This is an optimization exercise on Yosys and OpenROAD, whose aim is small area and a short achievable clock period, not a production implementation.
Where RTL was checked, it was by simulation tests only, not by an equivalence proof against the original.
The series may have gaps, and a smaller design here may also do less where the tests do not look.
Only the layout flow was run in runs 2 to 4, 13 and 14; the RTL was not checked for function there.

**flow/run.sh**
```bash
#!/bin/bash
# synth_recipe.tcl (not shown) runs the flow's synth.tcl, then flattens the netlist and writes it again
# the make line also repeats each setting of config.mk as NAME=value (left out here)
make -C /OpenROAD-flow-scripts/flow DESIGN_CONFIG=/design/flow/config.mk WORK_HOME=/design/flow/orfs CLKGATE_MAP_FILE= SYNTH_SCRIPT=/design/flow/synth_recipe.tcl finish
```
**flow/config.mk**
```make
export PLATFORM = sky130hd
export DESIGN_NAME = reflex_core
export DESIGN_NICKNAME = reflex_core
export VERILOG_FILES = /design/flow/design.v
export SDC_FILE = /design/flow/constraint.sdc
export NUM_CORES = 4
export LEC_CHECK = 0
export CAP_MARGIN = 20
export CORE_MARGIN = 2
export CORE_UTILIZATION = 40
export SLEW_MARGIN = 20
```
**flow/constraint.sdc**
```tcl
create_clock -name core_clock -period 8.0 [get_ports {clk}]
set_input_delay 1.6000 -clock core_clock [delete_from_list [all_inputs] [get_ports {clk}]]
set_output_delay 1.6000 -clock core_clock [all_outputs]
set_load 0.01 [all_outputs]
```
**flow/design.v**
```verilog
module reflex_core (
    input wire clk,                   
    input wire rst_n,                 
    input wire signed [15:0] z_pos,   
    input wire signed [15:0] z_vel,   
    input wire signed [15:0] kp_gain,
    input wire signed [15:0] kd_gain,
    input wire signed [15:0] vel_threshold,  
    output reg signed [15:0] u_out,   
    output reg guardian_active        
);
    reg signed [31:0] p_term;
    reg signed [31:0] d_term;
    reg signed [31:0] raw_sum;
    localparam signed [15:0] MAX_OUT = 16'd2000;   
    localparam signed [15:0] MIN_OUT = -16'd2000;  
    always @(posedge clk or negedge rst_n) begin
        if (!rst_n) begin
            u_out <= 16'd0;
            guardian_active <= 1'b0;
            p_term <= 32'd0;
            d_term <= 32'd0;
        end else begin
            if (($signed(z_vel) > $signed(vel_threshold)) || 
                ($signed(z_vel) < -$signed(vel_threshold))) begin
                guardian_active <= 1'b1;
                d_term <= z_vel * (kd_gain <<< 1); 
            end else begin
                guardian_active <= 1'b0;
                d_term <= z_vel * kd_gain;
            end
            p_term <= z_pos * kp_gain;  
            raw_sum = -(p_term + d_term); 
            if (raw_sum > MAX_OUT) 
                u_out <= MAX_OUT;
            else if (raw_sum < MIN_OUT) 
                u_out <= MIN_OUT;
            else
                u_out <= raw_sum[15:0];  
        end
    end
endmodule
```
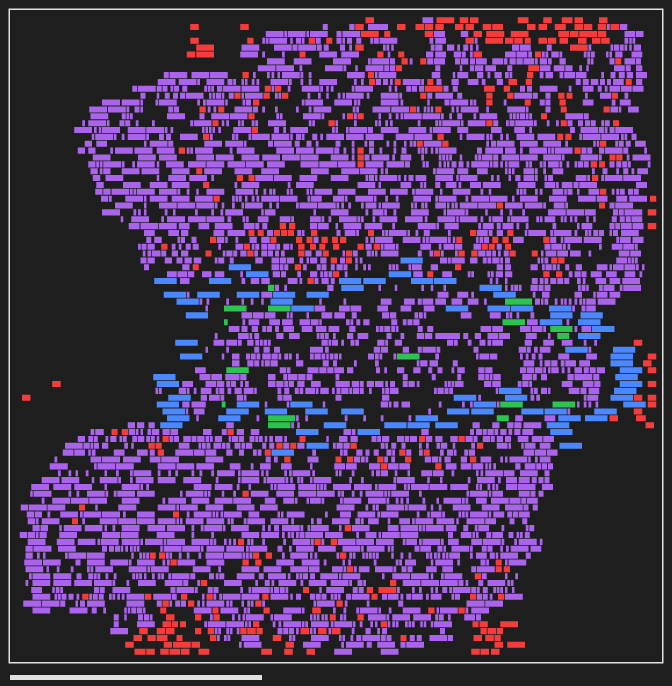
run_1/class_map.png
Bar = 100 µm.
Key: remaining logic cells = purple [cells 2707, share of their area 82%]; remaining buffers and delay cells = red [cells 332, share of their area 10%]; clock drivers and dummy loads = green [cells 16, share of their area 1.1%]; registers = blue [cells 81, share of their area 7.0%]
sequential share of cell area: 6.764%
fin area: 29970 µm²

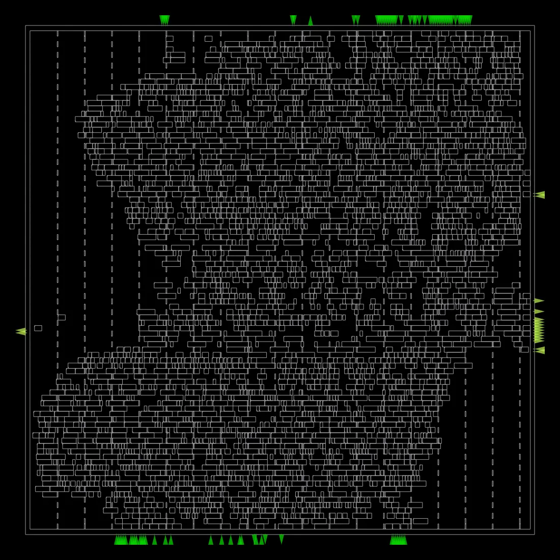
run_1/placed.png
sequential cell count: 81
tap cells: 855
Layout Utilization: 46.66%
Final Non-Filler Cells: 3991

==> out/qor.yml, run 1 <==
status: "timing/DRC/antenna clean"
buf_share_pct: 9.824
worstPathMaxFanout: 12
setup_viol: 0
met3_usage_pct: 1.937
ys_ff_latch: 81
final_cell_mix: "inv_1 (697), fa_1 (524), nand2_1 (320), ha_1 (257), and2_1 (236)"
r2r-start: "d_term[1]"
clkLatencyLatePin_ns: 0.34
final_nets: 3995
synthSimpleGateAreaFrac_pct: 15.02
start_util_pct: 40.29
route.met2.wl_um: 29410
yosysTopAreaCell: "fa_1"
grt_pass1_wl_um: 104300
root_buffer: "clkbuf_16"
min_path_type: "reg -> reg"
num_vias: 19680
numCtsBuffers: 9
multi_input_cells: 2008
ioPinCount: 99
synthesis.area_um2: 25880
synth.top_cells.by_count: "inv_1 (698), fa_1 (525), nand2_1 (321), ha_1 (257), and2_1 (236)"
cap_violations: 0
core-area_um2: 64230
post-place-ws_ns: -0.2416
dp_hpwl_um: 53440
fillers: 6170
synth_area_leaders: "fa_1 (41%), ha_1 (12%), inv_1 (10%)"
cp-start-kind: "primary input"
worst_path_largest_cell_delay_ns: 0.55
worst_slew_pin_slew_ns: 0.7500
synth_edf_count: 0
critPathRequiredTime_ns: 8.21
avgSynthCellArea_um2: 9.021
reg_top3: "d_term (32), p_term (32), u_out (16)"
crit_cells: 24
grt_max_degree: 82
period_share_pct: 96.28
antenna_found_initial: 1
clockBufferDepth: 2
hold_ws_ns: 0.7650
cts_setup_buffers: 0
cts_tree: "done"
synth.distinct_cells: 79
dr.pass1.iters: 5
cts-htree-levels: 3
post_drt_wl_per_cell_um: 15.04
routabilityCongestion: 0.8660
multi_input_area_um2: 20970
cts_sinks: 81
endpoint: "d_term[25]"
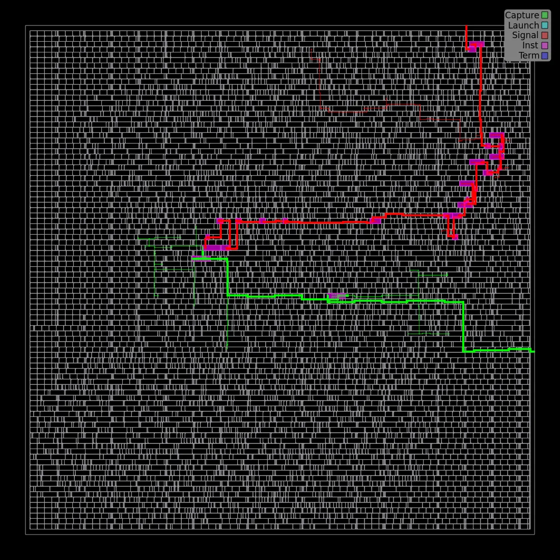
run_1/critical_path.png
Setup WS post-layout: 0.2980 ns
Min Clock Period, post-route: 7.702 ns
TNS Setup: 0 ns

--- run 2: outline of the changes from run 1 ---
flow/design.v: 42 -> 1411 lines; modules unchanged: 0
  reflex_core: edited, 42 -> 1400 lines
  rc_fa: new, 4 lines
  rc_ha: new, 4 lines
  rc_pp: new, 3 lines
==> module rc_ha as of run 2 <==
module rc_ha (input wire a, input wire b, output wire s, output wire co);
    assign s = a ^ b;
    assign co = a & b;
endmodule
==> module rc_pp as of run 2 <==
module rc_pp (input wire onen, input wire twon, input wire x0n, input wire x1n, output wire pp);
    assign pp = ~((onen | x0n) & (twon | x1n));
endmodule
==> module rc_fa as of run 2 <==
module rc_fa (input wire a, input wire b, input wire c, output wire s, output wire co);
    assign s = a ^ b ^ c;
    assign co = (a & b) | (a & c) | (b & c);
endmodule
--- a/flow/config.mk
+++ b/flow/config.mk
@@ -10,2 +10,3 @@
 export CORE_UTILIZATION = 40
 export SLEW_MARGIN = 20
+export SYNTH_HIERARCHICAL = 1
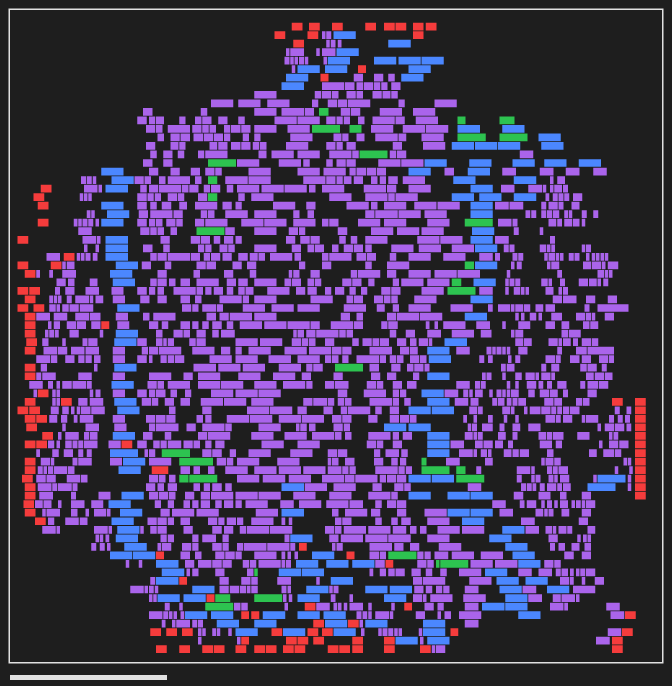
run_2/class_map.png
Bar = 50 µm.
Key: remaining buffers and delay cells = red [cells 113, share of their area 6.1%]; clock drivers and dummy loads = green [cells 32, share of their area 3.2%]; registers = blue [cells 148, share of their area 17%]; remaining logic cells = purple [cells 1456, share of their area 74%]
row count: 74
Layout Utilization: 45.55%
core box area: 40920 µm²

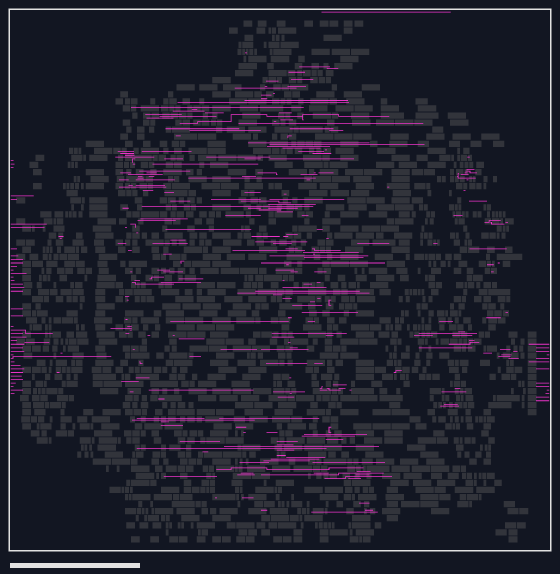
run_2/m3.png
Bar = 50 µm. Cells faint in the background.
228 nets have wire on it. The wires run mostly horizontal. The layer carries 3270 µm of wire. The layer holds 6.9% of the routed length.
final WL: 47590 µm
grt met3 use: 4.136%
routed via count: 13370

==> out/qor.yml, run 2 <==
status: "timing/DRC/antenna clean"
grt_pass1_wl_um: 76050
synthesis.area_um2: 16630
synthSimpleGateAreaFrac_pct: 6.959
yosysTopAreaCellShare_pct: 28.05
wl_met3_um: 3267
synth.most_common_cell: "xnor2_1"
start_util_pct: 40.64
fillers: 3930
cts_hold_buf: 0
r2r-start: "bp_ngn[5]"
buf_share_pct: 5.906
synth_area_leaders: "fa_1 (28%), dfxtp_1 (17%), xnor2_1 (15%)"
route.met2.wl_um: 22100
synth_edf_count: 0
cp_cell_sequence: "ha_1 -> a21oi_2 -> o22ai_2 -> nor3_1 -> a211oi_1 -> a211oi_1 -> o41a_1 -> nor4bb_1 -> and4_1 -> nand2_2 -> a211oi_2 -> clkdlybuf4s50_1"
min_from: "vld_a"
final_nets: 2145
gr-usage-met1_pct: 30.09
final_common_cell: "xnor2_1"
setup_viol: 0
clock_tree_area_fraction_pct: 3.087
synth.distinct_cells: 78
clkLatencyLatePin_ns: 0.45
final_cell_mix: "xnor2_1 (293), o22ai_1 (267), fa_1 (233), dfxtp_1 (145), inv_1 (103)"
critPathRequiredTime_ns: 6.40
worst_slew_pin_slew_ns: 1.079
fin_setup_tns_ns: 0
cts_setup_buffers: 0
nNonClkInverters: 103
drt_iter0_markers: 966
clockBufferDepth: 2
regMostFlops: "cs"
worst_path_largest_cell_delay_ns: 0.56
seq-cell-share_pct: 15.97
hold_ws_ns: 0.3548
crit_cells: 12
multi_input_area_share_pct: 69.39
area_delta_synth_final_pct: 12.09
cts_tree: "done"
n_tap_cell: 532
drc: 0
routabilityCongestion: 0.9282
cts_sinks: 148
period_share_pct: 75.56
dpl-instance-area_um2: 18050
design.seq.count: 148
holdPathEnd: "vld_b"
ys_ff_latch: 148
dp_hpwl_um: 40620
fin_area_um2: 18640
endpoint: "u_out[2]"
cts-htree-levels: 4
cap_violations: 0
ioPinCount: 99
synth.top_cells.by_count: "xnor2_1 (293), o22ai_1 (267), fa_1 (233), dfxtp_1 (145), inv_1 (103)"
post_drt_wl_per_cell_um: 20.86
cp-start-kind: "register"
reg_top3: "cs (64), zv (17), zp (16)"
startpoint: "cs[12]"
post-place-ws_ns: 2.439
wl_met1_um: 20820
yosysTopAreaCell: "fa_1"
crit_buf_inv: 1
root_buffer: "clkbuf_16"
synth-xor-area-share_pct: 15.86
synth_flop_cell: "dfxtp_1"
grt_max_degree: 20
clkbuf_count: 21
multi_input_area_um2: 12930
cp_common_cell: "a211oi_1"
use_met2_pct: 36.58
avgSynthCellArea_um2: 9.852
synth_fa_ha_area_share_pct: 35.12
multi_input_cells: 1353
antenna_found_initial: 0
dr.pass1.iters: 5
timing.final.hold_violations: 0
min_path_type: "reg -> reg"
worstPathMaxFanout: 11
hold_depth: 0
numCtsBuffers: 17
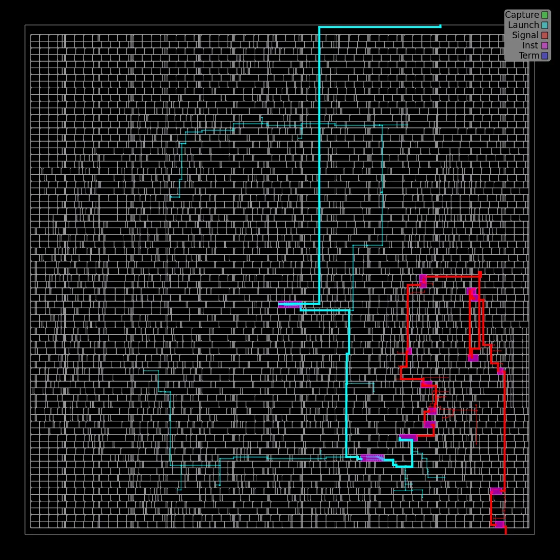
run_2/critical_path.png
Setup WS post-layout: 1.955 ns
Min Clock Period, post-route: 6.045 ns
Final Non-Filler Cells: 2281

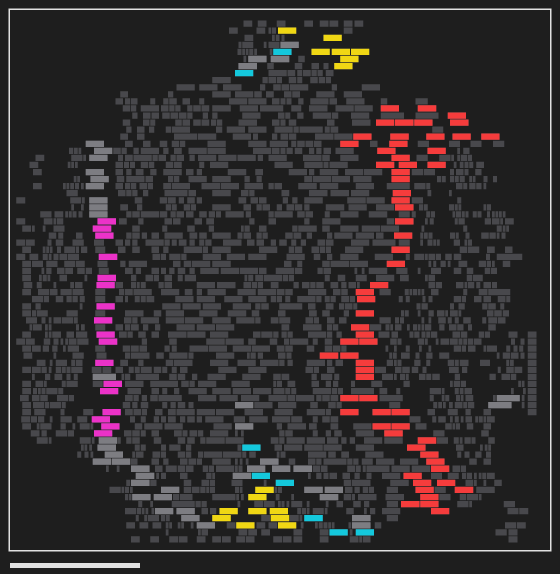
run_2/ff_map.png
Bar = 50 µm.
Key: `zv` = magenta [sequential cells 17]; `bp_two` = cyan [sequential cells 8]; `zp` = yellow [sequential cells 16]; `cs` = red [sequential cells 64, where a vertical strip on the right]
Seq. cell area: 2978 µm²

--- run 3 (diff from run 2) ---
--- a/flow/design.v
+++ b/flow/design.v
@@ -9,8 +9,9 @@
     output wire signed [15:0] u_out,
     output reg guardian_active
 );
-    wire [15:0] nthr = -vel_threshold;
-    wire g = ($signed(z_vel) > $signed(vel_threshold)) | ($signed(z_vel) < $signed(nthr));
+    wire [16:0] g_dif = {vel_threshold[15], vel_threshold} - {z_vel[15], z_vel};
+    wire [16:0] g_sum = {z_vel[15], z_vel} + {vel_threshold[15], vel_threshold};
+    wire g = g_dif[16] | (g_sum[16] & ~(vel_threshold == 16'h8000));
     wire [7:0] bp_one_d, bp_two_d, bp_ngn_d;
     wire [7:0] bd_one_d, bd_two_d, bd_ngn_d;
     assign bp_one_d[0] = ~(kp_gain[0] ^ 1'b0);
@@ -1394,8 +1395,17 @@
     wire [31:0] ra = {cs[62], cs[60], cs[58], cs[56], cs[54], cs[52], cs[50], cs[48], cs[46], cs[44], cs[42], cs[40], cs[38], cs[36], cs[34], cs[32], cs[30], cs[28], cs[26], cs[24], cs[22], cs[20], cs[18], cs[16], cs[14], cs[12], cs[10], cs[8], cs[6], cs[4], cs[2], cs[0]};
     wire [31:0] rb = {cs[63], cs[61], cs[59], cs[57], cs[55], cs[53], cs[51], cs[49], cs[47], cs[45], cs[43], cs[41], cs[39], cs[37], cs[35], cs[33], cs[31], cs[29], cs[27], cs[25], cs[23], cs[21], cs[19], cs[17], cs[15], cs[13], cs[11], cs[9], cs[7], cs[5], cs[3], cs[1]};
     wire [31:0] r = ra + rb;
-    wire sat_hi = ~r[31] & ((|r[30:11]) | (r[10:0] > 11'd2000));
-    wire sat_lo = r[31] & (~(&r[30:11]) | (r[10:0] < 11'd48));
+    wire [31:0] rp = ra ^ rb;
+    wire [31:0] rk = ~(ra | rb);
+    wire [31:0] rg = ra & rb;
+    wire [11:0] rlo = {1'b0, ra[10:0]} + {1'b0, rb[10:0]};
+    wire c11 = rlo[11];
+    wire z_hi = &(rp[30:12] ^ rk[29:11]) & (rp[11] == c11);
+    wire o_hi = &(rp[30:12] ^ rg[29:11]) & (rp[11] != c11);
+    wire gt2000 = (&rlo[10:5]) | ((rlo[10:4] == 7'b1111101) & (|rlo[3:0]));
+    wire lt48 = ~(|rlo[10:6]) & ~(rlo[5] & rlo[4]);
+    wire sat_hi = ~r[31] & (~z_hi | gt2000);
+    wire sat_lo = r[31] & (~o_hi | lt48);
     assign u_out = ~vld_b ? 16'd0 : sat_hi ? 16'd2000 : sat_lo ? 16'hf830 : r[15:0];
 endmodule
 module rc_fa (input wire a, input wire b, input wire c, output wire s, output wire co);
--- a/flow/config.mk
+++ b/flow/config.mk
@@ -8,5 +8,6 @@
 export CAP_MARGIN = 20
 export CORE_MARGIN = 2
 export CORE_UTILIZATION = 40
+export SETUP_SLACK_MARGIN = 3.8
 export SLEW_MARGIN = 20
 export SYNTH_HIERARCHICAL = 1
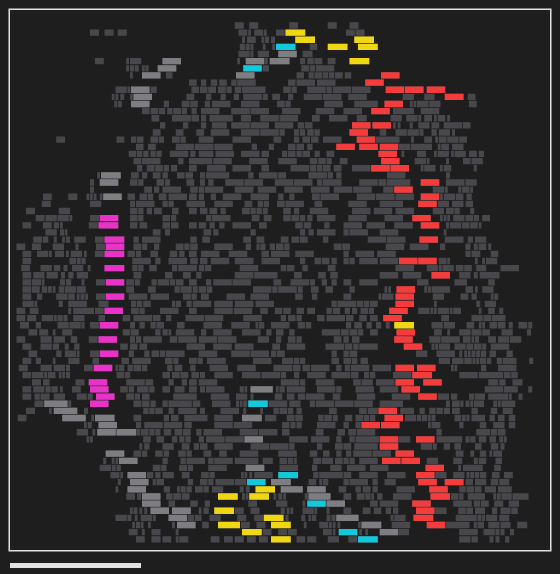
run_3/ff_map.png
Bar = 50 µm.
Key: `cs` = red [sequential cells 64, where a vertical strip on the right]; `bp_two` = cyan [sequential cells 8]; `zp` = yellow [sequential cells 16]; `zv` = magenta [sequential cells 17, where west]
Another 43 sequential cells are not coloured.
sequential share of cell area: 16.11%
Seq. cell area: 3038 µm²
Layout Utilization: 47.15%

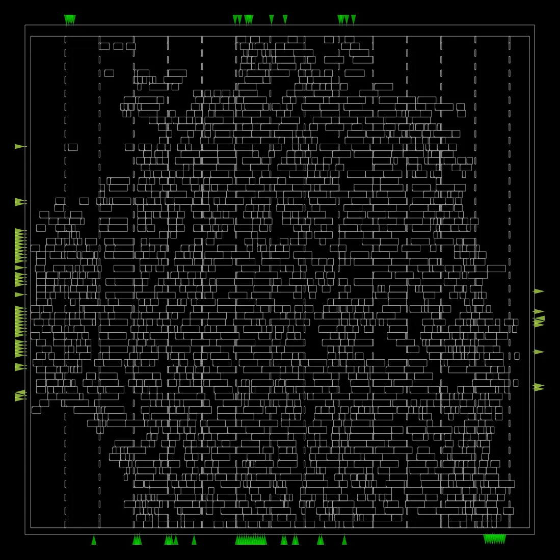
run_3/placed.png
Final Non-Filler Cells: 2195
sequential cell count: 148
row count: 73

==> out/qor.yml, run 3 <==
grt_pass1_wl_um: 71280
drc: 0
yosysTopAreaCellShare_pct: 29.98
post_drt_wl_per_cell_um: 20.43
clkLatencyLatePin_ns: 0.45
root_buffer: "clkbuf_16"
dpl-instance-area_um2: 17750
antenna_found_initial: 2
grt_max_degree: 20
synth-xor-area-share_pct: 16.40
ys_ff_latch: 148
met3_usage_pct: 4.197
core-area_um2: 40010
final_cell_mix: "xnor2_1 (293), o22ai_1 (264), fa_1 (241), inv_1 (133), ha_1 (109)"
wl_met3_um: 3203
startpoint: "cs[1]"
reg_top3: "cs (64), zv (17), zp (16)"
regMostFlops: "cs"
n_tap_cell: 525
worst_path_largest_cell_delay_ns: 0.36
synth_flop_cell: "dfxtp_1"
clock_tree_area_fraction_pct: 3.111
area_delta_synth_final_pct: 15.77
synth.top_cells.by_count: "xnor2_1 (293), o22ai_1 (265), fa_1 (244), dfxtp_1 (145), inv_1 (133)"
multi_input_area_share_pct: 67.81
hold_depth: 0
cap_violations: 0
min_path_type: "reg -> reg"
cts-htree-levels: 4
final_common_cell: "xnor2_1"
hold_ws_ns: 0.3540
worst_slew_pin_slew_ns: 0.7002
nNonClkInverters: 133
endpoint: "u_out[12]"
cts_sinks: 148
dr.pass1.iters: 5
start_util_pct: 40.73
synth_fa_ha_area_share_pct: 38.50
status: "timing/DRC/antenna clean"
clkbuf_count: 17
cts_tree: "done"
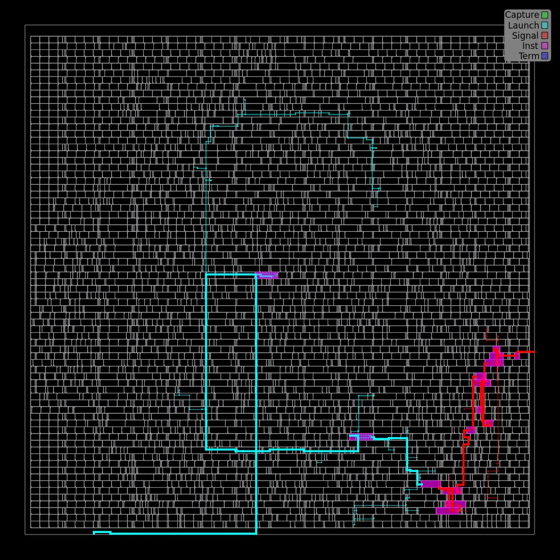
run_3/critical_path.png
Min Clock Period, post-route: 4.937 ns
Setup WS post-layout: 3.063 ns

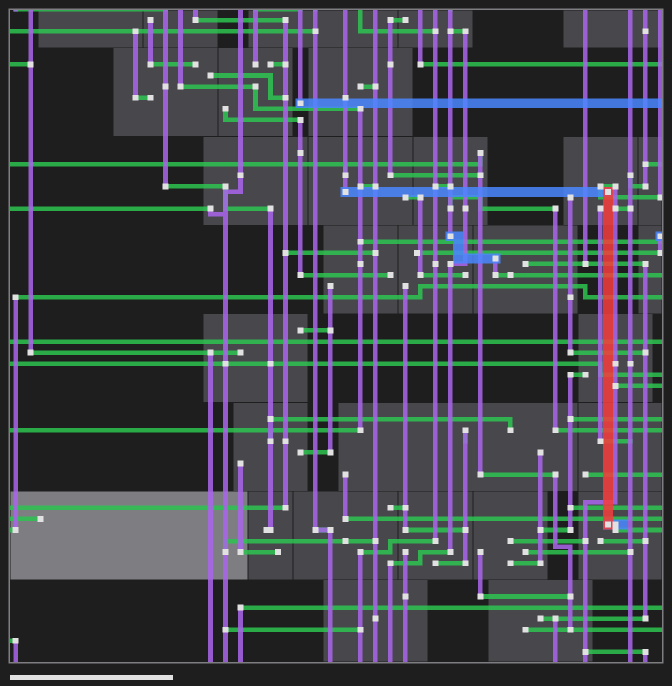
run_3/closeup.png
Bar = 5 µm. Window x 41 to 61, y 41 to 61 µm. Cells in grey, sequential cells in the stronger grey; small squares are vias.
Key: M3 = blue; M1 = green; M4 = red; M2 = purple
Sequential cells in the window: 1. Netlist names of flops here include `bd_ngn` (1). 22 logic cells have their middle in the window. Most frequent: xnor2_1 (10), o22ai_1 (9).

--- run 4 (diff from run 3) ---
--- a/flow/config.mk
+++ b/flow/config.mk
@@ -8,6 +8,6 @@
 export CAP_MARGIN = 20
 export CORE_MARGIN = 2
 export CORE_UTILIZATION = 40
-export SETUP_SLACK_MARGIN = 3.8
+export SETUP_SLACK_MARGIN = 3.0
 export SLEW_MARGIN = 20
 export SYNTH_HIERARCHICAL = 1
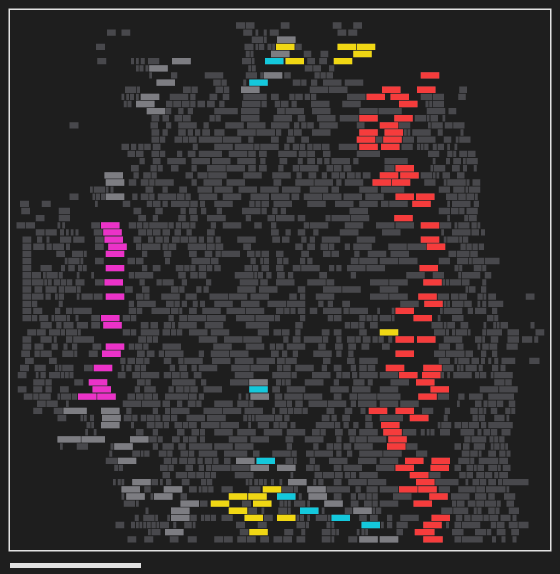
run_4/ff_map.png
Bar = 50 µm.
Key: `zv` = magenta [sequential cells 17, where west]; `zp` = yellow [sequential cells 16]; `bp_two` = cyan [sequential cells 8]; `cs` = red [sequential cells 64, where a vertical strip on the right]
Another 43 sequential cells are not coloured.
Seq. cell area: 2980 µm²
Layout Utilization: 46.53%
sequential share of cell area: 16.01%

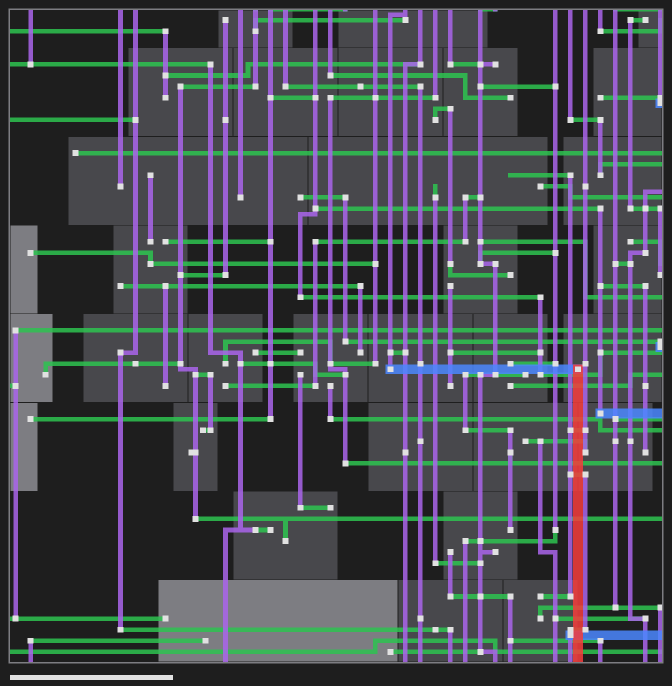
run_4/closeup.png
Bar = 5 µm. Window x 41 to 61, y 41 to 61 µm. Cells in grey, sequential cells in the stronger grey; small squares are vias.
Key: M2 = purple; M4 = red; M1 = green; M3 = blue
Most frequent: xnor2_1 (11), o22ai_1 (10), fa_1 (2). Netlist names of flops here include `bd_one` (1). 25 logic cells have their middle in the window. Sequential cells in the window: 1.

==> out/qor.yml, run 4 <==
wl_met3_um: 3182
wl_met1_um: 20100
synth-xor-area-share_pct: 16.40
fin_setup_tns_ns: 0
yosysTopAreaCellShare_pct: 29.98
drive_gt1_share_pct: 7.307
synth_fa_ha_area_share_pct: 38.50
antenna_found_initial: 0
dr.pass1.iters: 5
cap_violations: 0
cp-start-kind: "register"
ys_ff_latch: 148
startpoint: "cs[0]"
synth.most_common_cell: "xnor2_1"
numCtsBuffers: 17
use_met2_pct: 35.17
status: "timing/DRC/antenna clean"
wl_um: 44770
worst_slew_pin_slew_ns: 1.132
area_delta_synth_final_pct: 14.25
synthesis.area_um2: 16290
multi_input_cells: 1217
num_rows: 73
holdPathEnd: "vld_b"
final_common_cell: "xnor2_1"
min_path_type: "reg -> reg"
min_from: "vld_a"
start_util_pct: 40.73
clkbuf_count: 17
hold_ws_ns: 0.3510
ioPinCount: 99
dp_hpwl_um: 37860
synth.distinct_cells: 72
multi_input_area_share_pct: 68.34
final_cell_mix: "xnor2_1 (291), o22ai_1 (265), fa_1 (243), dfxtp_1 (143), inv_1 (133)"
post-route-min-period_ns: 5.050
route.met2.wl_um: 20630
met3_usage_pct: 4.640
r2r-start: "bp_ngn[2]"
maxSlewViolCount: 0
crit_buf_inv: 2
synth_edf_count: 0
yosysTopAreaCell: "fa_1"
crit_cells: 11
r2r_cells: 8
period_share_pct: 63.12
cts_tree: "done"
design.seq.count: 148
worstPathMaxFanout: 7
cts_sinks: 148
num_vias: 12210
drt_iter0_markers: 744
critPathRequiredTime_ns: 6.40
clock_tree_area_fraction_pct: 3.038
post-place-ws_ns: 2.810
cts-htree-levels: 4
drc: 0
root_buffer: "clkbuf_16"
cts_hold_buf: 0
endpoint: "u_out[4]"
synth_flop_cell: "dfxtp_1"
clkLatencyLatePin_ns: 0.45
dpl-instance-area_um2: 17710
buf_share_pct: 6.405
multi_input_area_um2: 12720
worst_path_largest_cell_delay_ns: 0.37
cts_setup_buffers: 12
post_drt_wl_per_cell_um: 20.52
timing.final.hold_violations: 0
regMostFlops: "cs"
hold_depth: 0
setup_viol: 0
clockBufferDepth: 2
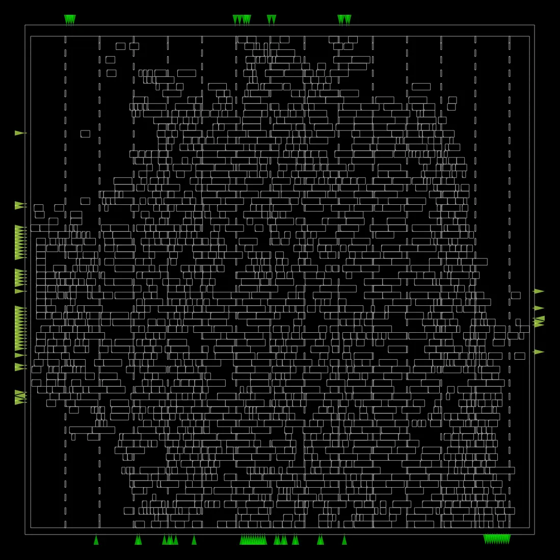
run_4/placed.png
filler cell count: 3729
tap cells: 525
Final Non-Filler Cells: 2181

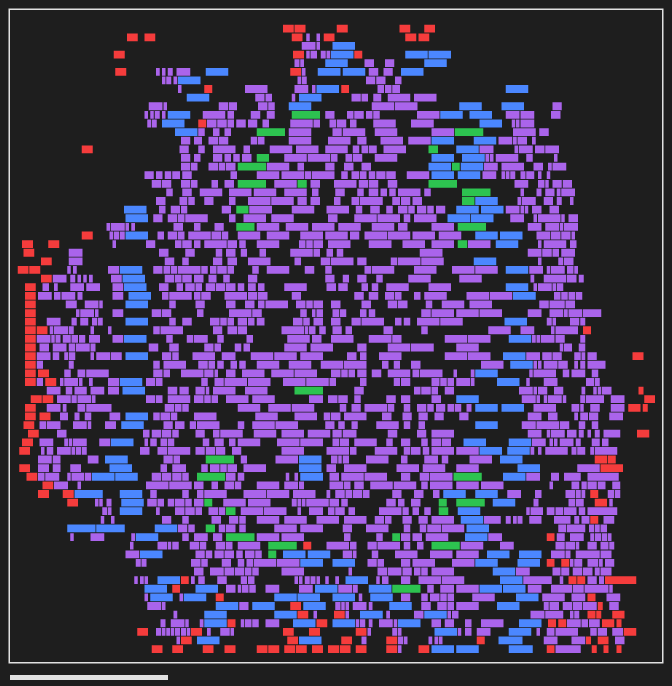
run_4/class_map.png
Bar = 50 µm.
Key: clock drivers and dummy loads = green [cells 32, share of their area 3.1%]; registers = blue [cells 148, share of their area 17%]; remaining buffers and delay cells = red [cells 126, share of their area 6.6%]; remaining logic cells = purple [cells 1350, share of their area 74%]
fin area: 18620 µm²
core box area: 40010 µm²

--- run 5 (diff from run 4) ---
--- a/flow/design.v
+++ b/flow/design.v
@@ -1390,20 +1390,204 @@
     always @(posedge clk or negedge rst_n)
         if (!rst_n) vld_b <= 1'b0;
         else vld_b <= vld_a;
-    reg [63:0] cs;
-    always @(posedge clk) cs <= {c1042, dt544, s1041, c1040, s1039, c1038, s1037, c1036, s1035, c1034, s1033, c1032, s1031, c1030, s1029, c1028, s1027, c1026, s1025, c1024, s1023, c1022, s1021, c1020, s1019, c1018, s1017, c1016, s1015, c1014, s1013, c1012, s1011, c1010, s1009, c1008, s1007, c1006, s1005, c1004, s1003, c1002, s1001, c1000, s999, c998, s997, c996, s995, c994, s993, c992, s991, c990, s989, c988, s987, c986, s985, c984, s983, c982, s981, s923};
-    wire [31:0] ra = {cs[62], cs[60], cs[58], cs[56], cs[54], cs[52], cs[50], cs[48], cs[46], cs[44], cs[42], cs[40], cs[38], cs[36], cs[34], cs[32], cs[30], cs[28], cs[26], cs[24], cs[22], cs[20], cs[18], cs[16], cs[14], cs[12], cs[10], cs[8], cs[6], cs[4], cs[2], cs[0]};
-    wire [31:0] rb = {cs[63], cs[61], cs[59], cs[57], cs[55], cs[53], cs[51], cs[49], cs[47], cs[45], cs[43], cs[41], cs[39], cs[37], cs[35], cs[33], cs[31], cs[29], cs[27], cs[25], cs[23], cs[21], cs[19], cs[17], cs[15], cs[13], cs[11], cs[9], cs[7], cs[5], cs[3], cs[1]};
-    wire [31:0] r = ra + rb;
-    wire [31:0] rp = ra ^ rb;
-    wire [31:0] rk = ~(ra | rb);
-    wire [31:0] rg = ra & rb;
-    wire [11:0] rlo = {1'b0, ra[10:0]} + {1'b0, rb[10:0]};
-    wire c11 = rlo[11];
-    wire z_hi = &(rp[30:12] ^ rk[29:11]) & (rp[11] == c11);
-    wire o_hi = &(rp[30:12] ^ rg[29:11]) & (rp[11] != c11);
-    wire gt2000 = (&rlo[10:5]) | ((rlo[10:4] == 7'b1111101) & (|rlo[3:0]));
-    wire lt48 = ~(|rlo[10:6]) & ~(rlo[5] & rlo[4]);
+    reg [62:0] cs;
+    always @(posedge clk) cs <= {(dt544 ^ c1042), (c1040 & s1041), (c1040 ^ s1041), (c1038 & s1039), (c1038 ^ s1039), (c1036 & s1037), (c1036 ^ s1037), (c1034 & s1035), (c1034 ^ s1035), (c1032 & s1033), (c1032 ^ s1033), (c1030 & s1031), (c1030 ^ s1031), (c1028 & s1029), (c1028 ^ s1029), (c1026 & s1027), (c1026 ^ s1027), (c1024 & s1025), (c1024 ^ s1025), (c1022 & s1023), (c1022 ^ s1023), (c1020 & s1021), (c1020 ^ s1021), (c1018 & s1019), (c1018 ^ s1019), (c1016 & s1017), (c1016 ^ s1017), (c1014 & s1015), (c1014 ^ s1015), (c1012 & s1013), (c1012 ^ s1013), (c1010 & s1011), (c1010 ^ s1011), (c1008 & s1009), (c1008 ^ s1009), (c1006 & s1007), (c1006 ^ s1007), (c1004 & s1005), (c1004 ^ s1005), (c1002 & s1003), (c1002 ^ s1003), (c1000 & s1001), (c1000 ^ s1001), (c998 & s999), (c998 ^ s999), (c996 & s997), (c996 ^ s997), (c994 & s995), (c994 ^ s995), (c992 & s993), (c992 ^ s993), (c990 & s991), (c990 ^ s991), (c988 & s989), (c988 ^ s989), (c986 & s987), (c986 ^ s987), (c984 & s985), (c984 ^ s985), (c982 & s983), (c982 ^ s983), (s923 & s981), (s923 ^ s981)};
+    wire [31:0] rp = {cs[62], cs[60], cs[58], cs[56], cs[54], cs[52], cs[50], cs[48], cs[46], cs[44], cs[42], cs[40], cs[38], cs[36], cs[34], cs[32], cs[30], cs[28], cs[26], cs[24], cs[22], cs[20], cs[18], cs[16], cs[14], cs[12], cs[10], cs[8], cs[6], cs[4], cs[2], cs[0]};
+    wire [31:0] rg = {1'b0, cs[61], cs[59], cs[57], cs[55], cs[53], cs[51], cs[49], cs[47], cs[45], cs[43], cs[41], cs[39], cs[37], cs[35], cs[33], cs[31], cs[29], cs[27], cs[25], cs[23], cs[21], cs[19], cs[17], cs[15], cs[13], cs[11], cs[9], cs[7], cs[5], cs[3], cs[1]};
+    wire [31:0] rk = ~(rp | rg);
+    wire pg0_1 = rg[1] | (rp[1] & rg[0]);
+    wire pp0_1 = rp[1] & rp[0];
+    wire pg0_3 = rg[3] | (rp[3] & rg[2]);
+    wire pp0_3 = rp[3] & rp[2];
+    wire pg0_5 = rg[5] | (rp[5] & rg[4]);
+    wire pp0_5 = rp[5] & rp[4];
+    wire pg0_7 = rg[7] | (rp[7] & rg[6]);
+    wire pp0_7 = rp[7] & rp[6];
+    wire pg0_9 = rg[9] | (rp[9] & rg[8]);
+    wire pp0_9 = rp[9] & rp[8];
+    wire pg0_11 = rg[11] | (rp[11] & rg[10]);
+    wire pp0_11 = rp[11] & rp[10];
+    wire pg0_13 = rg[13] | (rp[13] & rg[12]);
+    wire pp0_13 = rp[13] & rp[12];
+    wire pg0_15 = rg[15] | (rp[15] & rg[14]);
+    wire pp0_15 = rp[15] & rp[14];
+    wire pg0_17 = rg[17] | (rp[17] & rg[16]);
+    wire pp0_17 = rp[17] & rp[16];
+    wire pg0_19 = rg[19] | (rp[19] & rg[18]);
+    wire pp0_19 = rp[19] & rp[18];
+    wire pg0_21 = rg[21] | (rp[21] & rg[20]);
+    wire pp0_21 = rp[21] & rp[20];
+    wire pg0_23 = rg[23] | (rp[23] & rg[22]);
+    wire pp0_23 = rp[23] & rp[22];
+    wire pg0_25 = rg[25] | (rp[25] & rg[24]);
+    wire pp0_25 = rp[25] & rp[24];
+    wire pg0_27 = rg[27] | (rp[27] & rg[26]);
+    wire pp0_27 = rp[27] & rp[26];
+    wire pg0_29 = rg[29] | (rp[29] & rg[28]);
+    wire pp0_29 = rp[29] & rp[28];
+    wire pg1_2 = rg[2] | (rp[2] & pg0_1);
+    wire pp1_2 = rp[2] & pp0_1;
+    wire pg1_3 = pg0_3 | (pp0_3 & pg0_1);
+    wire pp1_3 = pp0_3 & pp0_1;
+    wire pg1_6 = rg[6] | (rp[6] & pg0_5);
+    wire pp1_6 = rp[6] & pp0_5;
+    wire pg1_7 = pg0_7 | (pp0_7 & pg0_5);
+    wire pp1_7 = pp0_7 & pp0_5;
+    wire pg1_10 = rg[10] | (rp[10] & pg0_9);
+    wire pp1_10 = rp[10] & pp0_9;
+    wire pg1_11 = pg0_11 | (pp0_11 & pg0_9);
+    wire pp1_11 = pp0_11 & pp0_9;
+    wire pg1_14 = rg[14] | (rp[14] & pg0_13);
+    wire pp1_14 = rp[14] & pp0_13;
+    wire pg1_15 = pg0_15 | (pp0_15 & pg0_13);
+    wire pp1_15 = pp0_15 & pp0_13;
+    wire pg1_18 = rg[18] | (rp[18] & pg0_17);
+    wire pp1_18 = rp[18] & pp0_17;
+    wire pg1_19 = pg0_19 | (pp0_19 & pg0_17);
+    wire pp1_19 = pp0_19 & pp0_17;
+    wire pg1_22 = rg[22] | (rp[22] & pg0_21);
+    wire pp1_22 = rp[22] & pp0_21;
+    wire pg1_23 = pg0_23 | (pp0_23 & pg0_21);
+    wire pp1_23 = pp0_23 & pp0_21;
+    wire pg1_26 = rg[26] | (rp[26] & pg0_25);
+    wire pp1_26 = rp[26] & pp0_25;
+    wire pg1_27 = pg0_27 | (pp0_27 & pg0_25);
+    wire pp1_27 = pp0_27 & pp0_25;
+    wire pg1_30 = rg[30] | (rp[30] & pg0_29);
+    wire pp1_30 = rp[30] & pp0_29;
+    wire pg2_4 = rg[4] | (rp[4] & pg1_3);
+    wire pp2_4 = rp[4] & pp1_3;
+    wire pg2_5 = pg0_5 | (pp0_5 & pg1_3);
+    wire pp2_5 = pp0_5 & pp1_3;
+    wire pg2_6 = pg1_6 | (pp1_6 & pg1_3);
+    wire pp2_6 = pp1_6 & pp1_3;
+    wire pg2_7 = pg1_7 | (pp1_7 & pg1_3);
+    wire pp2_7 = pp1_7 & pp1_3;
+    wire pg2_12 = rg[12] | (rp[12] & pg1_11);
+    wire pp2_12 = rp[12] & pp1_11;
+    wire pg2_13 = pg0_13 | (pp0_13 & pg1_11);
+    wire pp2_13 = pp0_13 & pp1_11;
+    wire pg2_14 = pg1_14 | (pp1_14 & pg1_11);
+    wire pp2_14 = pp1_14 & pp1_11;
+    wire pg2_15 = pg1_15 | (pp1_15 & pg1_11);
+    wire pp2_15 = pp1_15 & pp1_11;
+    wire pg2_20 = rg[20] | (rp[20] & pg1_19);
+    wire pp2_20 = rp[20] & pp1_19;
+    wire pg2_21 = pg0_21 | (pp0_21 & pg1_19);
+    wire pp2_21 = pp0_21 & pp1_19;
+    wire pg2_22 = pg1_22 | (pp1_22 & pg1_19);
+    wire pp2_22 = pp1_22 & pp1_19;
+    wire pg2_23 = pg1_23 | (pp1_23 & pg1_19);
+    wire pp2_23 = pp1_23 & pp1_19;
+    wire pg2_28 = rg[28] | (rp[28] & pg1_27);
+    wire pp2_28 = rp[28] & pp1_27;
+    wire pg2_29 = pg0_29 | (pp0_29 & pg1_27);
+    wire pp2_29 = pp0_29 & pp1_27;
+    wire pg2_30 = pg1_30 | (pp1_30 & pg1_27);
+    wire pp2_30 = pp1_30 & pp1_27;
+    wire pg3_8 = rg[8] | (rp[8] & pg2_7);
+    wire pp3_8 = rp[8] & pp2_7;
+    wire pg3_9 = pg0_9 | (pp0_9 & pg2_7);
+    wire pp3_9 = pp0_9 & pp2_7;
+    wire pg3_10 = pg1_10 | (pp1_10 & pg2_7);
+    wire pp3_10 = pp1_10 & pp2_7;
+    wire pg3_11 = pg1_11 | (pp1_11 & pg2_7);
+    wire pp3_11 = pp1_11 & pp2_7;
+    wire pg3_12 = pg2_12 | (pp2_12 & pg2_7);
+    wire pp3_12 = pp2_12 & pp2_7;
+    wire pg3_13 = pg2_13 | (pp2_13 & pg2_7);
+    wire pp3_13 = pp2_13 & pp2_7;
+    wire pg3_14 = pg2_14 | (pp2_14 & pg2_7);
+    wire pp3_14 = pp2_14 & pp2_7;
+    wire pg3_15 = pg2_15 | (pp2_15 & pg2_7);
+    wire pp3_15 = pp2_15 & pp2_7;
+    wire pg3_24 = rg[24] | (rp[24] & pg2_23);
+    wire pp3_24 = rp[24] & pp2_23;
+    wire pg3_25 = pg0_25 | (pp0_25 & pg2_23);
+    wire pp3_25 = pp0_25 & pp2_23;
+    wire pg3_26 = pg1_26 | (pp1_26 & pg2_23);
+    wire pp3_26 = pp1_26 & pp2_23;
+    wire pg3_27 = pg1_27 | (pp1_27 & pg2_23);
+    wire pp3_27 = pp1_27 & pp2_23;
+    wire pg3_28 = pg2_28 | (pp2_28 & pg2_23);
+    wire pp3_28 = pp2_28 & pp2_23;
+    wire pg3_29 = pg2_29 | (pp2_29 & pg2_23);
+    wire pp3_29 = pp2_29 & pp2_23;
+    wire pg3_30 = pg2_30 | (pp2_30 & pg2_23);
+    wire pp3_30 = pp2_30 & pp2_23;
+    wire pg4_16 = rg[16] | (rp[16] & pg3_15);
+    wire pp4_16 = rp[16] & pp3_15;
+    wire pg4_17 = pg0_17 | (pp0_17 & pg3_15);
+    wire pp4_17 = pp0_17 & pp3_15;
+    wire pg4_18 = pg1_18 | (pp1_18 & pg3_15);
+    wire pp4_18 = pp1_18 & pp3_15;
+    wire pg4_19 = pg1_19 | (pp1_19 & pg3_15);
+    wire pp4_19 = pp1_19 & pp3_15;
+    wire pg4_20 = pg2_20 | (pp2_20 & pg3_15);
+    wire pp4_20 = pp2_20 & pp3_15;
+    wire pg4_21 = pg2_21 | (pp2_21 & pg3_15);
+    wire pp4_21 = pp2_21 & pp3_15;
+    wire pg4_22 = pg2_22 | (pp2_22 & pg3_15);
+    wire pp4_22 = pp2_22 & pp3_15;
+    wire pg4_23 = pg2_23 | (pp2_23 & pg3_15);
+    wire pp4_23 = pp2_23 & pp3_15;
+    wire pg4_24 = pg3_24 | (pp3_24 & pg3_15);
+    wire pp4_24 = pp3_24 & pp3_15;
+    wire pg4_25 = pg3_25 | (pp3_25 & pg3_15);
+    wire pp4_25 = pp3_25 & pp3_15;
+    wire pg4_26 = pg3_26 | (pp3_26 & pg3_15);
+    wire pp4_26 = pp3_26 & pp3_15;
+    wire pg4_27 = pg3_27 | (pp3_27 & pg3_15);
+    wire pp4_27 = pp3_27 & pp3_15;
+    wire pg4_28 = pg3_28 | (pp3_28 & pg3_15);
+    wire pp4_28 = pp3_28 & pp3_15;
+    wire pg4_29 = pg3_29 | (pp3_29 & pg3_15);
+    wire pp4_29 = pp3_29 & pp3_15;
+    wire pg4_30 = pg3_30 | (pp3_30 & pg3_15);
+    wire pp4_30 = pp3_30 & pp3_15;
+    wire [31:0] c;
+    assign c[0] = 1'b0;
+    assign c[1] = rg[0];
+    assign c[2] = pg0_1;
+    assign c[3] = pg1_2;
+    assign c[4] = pg1_3;
+    assign c[5] = pg2_4;
+    assign c[6] = pg2_5;
+    assign c[7] = pg2_6;
+    assign c[8] = pg2_7;
+    assign c[9] = pg3_8;
+    assign c[10] = pg3_9;
+    assign c[11] = pg3_10;
+    assign c[12] = pg3_11;
+    assign c[13] = pg3_12;
+    assign c[14] = pg3_13;
+    assign c[15] = pg3_14;
+    assign c[16] = pg3_15;
+    assign c[17] = pg4_16;
+    assign c[18] = pg4_17;
+    assign c[19] = pg4_18;
+    assign c[20] = pg4_19;
+    assign c[21] = pg4_20;
+    assign c[22] = pg4_21;
+    assign c[23] = pg4_22;
+    assign c[24] = pg4_23;
+    assign c[25] = pg4_24;
+    assign c[26] = pg4_25;
+    assign c[27] = pg4_26;
+    assign c[28] = pg4_27;
+    assign c[29] = pg4_28;
+    assign c[30] = pg4_29;
+    assign c[31] = pg4_30;
+    wire [31:0] r = rp ^ {c[31:1], 1'b0};
+    wire z_hi = ~(rp[11] ^ c[11]) & ~(~rk[11] ^ rp[12]) & ~(~rk[12] ^ rp[13]) & ~(~rk[13] ^ rp[14]) & ~(~rk[14] ^ rp[15]) & ~(~rk[15] ^ rp[16]) & ~(~rk[16] ^ rp[17]) & ~(~rk[17] ^ rp[18]) & ~(~rk[18] ^ rp[19]) & ~(~rk[19] ^ rp[20]) & ~(~rk[20] ^ rp[21]) & ~(~rk[21] ^ rp[22]) & ~(~rk[22] ^ rp[23]) & ~(~rk[23] ^ rp[24]) & ~(~rk[24] ^ rp[25]) & ~(~rk[25] ^ rp[26]) & ~(~rk[26] ^ rp[27]) & ~(~rk[27] ^ rp[28]) & ~(~rk[28] ^ rp[29]) & ~(~rk[29] ^ rp[30]);
+    wire o_hi = (rp[11] ^ c[11]) & ~(rg[11] ^ ~rp[12]) & ~(rg[12] ^ ~rp[13]) & ~(rg[13] ^ ~rp[14]) & ~(rg[14] ^ ~rp[15]) & ~(rg[15] ^ ~rp[16]) & ~(rg[16] ^ ~rp[17]) & ~(rg[17] ^ ~rp[18]) & ~(rg[18] ^ ~rp[19]) & ~(rg[19] ^ ~rp[20]) & ~(rg[20] ^ ~rp[21]) & ~(rg[21] ^ ~rp[22]) & ~(rg[22] ^ ~rp[23]) & ~(rg[23] ^ ~rp[24]) & ~(rg[24] ^ ~rp[25]) & ~(rg[25] ^ ~rp[26]) & ~(rg[26] ^ ~rp[27]) & ~(rg[27] ^ ~rp[28]) & ~(rg[28] ^ ~rp[29]) & ~(rg[29] ^ ~rp[30]);
+    wire f_a = (rp[5] ^ c[5]) & ~(rg[5] ^ ~rp[6]) & ~(rg[6] ^ ~rp[7]) & ~(rg[7] ^ ~rp[8]) & ~(rg[8] ^ ~rp[9]) & ~(rg[9] ^ ~rp[10]);
+    wire f_b = (rp[4] ^ c[4]) & ~(rg[4] ^ rp[5]) & ~(~rk[5] ^ ~rp[6]) & ~(rg[6] ^ ~rp[7]) & ~(rg[7] ^ ~rp[8]) & ~(rg[8] ^ ~rp[9]) & ~(rg[9] ^ ~rp[10]);
+    wire f_c = ~rp[0] & ~(~rk[0] ^ rp[1]) & ~(~rk[1] ^ rp[2]) & ~(~rk[2] ^ rp[3]);
+    wire f_d = ~(rp[6] ^ c[6]) & ~(~rk[6] ^ rp[7]) & ~(~rk[7] ^ rp[8]) & ~(~rk[8] ^ rp[9]) & ~(~rk[9] ^ rp[10]);
+    wire f_e = (rp[4] ^ c[4]) & ~(rg[4] ^ ~rp[5]);
+    wire gt2000 = f_a | (f_b & ~f_c);
+    wire lt48 = f_d & ~f_e;
     wire sat_hi = ~r[31] & (~z_hi | gt2000);
     wire sat_lo = r[31] & (~o_hi | lt48);
     assign u_out = ~vld_b ? 16'd0 : sat_hi ? 16'd2000 : sat_lo ? 16'hf830 : r[15:0];
--- a/flow/config.mk
+++ b/flow/config.mk
@@ -8,6 +8,6 @@
 export CAP_MARGIN = 20
 export CORE_MARGIN = 2
 export CORE_UTILIZATION = 40
-export SETUP_SLACK_MARGIN = 3.0
+export SETUP_SLACK_MARGIN = 4.5
 export SLEW_MARGIN = 20
 export SYNTH_HIERARCHICAL = 1
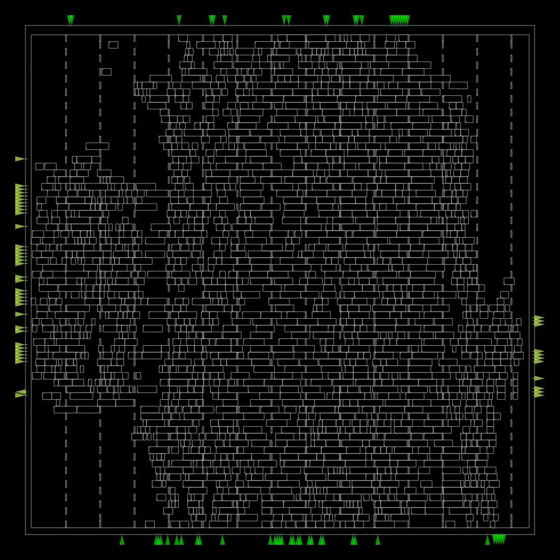
run_5/placed.png
Final Non-Filler Cells: 2357
core box area: 39820 µm²
filler cell count: 3344

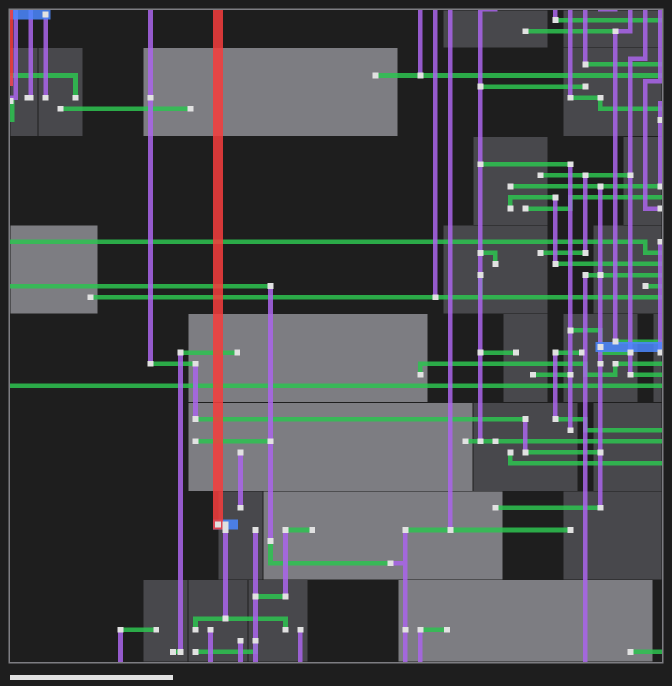
run_5/closeup.png
Bar = 5 µm. Window x 41 to 61, y 41 to 61 µm. Cells in grey, sequential cells in the stronger grey; small squares are vias.
Key: M3 = blue; M1 = green; M4 = red; M2 = purple
Most frequent: xnor2_1 (3), o22ai_1 (3). Sequential cells in the window: 5. Netlist names of flops here include `bd_two` (2). 19 logic cells have their middle in the window.

==> out/qor.yml, run 5 <==
synth_fa_ha_area_share_pct: 37.09
maxSlewViolCount: 0
use_met2_pct: 42.33
ys_ff_latch: 147
min_path_type: "reg -> reg"
met3_usage_pct: 4.518
post-place-ws_ns: 2.860
clkbuf_count: 19
area_delta_synth_final_pct: 37.36
synth.distinct_cells: 63
n_tap_cell: 525
dp_hpwl_um: 38690
min_from: "vld_a"
r2r-start: "zp[9]"
drc: 0
reg_top3: "cs (63), zv (17), zp (16)"
route.met2.wl_um: 25600
cts_sinks: 147
wl_um: 52110
cts-htree-levels: 4
synthesis.area_um2: 16170
startpoint: "cs[46]"
cp_cell_sequence: "nand4_1 -> or4_4 -> or3_1 -> a211o_1 -> a221oi_4 -> buf_6 -> mux2i_4 -> buf_6 -> o21a_1 -> buf_2"
status: "timing/DRC/antenna clean"
yosysTopAreaCell: "fa_1"
worst_slew_pin_slew_ns: 0.6967
worstPathMaxFanout: 3
nNonClkInverters: 89
cts_setup_buffers: 95
synthSimpleGateAreaFrac_pct: 7.530
multi_input_area_share_pct: 66.96
root_buffer: "clkbuf_16"
final_common_cell: "o22ai_1"
drt_iter0_markers: 849
crit_cells: 10
endpoint: "u_out[4]"
synth_flop_cell: "dfxtp_1"
gr-usage-met1_pct: 30.94
drive_gt1_share_pct: 35.37
antenna_found_initial: 0
dr.pass1.iters: 5
clock_tree_area_fraction_pct: 2.676
holdPathEnd: "vld_b"
fin_area_um2: 22210
grt_pass1_wl_um: 78630
yosysTopAreaCellShare_pct: 28.73
timing.final.hold_violations: 0
cts_tree: "done"
synth-xor-area-share_pct: 15.82
multi_input_area_um2: 14870
synth.top_cells.by_count: "xnor2_1 (284), o22ai_1 (264), fa_1 (232), dfxtp_1 (144), ha_1 (108)"
crit_buf_inv: 3
cap_violations: 0
fin_setup_tns_ns: 0
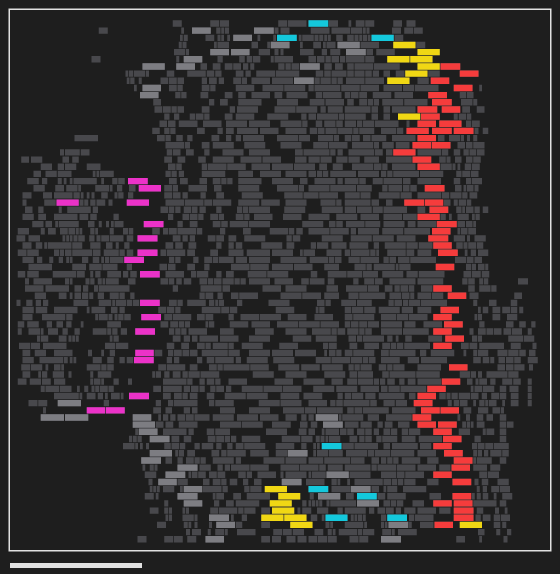
run_5/ff_map.png
Bar = 50 µm.
Key: `cs` = red [sequential cells 63, where a vertical strip on the right]; `zp` = yellow [sequential cells 16]; `bp_two` = cyan [sequential cells 8]; `zv` = magenta [sequential cells 17, where west]
Another 43 sequential cells are not coloured.
sequential share of cell area: 14.15%
Layout Utilization: 55.76%
Seq. cell area: 3142 µm²

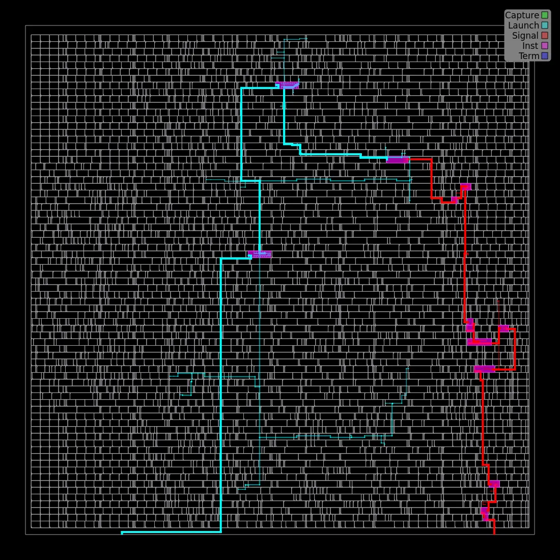
run_5/critical_path.png
Setup WS post-layout: 3.183 ns
Min Clock Period, post-route: 4.817 ns

--- run 6 (diff from run 5) ---
--- a/flow/config.mk
+++ b/flow/config.mk
@@ -8,6 +8,6 @@
 export CAP_MARGIN = 20
 export CORE_MARGIN = 2
 export CORE_UTILIZATION = 40
-export SETUP_SLACK_MARGIN = 4.5
+export SETUP_SLACK_MARGIN = 3.3
 export SLEW_MARGIN = 20
 export SYNTH_HIERARCHICAL = 1
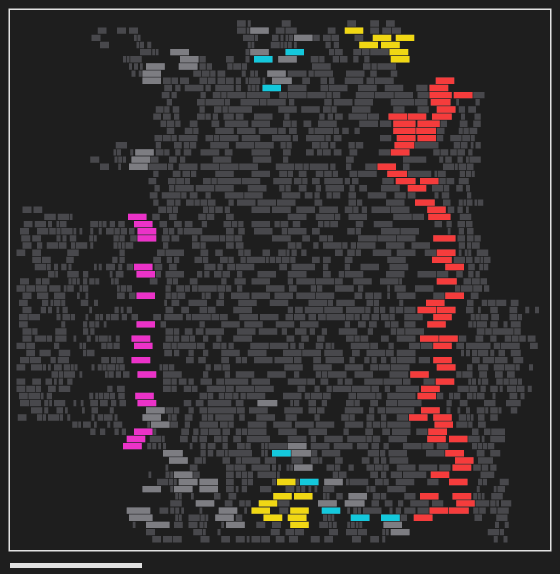
run_6/ff_map.png
Bar = 50 µm.
Key: `zv` = magenta [sequential cells 17]; `zp` = yellow [sequential cells 16]; `cs` = red [sequential cells 63, where a vertical strip on the right]; `bp_two` = cyan [sequential cells 8]
Another 43 sequential cells are not coloured.
Seq. cell area: 2999 µm²
sequential share of cell area: 16.19%
Layout Utilization: 46.52%

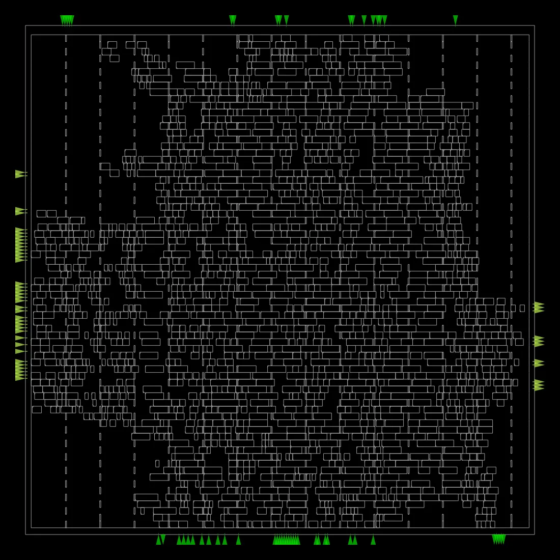
run_6/placed.png
Final Non-Filler Cells: 2225
filler cell count: 3801
sequential cell count: 147

==> out/qor.yml, run 6 <==
post-route-min-period_ns: 4.774
synth.top_cells.by_count: "xnor2_1 (284), o22ai_1 (264), fa_1 (232), dfxtp_1 (144), ha_1 (108)"
yosysTopAreaCell: "fa_1"
final_common_cell: "xnor2_1"
startpoint: "cs[50]"
setup_viol: 0
synth_area_leaders: "fa_1 (29%), dfxtp_1 (18%), xnor2_1 (15%)"
dpl-instance-area_um2: 17560
wl_met3_um: 3648
clkbuf_count: 20
cts-htree-levels: 4
drt_iter0_markers: 718
r2r_cells: 9
nNonClkInverters: 89
worst_path_largest_cell_delay_ns: 0.59
wl_um: 46200
reg_top3: "cs (63), zv (17), zp (16)"
final_nets: 2109
start_util_pct: 40.60
drc: 0
buf_share_pct: 6.591
cts_setup_buffers: 24
clockBufferDepth: 2
cp-start-kind: "register"
met3_usage_pct: 4.343
hold_ws_ns: 0.3502
final_cell_mix: "xnor2_1 (284), o22ai_1 (264), fa_1 (232), dfxtp_1 (123), ha_1 (106)"
multi_input_area_um2: 12700
drive_gt1_share_pct: 8.529
fin_setup_tns_ns: 0
cp_common_cell: "buf_6"
synth.distinct_cells: 63
yosysTopAreaCellShare_pct: 28.73
maxSlewViolCount: 0
cap_violations: 0
endpoint: "u_out[3]"
ioPinCount: 99
gr-usage-met1_pct: 30.08
num_rows: 73
synth_edf_count: 0
routabilityCongestion: 0.9707
core-area_um2: 39820
area_delta_synth_final_pct: 14.60
status: "timing/DRC/antenna clean"
ys_ff_latch: 147
synth_fa_ha_area_share_pct: 37.09
synthesis.area_um2: 16170
hold_depth: 0
r2r-start: "zp[7]"
synthSimpleGateAreaFrac_pct: 7.530
grt_max_degree: 54
n_tap_cell: 525
clock_tree_area_fraction_pct: 3.316
critPathRequiredTime_ns: 6.40
antenna_found_initial: 0
dr.pass1.iters: 7
period_share_pct: 59.68
holdPathEnd: "vld_b"
root_buffer: "clkbuf_16"
worstPathMaxFanout: 4
dp_hpwl_um: 38760
min_from: "vld_a"
crit_cells: 10
min_path_type: "reg -> reg"
setup_slack_ns: 3.226
synth.most_common_cell: "xnor2_1"
multi_input_cells: 1297
numCtsBuffers: 17
grt_pass1_wl_um: 73750
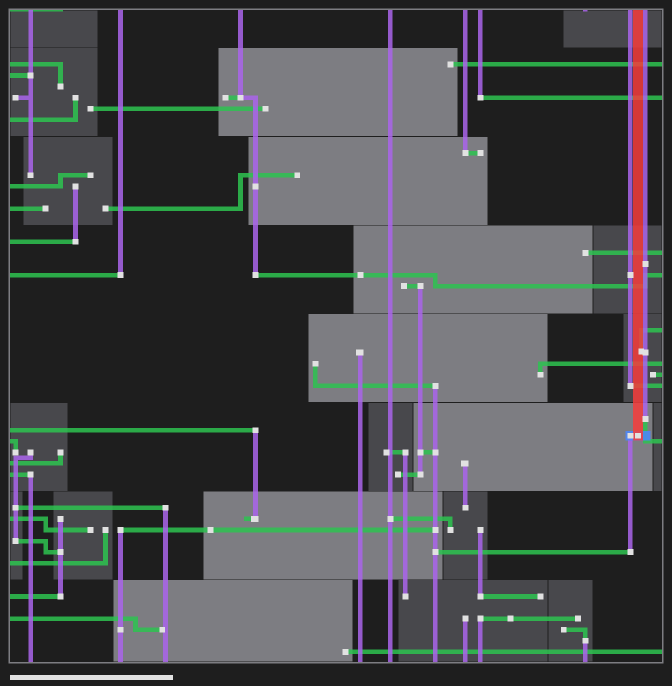
run_6/closeup.png
Bar = 5 µm. Window x 41 to 61, y 41 to 61 µm. Cells in grey, sequential cells in the stronger grey; small squares are vias.
Key: M2 = purple; M1 = green; M4 = red; M3 = blue
Most frequent: dfxtp_1 (7), inv_1 (3), o211ai_1 (2). Netlist names of flops here include `zv` (4). Sequential cells in the window: 7. 16 logic cells have their middle in the window.

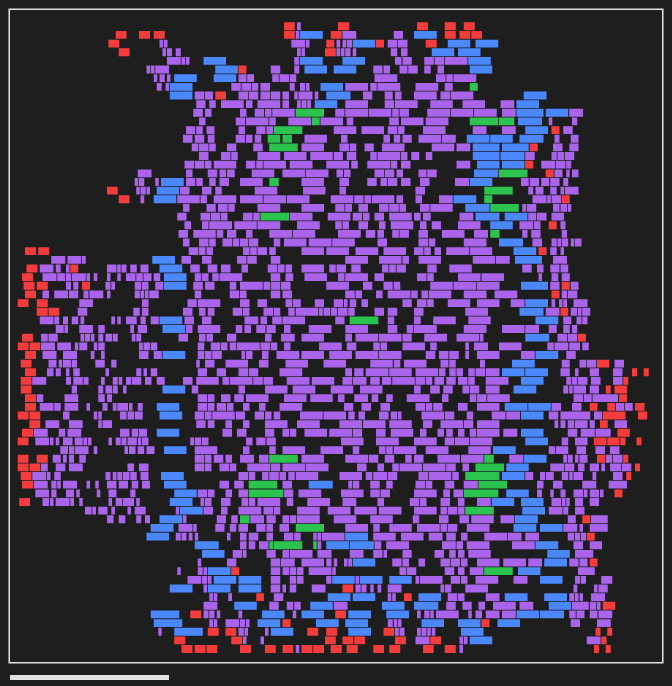
run_6/class_map.png
Bar = 50 µm.
Key: registers = blue [cells 147, share of their area 17%]; remaining logic cells = purple [cells 1386, share of their area 73%]; clock drivers and dummy loads = green [cells 32, share of their area 3.4%]; remaining buffers and delay cells = red [cells 135, share of their area 6.8%]
fin area: 18530 µm²

--- run 7 (diff from run 6) ---
--- a/flow/config.mk
+++ b/flow/config.mk
@@ -8,6 +8,6 @@
 export CAP_MARGIN = 20
 export CORE_MARGIN = 2
 export CORE_UTILIZATION = 40
-export SETUP_SLACK_MARGIN = 3.3
+export SETUP_SLACK_MARGIN = 3.5
 export SLEW_MARGIN = 20
 export SYNTH_HIERARCHICAL = 1
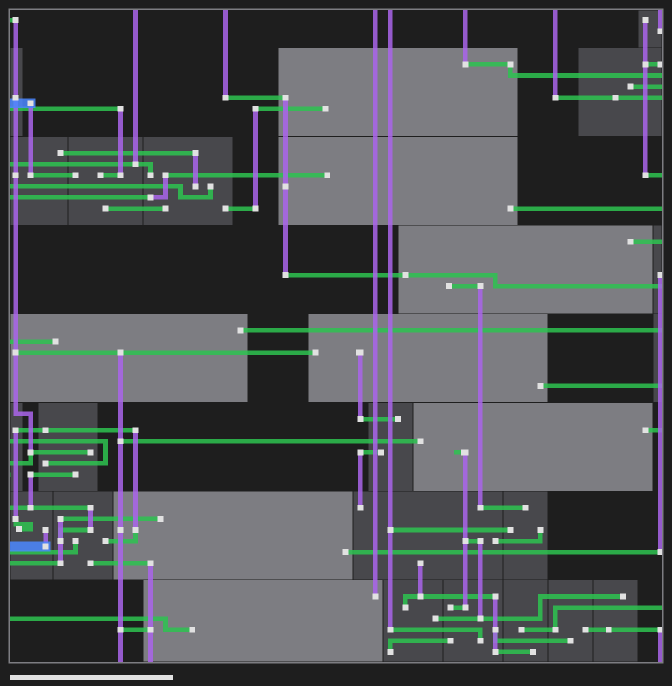
run_7/closeup.png
Bar = 5 µm. Window x 41 to 61, y 41 to 61 µm. Cells in grey, sequential cells in the stronger grey; small squares are vias.
Key: M3 = blue; M2 = purple; M1 = green
22 logic cells have their middle in the window. Most frequent: dfxtp_1 (7), inv_1 (3). Sequential cells in the window: 8. Netlist names of flops here include `zv` (5).

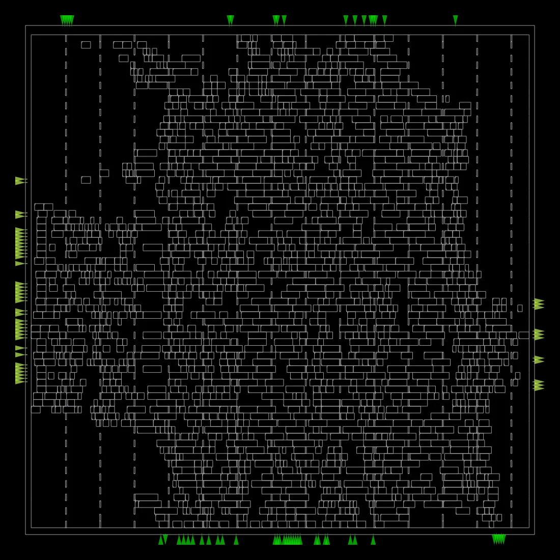
run_7/placed.png
filler cell count: 3790
Final Non-Filler Cells: 2226
sequential share of cell area: 16.33%
Layout Utilization: 46.64%

==> out/qor.yml, run 7 <==
reg_top3: "cs (63), zv (17), zp (16)"
area_delta_synth_final_pct: 14.90
clock_tree_area_fraction_pct: 3.307
cts_hold_buf: 0
multi_input_cells: 1297
cts_setup_buffers: 19
fin_setup_tns_ns: 0
wl_met3_um: 3373
design.seq.count: 147
worstPathMaxFanout: 4
yosysTopAreaCellShare_pct: 28.73
synthesis.area_um2: 16170
startpoint: "cs[50]"
period_share_pct: 59.28
dp_hpwl_um: 38730
synth.most_common_cell: "xnor2_1"
num_vias: 12760
worst_path_largest_cell_delay_ns: 0.58
endpoint: "u_out[4]"
r2r-start: "zv[11]"
cap_violations: 0
yosysTopAreaCell: "fa_1"
cts-htree-levels: 4
hold_ws_ns: 0.3512
worst_slew_pin_slew_ns: 0.7244
drive_gt1_share_pct: 9.759
synth_edf_count: 0
wl_um: 46320
synth.distinct_cells: 63
num_rows: 73
nNonClkInverters: 89
status: "timing/DRC/antenna clean"
route.met2.wl_um: 22200
multi_input_area_share_pct: 68.21
buf_share_pct: 6.810
numCtsBuffers: 17
use_met2_pct: 38.25
synth-xor-area-share_pct: 15.82
maxSlewViolCount: 0
synthSimpleGateAreaFrac_pct: 7.530
r2r_cells: 9
multi_input_area_um2: 12670
crit_buf_inv: 3
grt_pass1_wl_um: 73570
final_cell_mix: "xnor2_1 (284), o22ai_1 (264), fa_1 (232), ha_1 (106), dfxtp_1 (99)"
critPathRequiredTime_ns: 6.40
n_tap_cell: 525
cts_tree: "done"
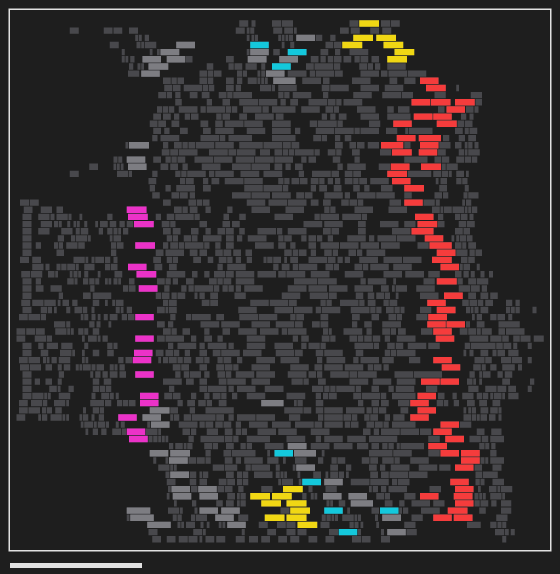
run_7/ff_map.png
Bar = 50 µm.
Key: `cs` = red [sequential cells 63, where a vertical strip on the right]; `zv` = magenta [sequential cells 17]; `bp_two` = cyan [sequential cells 8]; `zp` = yellow [sequential cells 16]
Seq. cell area: 3034 µm²

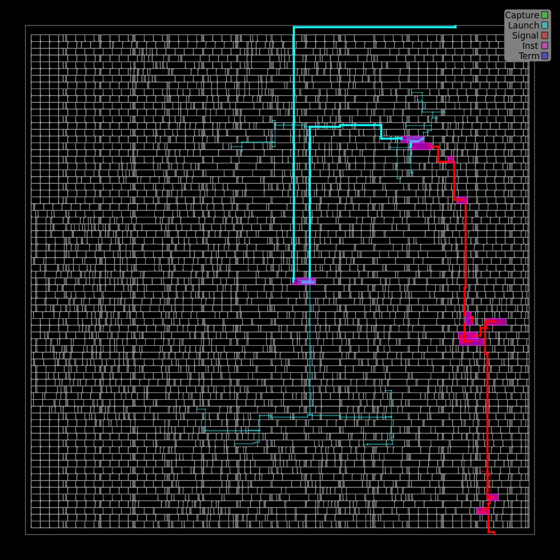
run_7/critical_path.png
Min Clock Period, post-route: 4.743 ns
Setup WS post-layout: 3.257 ns

--- run 8 (diff from run 7) ---
--- a/flow/config.mk
+++ b/flow/config.mk
@@ -8,6 +8,6 @@
 export CAP_MARGIN = 20
 export CORE_MARGIN = 2
 export CORE_UTILIZATION = 40
-export SETUP_SLACK_MARGIN = 3.5
+export SETUP_SLACK_MARGIN = 3.8
 export SLEW_MARGIN = 20
 export SYNTH_HIERARCHICAL = 1
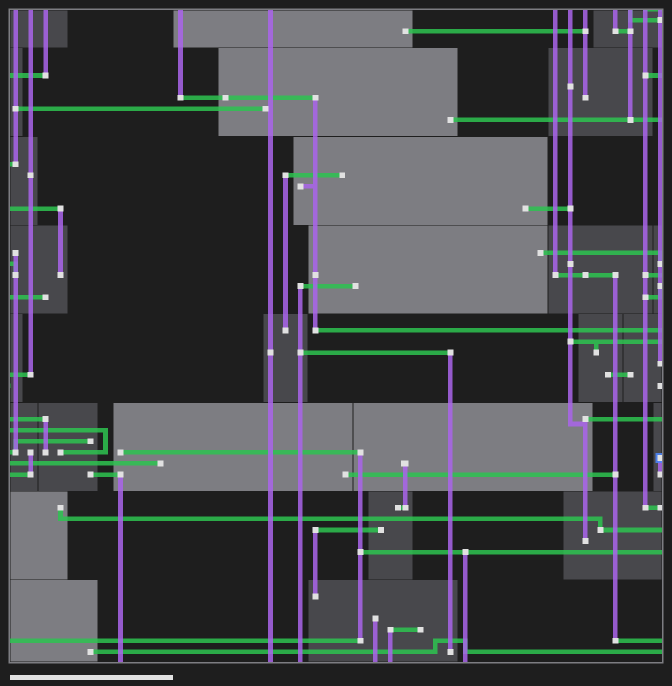
run_8/closeup.png
Bar = 5 µm. Window x 41 to 61, y 41 to 61 µm. Cells in grey, sequential cells in the stronger grey; small squares are vias.
Key: M3 = blue; M2 = purple; M1 = green
Sequential cells in the window: 5. Most frequent: dfxtp_1 (4), xnor2_1 (3), inv_1 (2). Netlist names of flops here include `zv` (2). 15 logic cells have their middle in the window.

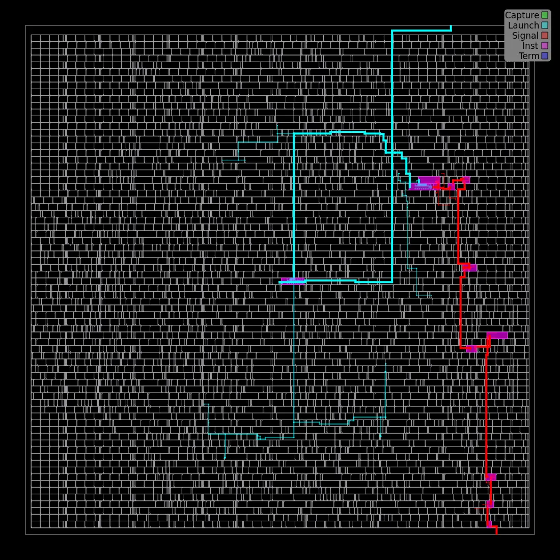
run_8/critical_path.png
Layout Utilization: 49.41%
Final Non-Filler Cells: 2278

==> out/qor.yml, run 8 <==
status: "timing/DRC/antenna clean"
worst_slew_pin_slew_ns: 0.7120
regMostFlops: "cs"
critPathRequiredTime_ns: 6.40
synth_edf_count: 0
drive_gt1_share_pct: 18.60
design.seq.count: 147
gr-usage-met1_pct: 30.23
num_rows: 73
wl_met3_um: 3470
multi_input_area_share_pct: 67.35
synth-xor-area-share_pct: 15.82
fillers: 3651
multi_input_area_um2: 13250
min_from: "vld_a"
post_drt_wl_per_cell_um: 20.85
drc: 0
final_nets: 2162
worst_path_largest_cell_delay_ns: 0.47
crit_cells: 10
grt_pass1_wl_um: 73440
r2r-start: "zp[8]"
antenna_found_initial: 0
reg_top3: "cs (63), zv (17), zp (16)"
synth.distinct_cells: 63
synth.most_common_cell: "xnor2_1"
start_util_pct: 40.60
cts-htree-levels: 4
numCtsBuffers: 17
nNonClkInverters: 89
area_delta_synth_final_pct: 21.71
routabilityCongestion: 0.9564
post-route-min-period_ns: 4.713
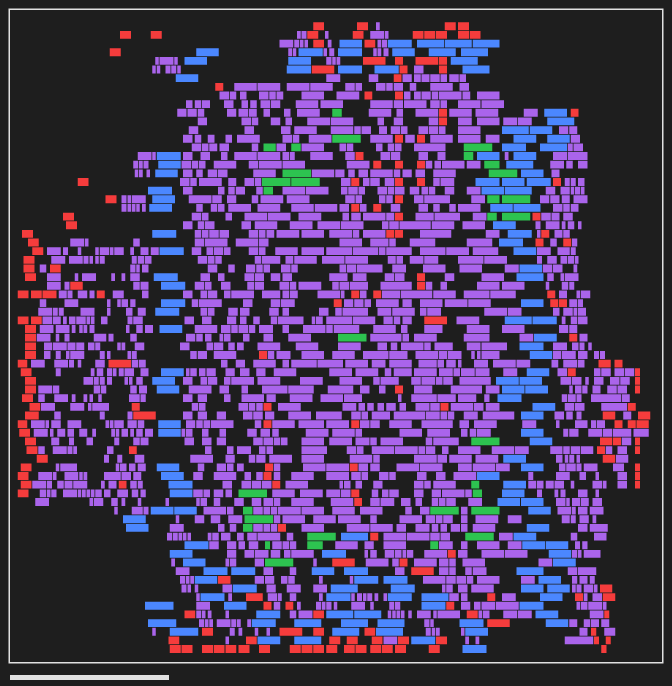
run_8/class_map.png
Bar = 50 µm.
Key: remaining buffers and delay cells = red [cells 188, share of their area 9.2%]; clock drivers and dummy loads = green [cells 32, share of their area 3.0%]; remaining logic cells = purple [cells 1386, share of their area 71%]; registers = blue [cells 147, share of their area 16%]
fin area: 19680 µm²
sequential share of cell area: 15.81%

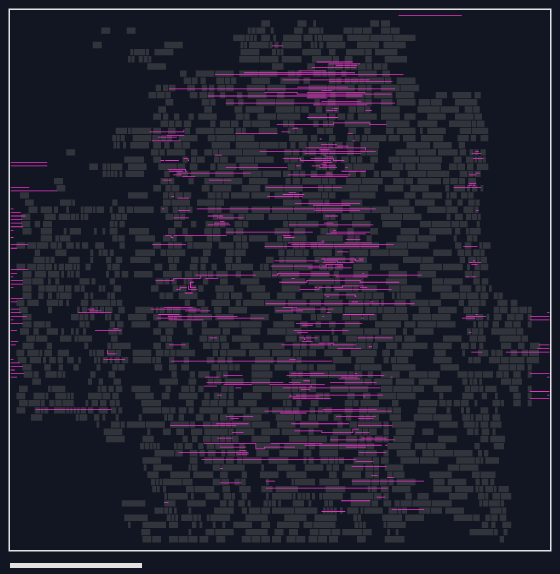
run_8/m3.png
Bar = 50 µm. Cells faint in the background.
The wires run mostly horizontal. The longest straight run is 85.6 µm. 224 nets have wire on it.
routed via count: 13060
grt met3 use: 4.232%
final WL: 47500 µm

## Run 9: large edit since run 8, in outline
flow/design.v: 1605 -> 1606 lines; modules unchanged: 3
  reflex_core: edited, 1594 -> 1595 lines
--- a/flow/config.mk
+++ b/flow/config.mk
@@ -9,5 +9,5 @@
 export CORE_MARGIN = 2
 export CORE_UTILIZATION = 40
-export SETUP_SLACK_MARGIN = 3.8
+export SETUP_SLACK_MARGIN = 3.5
 export SLEW_MARGIN = 20
 export SYNTH_HIERARCHICAL = 1
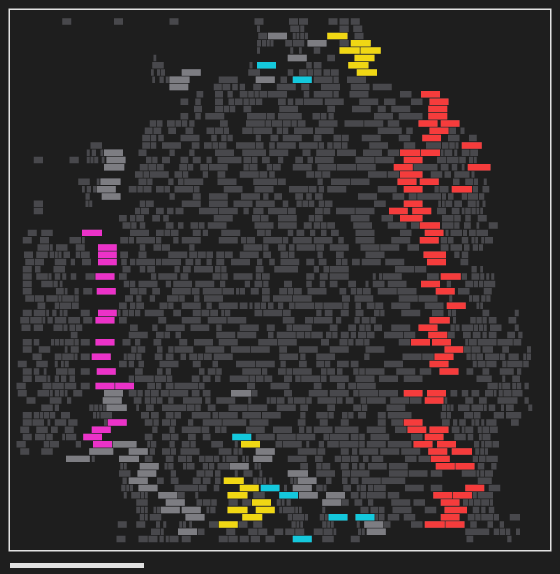
run_9/ff_map.png
Bar = 50 µm.
Key: `zv` = magenta [sequential cells 17]; `zp` = yellow [sequential cells 16]; `bp_two` = cyan [sequential cells 8]; `cs` = red [sequential cells 63, where a vertical strip on the right]
Another 43 sequential cells are not coloured.
Layout Utilization: 46.48%
sequential share of cell area: 16.80%
Seq. cell area: 3010 µm²

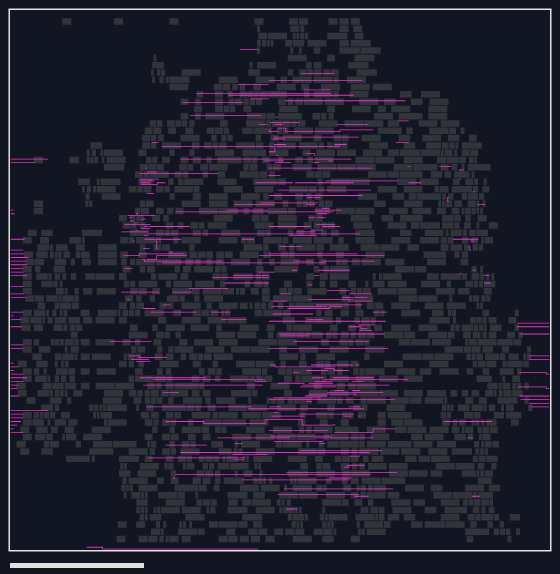
run_9/m3.png
Bar = 50 µm. Cells faint in the background.
The layer carries 3440 µm of wire. The wires run mostly horizontal. The layer holds 8.0% of the routed length.
final WL: 43130 µm
routed via count: 12000
grt met3 use: 4.082%

==> out/qor.yml, run 9 <==
status: "timing/DRC/antenna clean"
drc: 0
maxSlewViolCount: 0
synth_flop_cell: "dfxtp_1"
gr-usage-met1_pct: 30.29
clockBufferDepth: 2
synth_area_leaders: "fa_1 (30%), dfxtp_1 (18%), xnor2_1 (16%)"
antenna_found_initial: 0
wl_met3_um: 3443
numCtsBuffers: 17
yosysTopAreaCell: "fa_1"
clkLatencyLatePin_ns: 0.44
synth-xor-area-share_pct: 16.28
setup_viol: 0
synthesis.area_um2: 15600
cts_sinks: 147
cts-htree-levels: 4
root_buffer: "clkbuf_16"
cts_tree: "done"
ioPinCount: 99
synth.most_common_cell: "xnor2_1"
start_util_pct: 40.46
synth_fa_ha_area_share_pct: 38.44
route.met2.wl_um: 19280
grt_pass1_wl_um: 68750
worstPathMaxFanout: 6
crit_cells: 10
endpoint: "u_out[14]"
hold_depth: 0
cp_cell_sequence: "xnor2_2 -> nand2b_1 -> a221o_1 -> or4_4 -> a211oi_4 -> buf_4 -> a211oi_2 -> or3_4 -> a21oi_2 -> buf_2"
final_common_cell: "xnor2_1"
avgSynthCellArea_um2: 10.28
synth.top_cells.by_count: "xnor2_1 (282), o22ai_1 (267), fa_1 (232), dfxtp_1 (144), ha_1 (108)"
setup_slack_ns: 3.406
drt_iter0_markers: 862
synthSimpleGateAreaFrac_pct: 5.318
area_delta_synth_final_pct: 14.90
final_nets: 2012
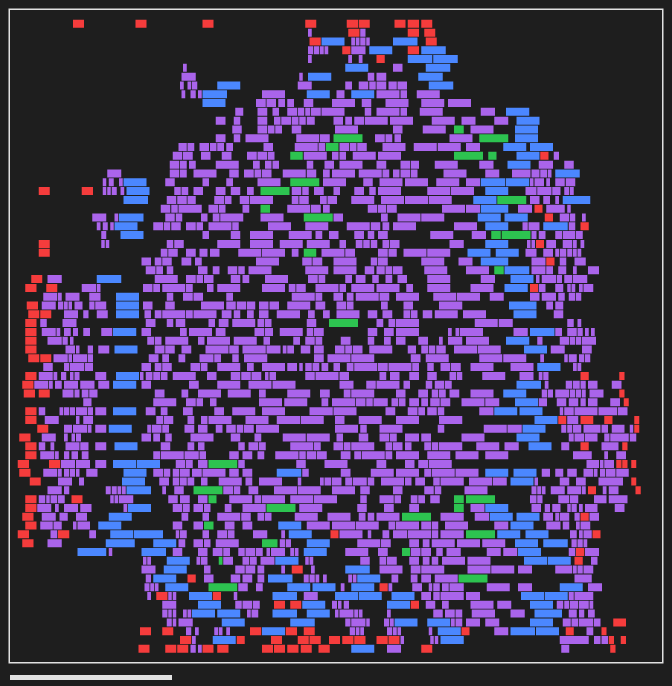
run_9/class_map.png
Bar = 50 µm.
Key: registers = blue [cells 147, share of their area 17%]; remaining buffers and delay cells = red [cells 125, share of their area 6.4%]; clock drivers and dummy loads = green [cells 32, share of their area 3.2%]; remaining logic cells = purple [cells 1299, share of their area 73%]
fin area: 17920 µm²
row count: 72

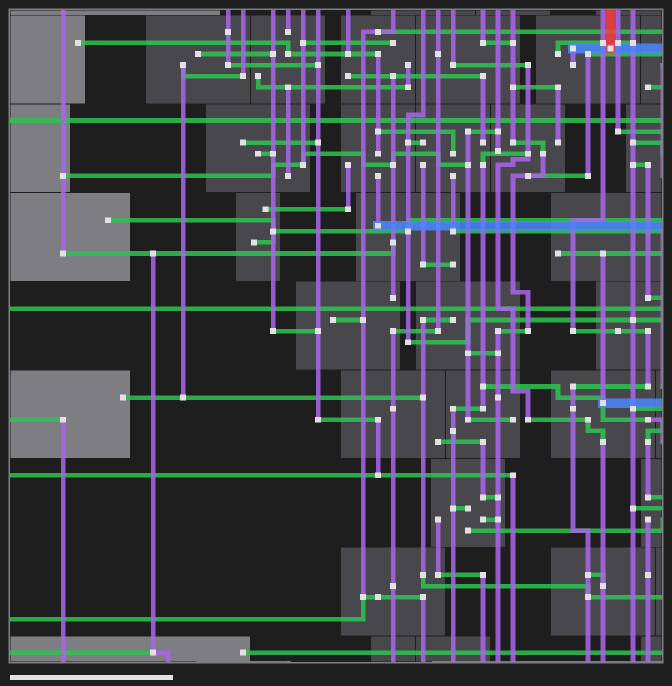
run_9/closeup.png
Bar = 5 µm. Window x 40 to 60, y 40 to 60 µm. Cells in grey, sequential cells in the stronger grey; small squares are vias.
Key: M3 = blue; M2 = purple; M1 = green; M4 = red
Sequential cells in the window: 1. Most frequent: xnor2_1 (12), o22ai_1 (7). 21 logic cells have their middle in the window. Netlist names of flops here include `zv` (1).

--- run 10 (diff from run 9) ---
--- a/flow/config.mk
+++ b/flow/config.mk
@@ -8,6 +8,8 @@
 export CAP_MARGIN = 20
 export CORE_MARGIN = 2
 export CORE_UTILIZATION = 40
+export CTS_CLUSTER_DIAMETER = 100
+export CTS_CLUSTER_SIZE = 50
 export SETUP_SLACK_MARGIN = 3.5
 export SLEW_MARGIN = 20
 export SYNTH_HIERARCHICAL = 1
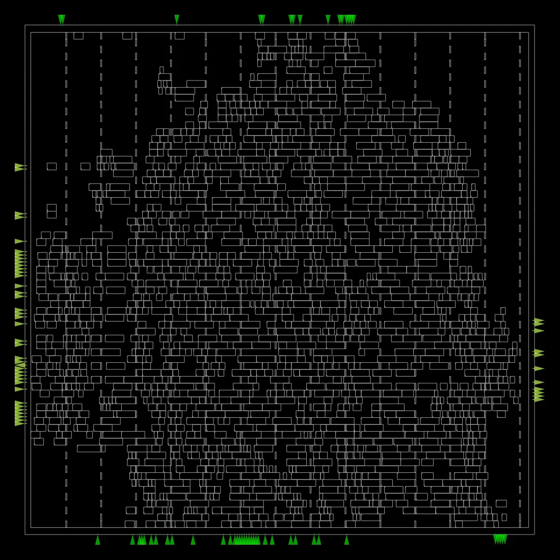
run_10/placed.png
tap cells: 518
Final Non-Filler Cells: 2121
core box area: 38560 µm²

==> out/qor.yml, run 10 <==
cap_violations: 0
min_from: "vld_a"
crit_buf_inv: 2
wl_met3_um: 3443
fin_setup_tns_ns: 0
synth.distinct_cells: 61
maxSlewViolCount: 0
setup_viol: 0
final_util_pct: 46.48
design.seq.count: 147
period_share_pct: 57.43
r2r_cells: 9
synthSimpleGateAreaFrac_pct: 5.318
gr-usage-met1_pct: 30.29
cts_sinks: 147
synth_edf_count: 0
worst_path_largest_cell_delay_ns: 0.55
numCtsBuffers: 17
start_util_pct: 40.46
min_path_type: "reg -> reg"
synth.most_common_cell: "xnor2_1"
final_nets: 2012
clock_tree_area_fraction_pct: 3.128
fillers: 3656
synth_flop_cell: "dfxtp_1"
endpoint: "u_out[14]"
ys_ff_latch: 147
wl_met1_um: 19520
regMostFlops: "cs"
worst_slew_pin_slew_ns: 0.6884
area_delta_synth_final_pct: 14.90
critPathRequiredTime_ns: 6.40
holdPathEnd: "vld_b"
synth-xor-area-share_pct: 16.28
use_met2_pct: 34.61
status: "timing/DRC/antenna clean"
cp_cell_sequence: "xnor2_2 -> nand2b_1 -> a221o_1 -> or4_4 -> a211oi_4 -> buf_4 -> a211oi_2 -> or3_4 -> a21oi_2 -> buf_2"
ioPinCount: 99
root_buffer: "clkbuf_16"
wl_um: 43130
yosysTopAreaCellShare_pct: 29.77
yosysTopAreaCell: "fa_1"
grt_max_degree: 20
seq-cell-share_pct: 16.80
multi_input_area_share_pct: 68.32
synthesis.area_um2: 15600
multi_input_area_um2: 12240
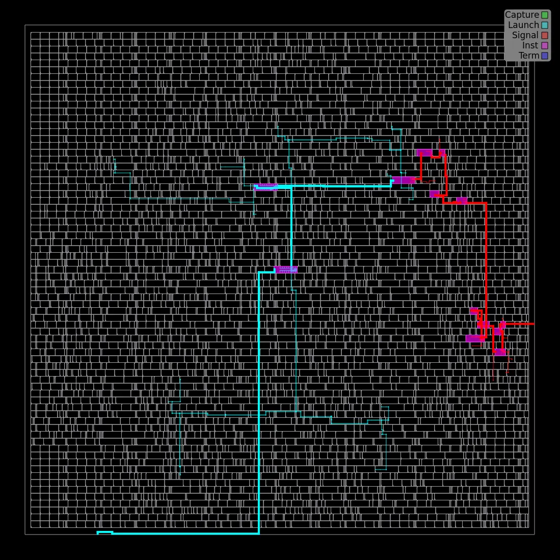
run_10/critical_path.png
Setup WS post-layout: 3.406 ns
Min Clock Period, post-route: 4.594 ns

--- run 11 (diff from run 10) ---
--- a/flow/config.mk
+++ b/flow/config.mk
@@ -7,9 +7,7 @@
 export LEC_CHECK = 0
 export CAP_MARGIN = 20
 export CORE_MARGIN = 2
-export CORE_UTILIZATION = 40
-export CTS_CLUSTER_DIAMETER = 100
-export CTS_CLUSTER_SIZE = 50
+export CORE_UTILIZATION = 60
 export SETUP_SLACK_MARGIN = 3.5
 export SLEW_MARGIN = 20
 export SYNTH_HIERARCHICAL = 1
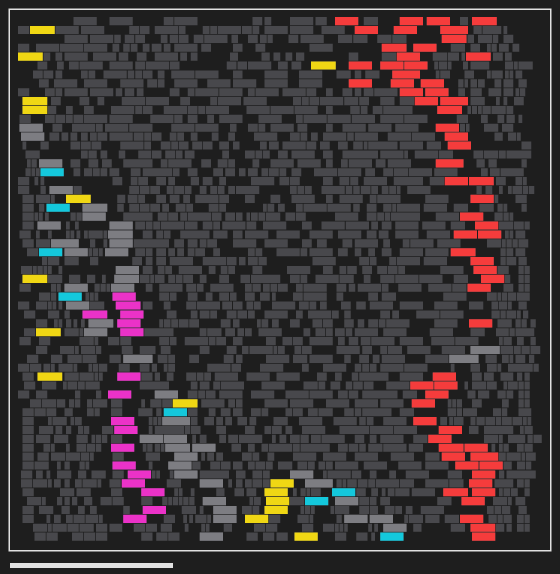
run_11/ff_map.png
Bar = 50 µm.
Key: `zv` = magenta [sequential cells 17]; `cs` = red [sequential cells 63, where a vertical strip on the right]; `bp_two` = cyan [sequential cells 8]; `zp` = yellow [sequential cells 16]
Seq. cell area: 3022 µm²
Layout Utilization: 68.67%
sequential share of cell area: 17.08%

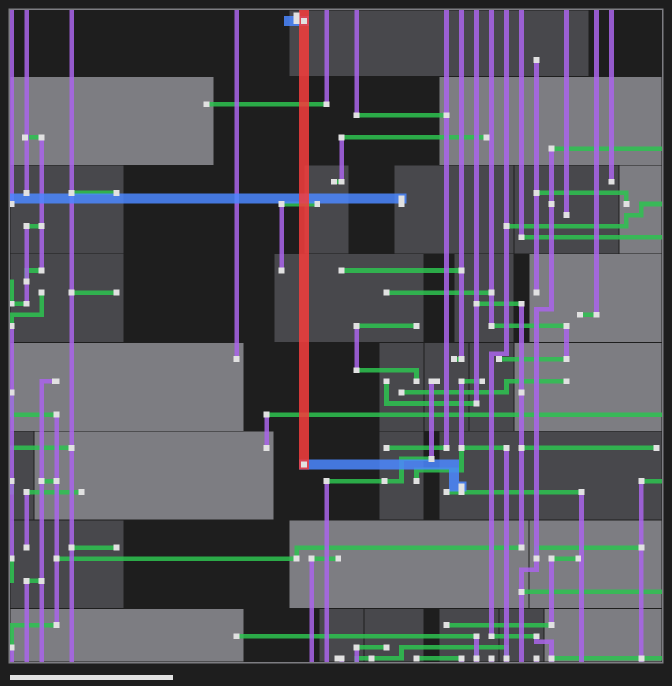
run_11/closeup.png
Bar = 5 µm. Window x 31 to 51, y 31 to 51 µm. Cells in grey, sequential cells in the stronger grey; small squares are vias.
Key: M1 = green; M4 = red; M3 = blue; M2 = purple
Most frequent: dfxtp_1 (8), inv_1 (4). 27 logic cells have their middle in the window. Netlist names of flops here include `zv` (4). Sequential cells in the window: 9.

==> out/qor.yml, run 11 <==
final_common_cell: "xnor2_1"
worst_path_largest_cell_delay_ns: 0.56
met3_usage_pct: 10.89
final_nets: 2010
drive_gt1_share_pct: 8.994
n_tap_cell: 335
use_met2_pct: 53.20
regMostFlops: "cs"
fillers: 2047
crit_cells: 11
multi_input_area_um2: 12200
status: "timing/DRC/antenna clean"
yosysTopAreaCell: "fa_1"
reg_top3: "cs (63), zv (17), zp (16)"
numCtsBuffers: 17
startpoint: "cs[36]"
antenna_found_initial: 0
final_cell_mix: "xnor2_1 (281), o22ai_1 (267), fa_1 (232), dfxtp_1 (109), ha_1 (106)"
design.seq.count: 147
area_delta_synth_final_pct: 13.41
r2r_cells: 9
worst_slew_pin_slew_ns: 0.8947
r2r-start: "zv[15]"
cts_sinks: 147
cts_tree: "done"
start_util_pct: 60.55
synth_flop_cell: "dfxtp_1"
route.met2.wl_um: 20010
wl_met1_um: 18560
min_from: "vld_a"
cts-htree-levels: 4
drc: 0
endpoint: "u_out[3]"
cp_cell_sequence: "nor3b_2 -> o21ai_1 -> a221o_1 -> or4_4 -> a211oi_4 -> buf_4 -> nor2_4 -> nor4_4 -> buf_4 -> and3_1 -> buf_2"
clock_tree_area_fraction_pct: 3.480
multi_input_area_share_pct: 68.95
post-place-ws_ns: 3.081
dr.pass1.iters: 7
post_drt_wl_per_cell_um: 23.41
synth_edf_count: 0
nNonClkInverters: 92
period_share_pct: 58.36
clkbuf_count: 19
yosysTopAreaCellShare_pct: 29.77
clkLatencyLatePin_ns: 0.45
setup_viol: 0
cts_hold_buf: 0
worstPathMaxFanout: 5
cp-start-kind: "register"
grt_pass1_wl_um: 69300
gr-usage-met1_pct: 44.82
cts_setup_buffers: 14
avgSynthCellArea_um2: 10.28
hold_depth: 0
synth_area_leaders: "fa_1 (30%), dfxtp_1 (18%), xnor2_1 (16%)"
dp_hpwl_um: 35490
ys_ff_latch: 147
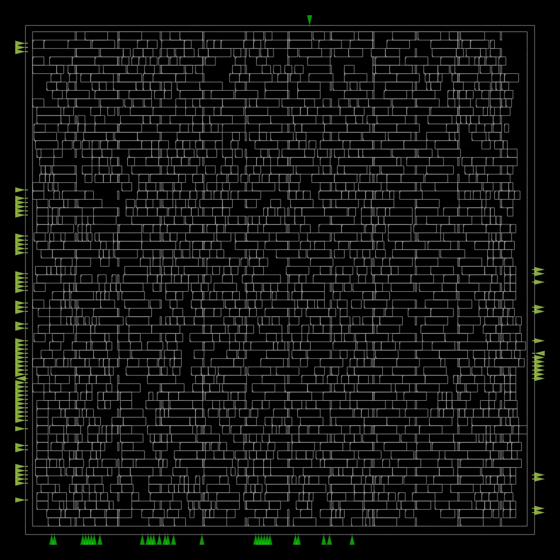
run_11/placed.png
core box area: 25760 µm²
row count: 59

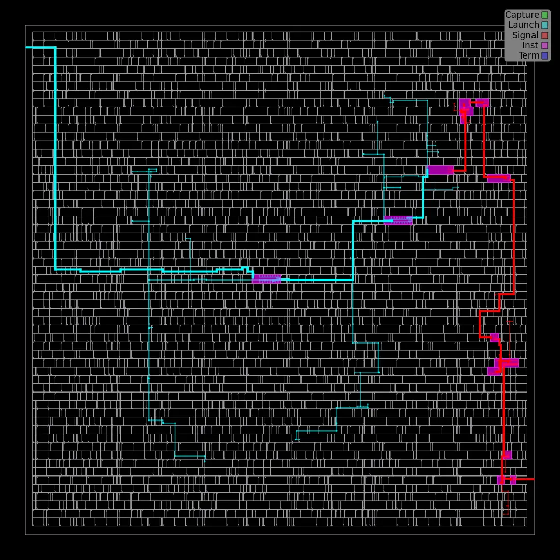
run_11/critical_path.png
Min Clock Period, post-route: 4.669 ns
Setup WS post-layout: 3.331 ns
Final Non-Filler Cells: 1937

--- run 12 (diff from run 11) ---
==> flow/flow/run.sh (new file) <==
#!/bin/bash
set -o pipefail
export BUFFER_PORTS_ARGS="-buffer_cell sky130_fd_sc_hd__buf_1"
bash standard.sh > standard.log 2>&1
status=$?
tail -n 40 standard.log
exit $status
==> flow/standard.sh (new file) <==
#!/bin/bash
# synth_recipe.tcl (not shown) runs the flow's synth.tcl, then flattens the netlist and writes it again
# the make line also repeats each setting of config.mk as NAME=value (left out here)
make -C /OpenROAD-flow-scripts/flow DESIGN_CONFIG=/design/flow/config.mk WORK_HOME=/design/flow/orfs CLKGATE_MAP_FILE= SYNTH_SCRIPT=/design/flow/synth_recipe.tcl "${@:-finish}"
--- a/flow/config.mk
+++ b/flow/config.mk
@@ -7,7 +7,7 @@
 export LEC_CHECK = 0
 export CAP_MARGIN = 20
 export CORE_MARGIN = 2
-export CORE_UTILIZATION = 60
+export CORE_UTILIZATION = 40
 export SETUP_SLACK_MARGIN = 3.5
 export SLEW_MARGIN = 20
 export SYNTH_HIERARCHICAL = 1
removed: flow/run.sh
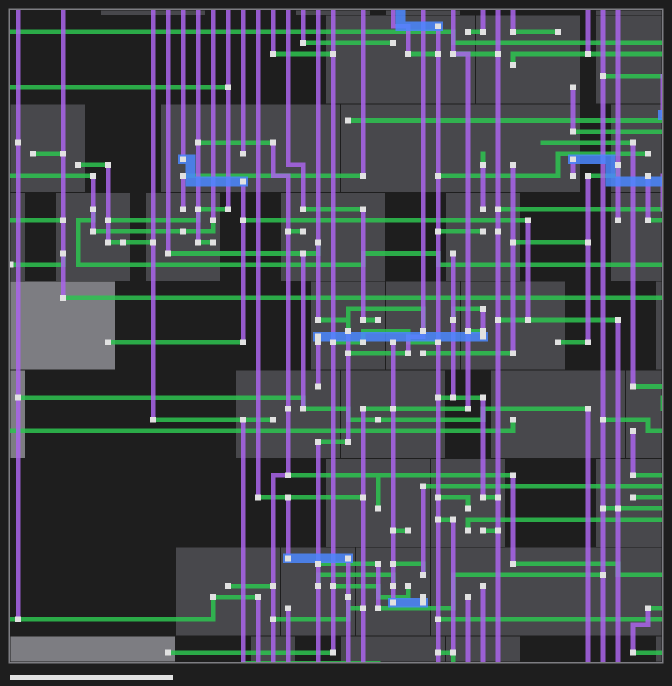
run_12/closeup.png
Bar = 5 µm. Window x 40 to 60, y 40 to 60 µm. Cells in grey, sequential cells in the stronger grey; small squares are vias.
Key: M2 = purple; M1 = green; M3 = blue
23 logic cells have their middle in the window. Most frequent: xnor2_1 (9), o22ai_1 (9), fa_1 (2). Sequential cells in the window: 0.

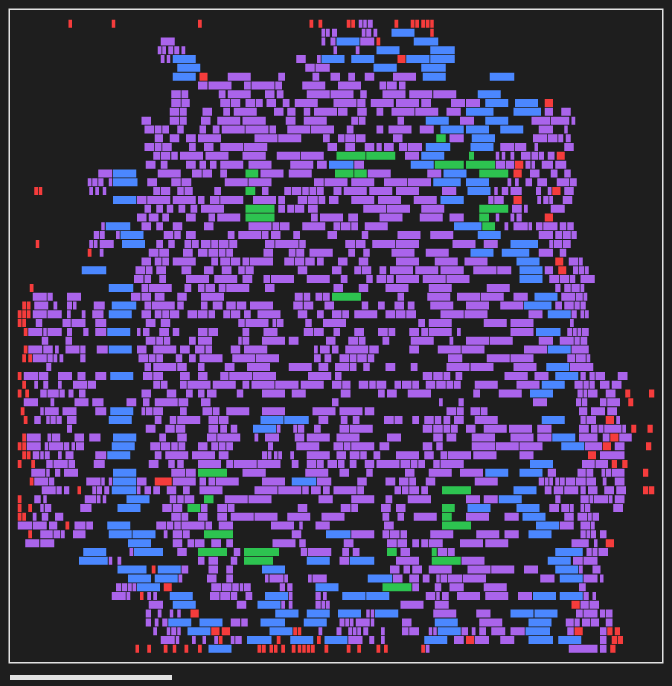
run_12/class_map.png
Bar = 50 µm.
Key: registers = blue [cells 147, share of their area 18%]; remaining buffers and delay cells = red [cells 122, share of their area 3.4%]; remaining logic cells = purple [cells 1299, share of their area 75%]; clock drivers and dummy loads = green [cells 32, share of their area 3.5%]
core box area: 38560 µm²
fin area: 17360 µm²
sequential share of cell area: 17.37%

==> out/qor.yml, run 12 <==
status: "timing/DRC/antenna clean"
design.seq.count: 147
clockBufferDepth: 2
setup_slack_ns: 3.384
crit_buf_inv: 1
fin_setup_tns_ns: 0
hold_ws_ns: 0.3569
synthesis.area_um2: 15600
r2r-start: "zp[14]"
wl_met3_um: 3925
min_path_type: "reg -> reg"
endpoint: "u_out[12]"
cap_violations: 0
numCtsBuffers: 17
final_nets: 2009
synth.distinct_cells: 61
post-place-ws_ns: 3.355
holdPathEnd: "vld_b"
synth_edf_count: 0
dpl-instance-area_um2: 16390
setup_viol: 0
regMostFlops: "cs"
dp_hpwl_um: 38190
gr-usage-met1_pct: 32.73
multi_input_area_um2: 12190
drt_iter0_markers: 1024
clock_tree_area_fraction_pct: 3.401
synthSimpleGateAreaFrac_pct: 5.318
fillers: 3727
start_util_pct: 40.46
root_buffer: "clkbuf_16"
cts_sinks: 147
startpoint: "cs[40]"
synth.top_cells.by_count: "xnor2_1 (282), o22ai_1 (267), fa_1 (232), dfxtp_1 (144), ha_1 (108)"
antenna_found_initial: 0
post-route-min-period_ns: 4.616
r2r_cells: 9
nNonClkInverters: 92
worstPathMaxFanout: 6
avgSynthCellArea_um2: 10.28
dr.pass1.iters: 7
final_cell_mix: "xnor2_1 (281), o22ai_1 (267), fa_1 (232), dfxtp_1 (113), ha_1 (107)"
timing.final.hold_violations: 0
synth_fa_ha_area_share_pct: 38.44
crit_cells: 9
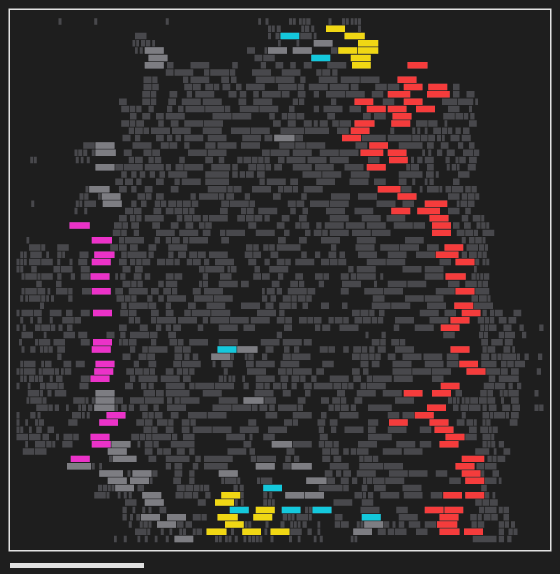
run_12/ff_map.png
Bar = 50 µm.
Key: `zp` = yellow [sequential cells 16]; `zv` = magenta [sequential cells 17]; `bp_two` = cyan [sequential cells 8]; `cs` = red [sequential cells 63, where a vertical strip on the right]
Seq. cell area: 3017 µm²
Layout Utilization: 45.04%

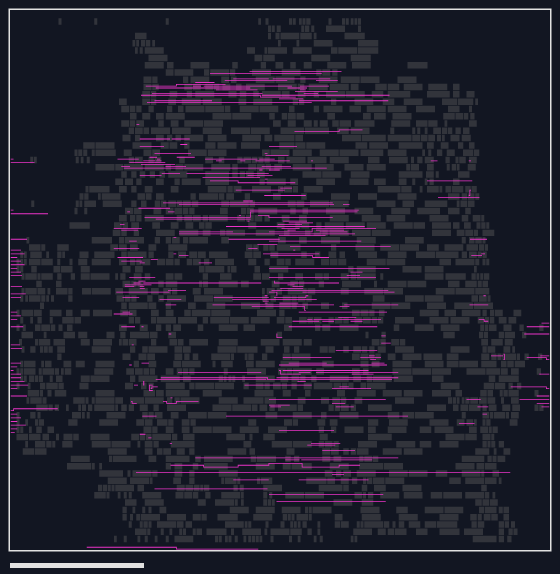
run_12/m3.png
Bar = 50 µm. Cells faint in the background.
The wires run mostly horizontal. 215 nets have wire on it. The layer holds 8.5% of the routed length.
routed via count: 12120
grt met3 use: 4.649%
final WL: 45960 µm

--- run 13 (diff from run 12) ---
--- a/flow/design.v
+++ b/flow/design.v
@@ -1579,8 +1579,76 @@
     assign c[30] = pg4_29;
     assign c[31] = pg4_30;
     wire [31:0] r = rp ^ {c[31:1], 1'b0};
-    wire z_hi = ~(rp[11] ^ c[11]) & ~(~rk[11] ^ rp[12]) & ~(~rk[12] ^ rp[13]) & ~(~rk[13] ^ rp[14]) & ~(~rk[14] ^ rp[15]) & ~(~rk[15] ^ rp[16]) & ~(~rk[16] ^ rp[17]) & ~(~rk[17] ^ rp[18]) & ~(~rk[18] ^ rp[19]) & ~(~rk[19] ^ rp[20]) & ~(~rk[20] ^ rp[21]) & ~(~rk[21] ^ rp[22]) & ~(~rk[22] ^ rp[23]) & ~(~rk[23] ^ rp[24]) & ~(~rk[24] ^ rp[25]) & ~(~rk[25] ^ rp[26]) & ~(~rk[26] ^ rp[27]) & ~(~rk[27] ^ rp[28]) & ~(~rk[28] ^ rp[29]) & ~(~rk[29] ^ rp[30]) & ~(~rk[30] ^ rp[31]);
-    wire o_hi = (rp[11] ^ c[11]) & ~(rg[11] ^ ~rp[12]) & ~(rg[12] ^ ~rp[13]) & ~(rg[13] ^ ~rp[14]) & ~(rg[14] ^ ~rp[15]) & ~(rg[15] ^ ~rp[16]) & ~(rg[16] ^ ~rp[17]) & ~(rg[17] ^ ~rp[18]) & ~(rg[18] ^ ~rp[19]) & ~(rg[19] ^ ~rp[20]) & ~(rg[20] ^ ~rp[21]) & ~(rg[21] ^ ~rp[22]) & ~(rg[22] ^ ~rp[23]) & ~(rg[23] ^ ~rp[24]) & ~(rg[24] ^ ~rp[25]) & ~(rg[25] ^ ~rp[26]) & ~(rg[26] ^ ~rp[27]) & ~(rg[27] ^ ~rp[28]) & ~(rg[28] ^ ~rp[29]) & ~(rg[29] ^ ~rp[30]) & ~(rg[30] ^ ~rp[31]);
+    wire z_hi_t0 = ~(~rk[11] ^ rp[12]);
+    wire z_hi_t1 = ~(~rk[12] ^ rp[13]);
+    wire z_hi_t2 = ~(~rk[13] ^ rp[14]);
+    wire z_hi_t3 = ~(~rk[14] ^ rp[15]);
+    wire z_hi_t4 = ~(~rk[15] ^ rp[16]);
+    wire z_hi_t5 = ~(~rk[16] ^ rp[17]);
+    wire z_hi_t6 = ~(~rk[17] ^ rp[18]);
+    wire z_hi_t7 = ~(~rk[18] ^ rp[19]);
+    wire z_hi_t8 = ~(~rk[19] ^ rp[20]);
+    wire z_hi_t9 = ~(~rk[20] ^ rp[21]);
+    wire z_hi_t10 = ~(~rk[21] ^ rp[22]);
+    wire z_hi_t11 = ~(~rk[22] ^ rp[23]);
+    wire z_hi_t12 = ~(~rk[23] ^ rp[24]);
+    wire z_hi_t13 = ~(~rk[24] ^ rp[25]);
+    wire z_hi_t14 = ~(~rk[25] ^ rp[26]);
+    wire z_hi_t15 = ~(~rk[26] ^ rp[27]);
+    wire z_hi_t16 = ~(~rk[27] ^ rp[28]);
+    wire z_hi_t17 = ~(~rk[28] ^ rp[29]);
+    wire z_hi_t18 = ~(~rk[29] ^ rp[30]);
+    wire z_hi_t19 = ~(~rk[30] ^ rp[31]);
+    wire z_hi_n0;
+    rc_nand4 u_z_hi_n0 (.a(z_hi_t0), .b(z_hi_t1), .c(z_hi_t2), .d(z_hi_t3), .y(z_hi_n0));
+    wire z_hi_n1;
+    rc_nand4 u_z_hi_n1 (.a(z_hi_t4), .b(z_hi_t5), .c(z_hi_t6), .d(z_hi_t7), .y(z_hi_n1));
+    wire z_hi_n2;
+    rc_nand4 u_z_hi_n2 (.a(z_hi_t8), .b(z_hi_t9), .c(z_hi_t10), .d(z_hi_t11), .y(z_hi_n2));
+    wire z_hi_n3;
+    rc_nand4 u_z_hi_n3 (.a(z_hi_t12), .b(z_hi_t13), .c(z_hi_t14), .d(z_hi_t15), .y(z_hi_n3));
+    wire z_hi_n4;
+    rc_nand4 u_z_hi_n4 (.a(z_hi_t16), .b(z_hi_t17), .c(z_hi_t18), .d(z_hi_t19), .y(z_hi_n4));
+    wire z_hi_a0;
+    rc_nor4 u_z_hi_a0 (.a(z_hi_n0), .b(z_hi_n1), .c(z_hi_n2), .d(z_hi_n3), .y(z_hi_a0));
+    wire z_hi_a1;
+    rc_nor4 u_z_hi_a1 (.a(z_hi_n4), .b(1'b0), .c(1'b0), .d(1'b0), .y(z_hi_a1));
+    wire z_hi = z_hi_a0 & z_hi_a1 & ~(rp[11] ^ c[11]);
+    wire o_hi_t0 = ~(rg[11] ^ ~rp[12]);
+    wire o_hi_t1 = ~(rg[12] ^ ~rp[13]);
+    wire o_hi_t2 = ~(rg[13] ^ ~rp[14]);
+    wire o_hi_t3 = ~(rg[14] ^ ~rp[15]);
+    wire o_hi_t4 = ~(rg[15] ^ ~rp[16]);
+    wire o_hi_t5 = ~(rg[16] ^ ~rp[17]);
+    wire o_hi_t6 = ~(rg[17] ^ ~rp[18]);
+    wire o_hi_t7 = ~(rg[18] ^ ~rp[19]);
+    wire o_hi_t8 = ~(rg[19] ^ ~rp[20]);
+    wire o_hi_t9 = ~(rg[20] ^ ~rp[21]);
+    wire o_hi_t10 = ~(rg[21] ^ ~rp[22]);
+    wire o_hi_t11 = ~(rg[22] ^ ~rp[23]);
+    wire o_hi_t12 = ~(rg[23] ^ ~rp[24]);
+    wire o_hi_t13 = ~(rg[24] ^ ~rp[25]);
+    wire o_hi_t14 = ~(rg[25] ^ ~rp[26]);
+    wire o_hi_t15 = ~(rg[26] ^ ~rp[27]);
+    wire o_hi_t16 = ~(rg[27] ^ ~rp[28]);
+    wire o_hi_t17 = ~(rg[28] ^ ~rp[29]);
+    wire o_hi_t18 = ~(rg[29] ^ ~rp[30]);
+    wire o_hi_t19 = ~(rg[30] ^ ~rp[31]);
+    wire o_hi_n0;
+    rc_nand4 u_o_hi_n0 (.a(o_hi_t0), .b(o_hi_t1), .c(o_hi_t2), .d(o_hi_t3), .y(o_hi_n0));
+    wire o_hi_n1;
+    rc_nand4 u_o_hi_n1 (.a(o_hi_t4), .b(o_hi_t5), .c(o_hi_t6), .d(o_hi_t7), .y(o_hi_n1));
+    wire o_hi_n2;
+    rc_nand4 u_o_hi_n2 (.a(o_hi_t8), .b(o_hi_t9), .c(o_hi_t10), .d(o_hi_t11), .y(o_hi_n2));
+    wire o_hi_n3;
+    rc_nand4 u_o_hi_n3 (.a(o_hi_t12), .b(o_hi_t13), .c(o_hi_t14), .d(o_hi_t15), .y(o_hi_n3));
+    wire o_hi_n4;
+    rc_nand4 u_o_hi_n4 (.a(o_hi_t16), .b(o_hi_t17), .c(o_hi_t18), .d(o_hi_t19), .y(o_hi_n4));
+    wire o_hi_a0;
+    rc_nor4 u_o_hi_a0 (.a(o_hi_n0), .b(o_hi_n1), .c(o_hi_n2), .d(o_hi_n3), .y(o_hi_a0));
+    wire o_hi_a1;
+    rc_nor4 u_o_hi_a1 (.a(o_hi_n4), .b(1'b0), .c(1'b0), .d(1'b0), .y(o_hi_a1));
+    wire o_hi = o_hi_a0 & o_hi_a1 & (rp[11] ^ c[11]);
     wire f_a = (rp[5] ^ c[5]) & ~(rg[5] ^ ~rp[6]) & ~(rg[6] ^ ~rp[7]) & ~(rg[7] ^ ~rp[8]) & ~(rg[8] ^ ~rp[9]) & ~(rg[9] ^ ~rp[10]);
     wire f_b = (rp[4] ^ c[4]) & ~(rg[4] ^ rp[5]) & ~(~rk[5] ^ ~rp[6]) & ~(rg[6] ^ ~rp[7]) & ~(rg[7] ^ ~rp[8]) & ~(rg[8] ^ ~rp[9]) & ~(rg[9] ^ ~rp[10]);
     wire f_c = ~rp[0] & ~(~rk[0] ^ rp[1]) & ~(~rk[1] ^ rp[2]) & ~(~rk[2] ^ rp[3]);
@@ -1597,6 +1665,12 @@
     assign s = a ^ b ^ c;
     assign co = (a & b) | (a & c) | (b & c);
 endmodule
+module rc_nand4 (input wire a, input wire b, input wire c, input wire d, output wire y);
+    assign y = ~(a & b & c & d);
+endmodule
+module rc_nor4 (input wire a, input wire b, input wire c, input wire d, output wire y);
+    assign y = ~(a | b | c | d);
+endmodule
 module rc_ha (input wire a, input wire b, output wire s, output wire co);
     assign s = a ^ b;
     assign co = a & b;
==> flow/run.sh (new file) <==
#!/bin/bash
# synth_recipe.tcl (not shown) runs the flow's synth.tcl, then flattens the netlist and writes it again
# the make line also repeats each setting of config.mk as NAME=value (left out here)
make -C /OpenROAD-flow-scripts/flow DESIGN_CONFIG=/design/flow/config.mk WORK_HOME=/design/flow/orfs CLKGATE_MAP_FILE= SYNTH_SCRIPT=/design/flow/synth_recipe.tcl finish
removed: flow/flow/run.sh
removed: flow/standard.sh
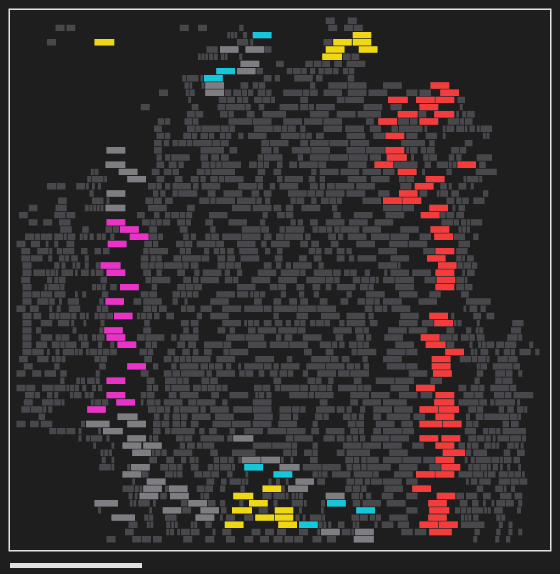
run_13/ff_map.png
Bar = 50 µm.
Key: `zp` = yellow [sequential cells 16]; `cs` = red [sequential cells 63, where a vertical strip on the right]; `zv` = magenta [sequential cells 17, where west]; `bp_two` = cyan [sequential cells 8]
sequential share of cell area: 16.32%
Layout Utilization: 46.29%
Seq. cell area: 2995 µm²

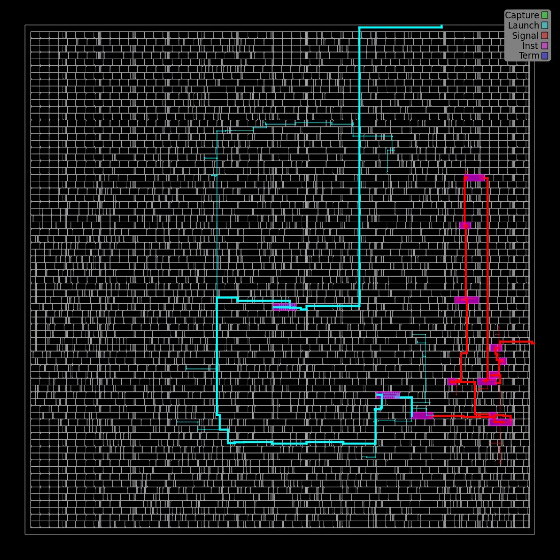
run_13/critical_path.png
Min Clock Period, post-route: 4.608 ns
Setup WS post-layout: 3.392 ns
Final Non-Filler Cells: 2190

==> out/qor.yml, run 13 <==
synth_area_leaders: "fa_1 (29%), dfxtp_1 (18%), xnor2_1 (15%)"
cts_setup_buffers: 20
drt_iter0_markers: 837
synth_flop_cell: "dfxtp_1"
numCtsBuffers: 17
drc: 0
synth-xor-area-share_pct: 16.81
setup_viol: 0
final_cell_mix: "xnor2_1 (269), o22ai_1 (265), fa_1 (232), dfxtp_1 (120), ha_1 (104)"
reg_top3: "cs (63), zv (17), zp (16)"
period_share_pct: 57.60
routabilityCongestion: 0.9724
min_from: "vld_a"
cp-start-kind: "register"
wl_met3_um: 3376
status: "timing/DRC/antenna clean"
final_nets: 2075
clockBufferDepth: 2
cts_tree: "done"
regMostFlops: "cs"
multi_input_area_um2: 12660
grt_pass1_wl_um: 72460
post-place-ws_ns: 2.873
synthesis.area_um2: 15990
synth.distinct_cells: 62
dp_hpwl_um: 38620
r2r-start: "zp[6]"
crit_cells: 11
timing.final.hold_violations: 0
post_drt_wl_per_cell_um: 20.92
start_util_pct: 40.34
synthSimpleGateAreaFrac_pct: 6.470
crit_buf_inv: 3
area_delta_synth_final_pct: 14.73
clock_tree_area_fraction_pct: 2.959
cp_cell_sequence: "ha_4 -> o21a_1 -> or2_4 -> a221oi_4 -> o22ai_2 -> o32a_4 -> a211oi_4 -> buf_6 -> buf_4 -> a211oi_1 -> buf_2"
hold_ws_ns: 0.3545
fin_setup_tns_ns: 0
dr.pass1.iters: 4
cts-htree-levels: 4
wl_met1_um: 20550
hold_depth: 0
drive_gt1_share_pct: 9.069
design.seq.count: 147
r2r_cells: 9
clkbuf_count: 18
worstPathMaxFanout: 4
wl_um: 45820
cts_hold_buf: 0
maxSlewViolCount: 0
holdPathEnd: "vld_b"
route.met2.wl_um: 21030
startpoint: "cs[18]"
critPathRequiredTime_ns: 6.40
clkLatencyLatePin_ns: 0.44
avgSynthCellArea_um2: 10.16
largestClassByArea: "multi-input gates"
cap_violations: 0
yosysTopAreaCell: "fa_1"
worst_path_largest_cell_delay_ns: 0.41
root_buffer: "clkbuf_16"
synth.most_common_cell: "xnor2_1"
grt_max_degree: 20
yosysTopAreaCellShare_pct: 29.04
worst_slew_pin_slew_ns: 0.7584
multi_input_cells: 1270
final_common_cell: "xnor2_1"
buf_share_pct: 6.423
fin_area_um2: 18350
min_path_type: "reg -> reg"
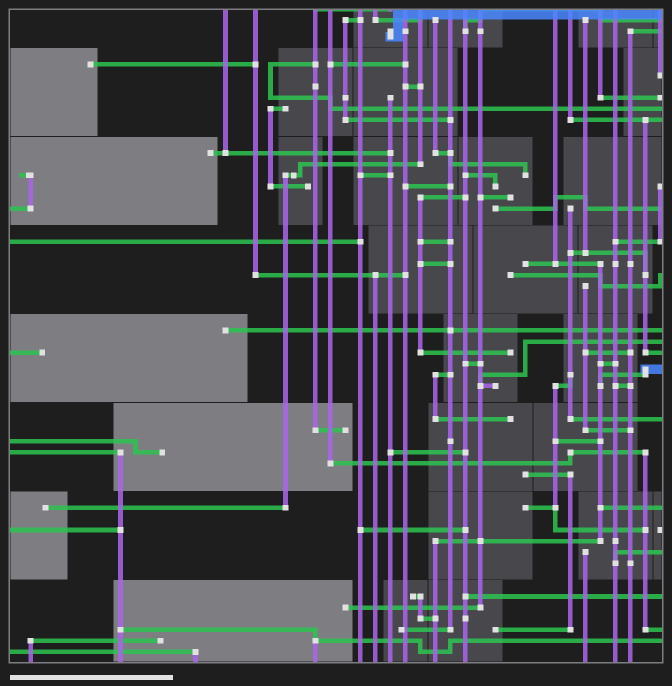
run_13/closeup.png
Bar = 5 µm. Window x 41 to 61, y 41 to 61 µm. Cells in grey, sequential cells in the stronger grey; small squares are vias.
Key: M3 = blue; M1 = green; M2 = purple
Sequential cells in the window: 4. Most frequent: xnor2_1 (7), o22ai_1 (7), dfxtp_1 (3). 20 logic cells have their middle in the window.

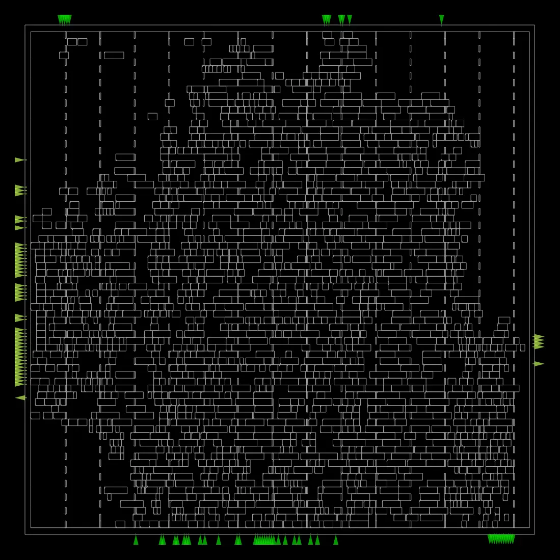
run_13/placed.png
core box area: 39640 µm²
filler cell count: 3714
row count: 73
tap cells: 525

--- run 14: outline of the changes from run 13 ---
flow/design.v: 1680 -> 1633 lines; modules unchanged: 3
  reflex_core: edited, 1663 -> 1622 lines
  removed: rc_nand4, rc_nor4
==> flow/flow/run.sh (new file) <==
#!/bin/bash
set -o pipefail
export BUFFER_PORTS_ARGS="-buffer_cell sky130_fd_sc_hd__buf_1"
bash standard.sh > standard.log 2>&1
status=$?
tail -n 40 standard.log
exit $status
==> flow/standard.sh (new file) <==
#!/bin/bash
# synth_recipe.tcl (not shown) runs the flow's synth.tcl, then flattens the netlist and writes it again
# the make line also repeats each setting of config.mk as NAME=value (left out here)
make -C /OpenROAD-flow-scripts/flow DESIGN_CONFIG=/design/flow/config.mk WORK_HOME=/design/flow/orfs CLKGATE_MAP_FILE= SYNTH_SCRIPT=/design/flow/synth_recipe.tcl "${@:-finish}"
removed: flow/run.sh
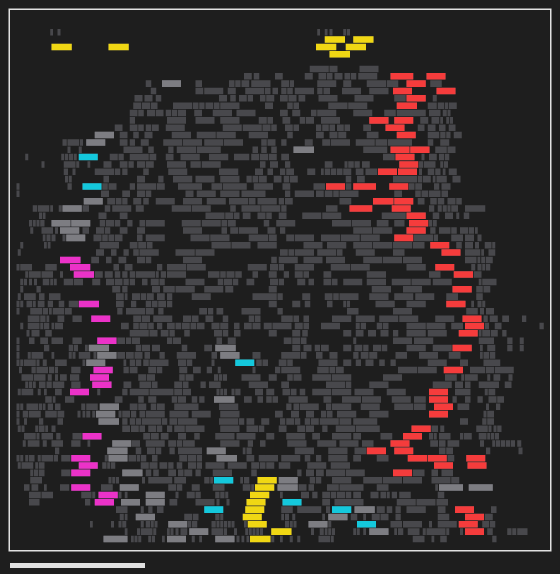
run_14/ff_map.png
Bar = 50 µm.
Key: `bp_two` = cyan [sequential cells 8]; `cs` = red [sequential cells 58, where a vertical strip on the right]; `zp` = yellow [sequential cells 16]; `zv` = magenta [sequential cells 17]
Another 43 sequential cells are not coloured.
Layout Utilization: 44.96%
sequential share of cell area: 17.08%
Seq. cell area: 2900 µm²

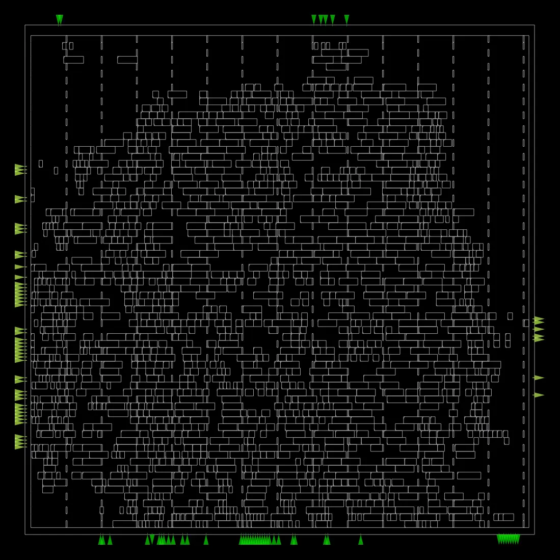
run_14/placed.png
core box area: 37760 µm²
Final Non-Filler Cells: 2064

==> out/qor.yml, run 14 <==
avgSynthCellArea_um2: 10.40
critPathRequiredTime_ns: 6.40
wl_met3_um: 4334
clockBufferDepth: 2
clkLatencyLatePin_ns: 0.44
final_nets: 1959
dpl-instance-area_um2: 16160
cts_sinks: 142
crit_buf_inv: 1
fin_area_um2: 16980
cp-start-kind: "register"
endpoint: "u_out[0]"
synthesis.area_um2: 15370
design.seq.count: 142
area_delta_synth_final_pct: 10.48
fin_setup_tns_ns: 0
crit_cells: 8
wl_met1_um: 20790
synth_flop_cell: "dfxtp_1"
final_cell_mix: "xnor2_1 (270), o22ai_1 (266), fa_1 (235), dfxtp_1 (111), ha_1 (102)"
multi_input_area_um2: 11960
min_path_type: "reg -> reg"
min_from: "vld_a"
cts_setup_buffers: 4
cts-htree-levels: 4
worst_slew_pin_slew_ns: 0.7542
route.met2.wl_um: 19570
start_util_pct: 40.70
synthSimpleGateAreaFrac_pct: 5.040
synth-xor-area-share_pct: 16.36
n_tap_cell: 511
ys_ff_latch: 142
yosysTopAreaCell: "fa_1"
gr-usage-met1_pct: 34.04
synth.most_common_cell: "xnor2_1"
synth_fa_ha_area_share_pct: 38.92
antenna_found_initial: 0
grt_max_degree: 20
use_met2_pct: 36.45
yosysTopAreaCellShare_pct: 30.62
reg_top3: "cs (58), zv (17), zp (16)"
r2r-start: "zp[1]"
startpoint: "cs[29]"
numCtsBuffers: 17
holdPathEnd: "vld_b"
multi_input_cells: 1170
synth_edf_count: 0
largestClassByArea: "multi-input gates"
final_common_cell: "xnor2_1"
period_share_pct: 57.57
synth.distinct_cells: 60
root_buffer: "clkbuf_16"
timing.final.hold_violations: 0
status: "timing/DRC/antenna clean"
worstPathMaxFanout: 4
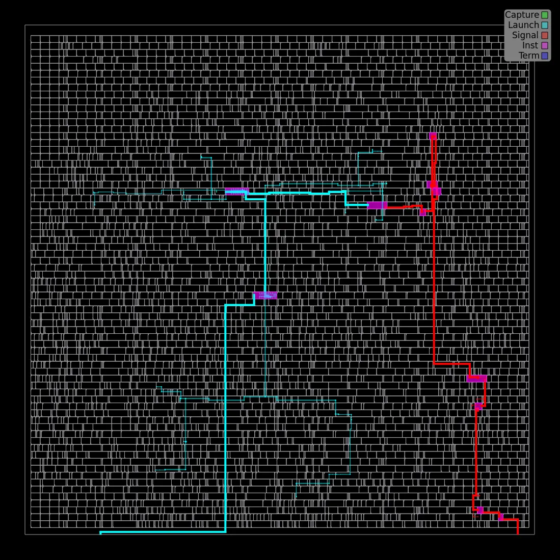
run_14/critical_path.png
Min Clock Period, post-route: 4.605 ns
Setup WS post-layout: 3.395 ns

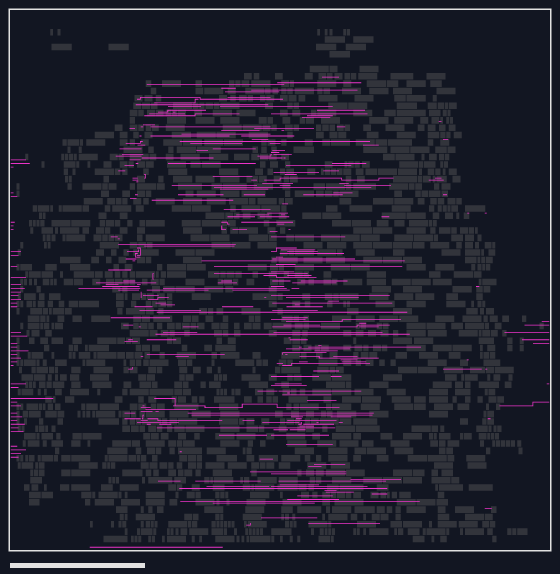
run_14/m3.png
Bar = 50 µm. Cells faint in the background.
221 nets have wire on it. The layer carries 4330 µm of wire.
routed via count: 11780
final WL: 45800 µm
grt met3 use: 5.578%

==> re-timing with driven ports <==
No port has a modelled driver above. Below, the same layouts with a new extraction and two added sets of constraints. Step 1 (the two cells are an assumption about what drives the block):
set clk [get_ports {clk}]
set_driving_cell -lib_cell sky130_fd_sc_hd__clkbuf_16 $clk
set_driving_cell -lib_cell sky130_fd_sc_hd__buf_2 [delete_from_list [all_inputs] $clk]
Step 2 adds t to the input delays and takes it off the output delays; t is the mean of the earliest and latest rising clock arrival at the registers after step 1. Input paths then give back, and output paths get back, about the clock's delay inside the block. Slacks: ideal / step 1 / step 2; pairs: ideal / step 1.
run | t, ns | setup slack, ns | worst setup path at the end | cell pins on the clock port's net
run 1 | 0.386 | 0.298 / 0.319 / -0.067 | input to register | 1
run 2 | 0.493 | 1.955 / 1.904 / 2.398 | register to output | 1
run 3 | 0.490 | 3.063 / 3.015 / 3.489 | input to register | 1
run 4 | 0.485 | 2.951 / 2.907 / 3.090 | input to register | 1
run 5 | 0.492 | 3.183 / 3.133 / 3.625 | register to output | 1
run 6 | 0.483 | 3.226 / 3.176 / 3.215 | input to register | 1
run 7 | 0.480 | 3.257 / 3.209 / 3.277 | input to register | 1
run 8 | 0.481 | 3.287 / 3.236 / 3.490 | input to register | 1
run 9 | 0.487 | 3.406 / 3.356 / 3.543 | input to register | 1
run 10 | 0.487 | 3.406 / 3.356 / 3.543 | input to register | 1
run 11 | 0.487 | 3.331 / 3.281 / 3.465 | input to register | 1
run 12 | 0.484 | 3.384 / 3.333 / 3.565 | input to register | 1
run 13 | 0.485 | 3.392 / 3.340 / 3.313 | input to register | 1
run 14 | 0.486 | 3.395 / 3.346 / 3.578 | register to register | 1
With both steps, setup timing fails in run 1, where it was met with ideal ports. For run 1, which loses most, drivers alone change the setup slack by +0.021 ns; drivers and shift together by -0.365 ns.
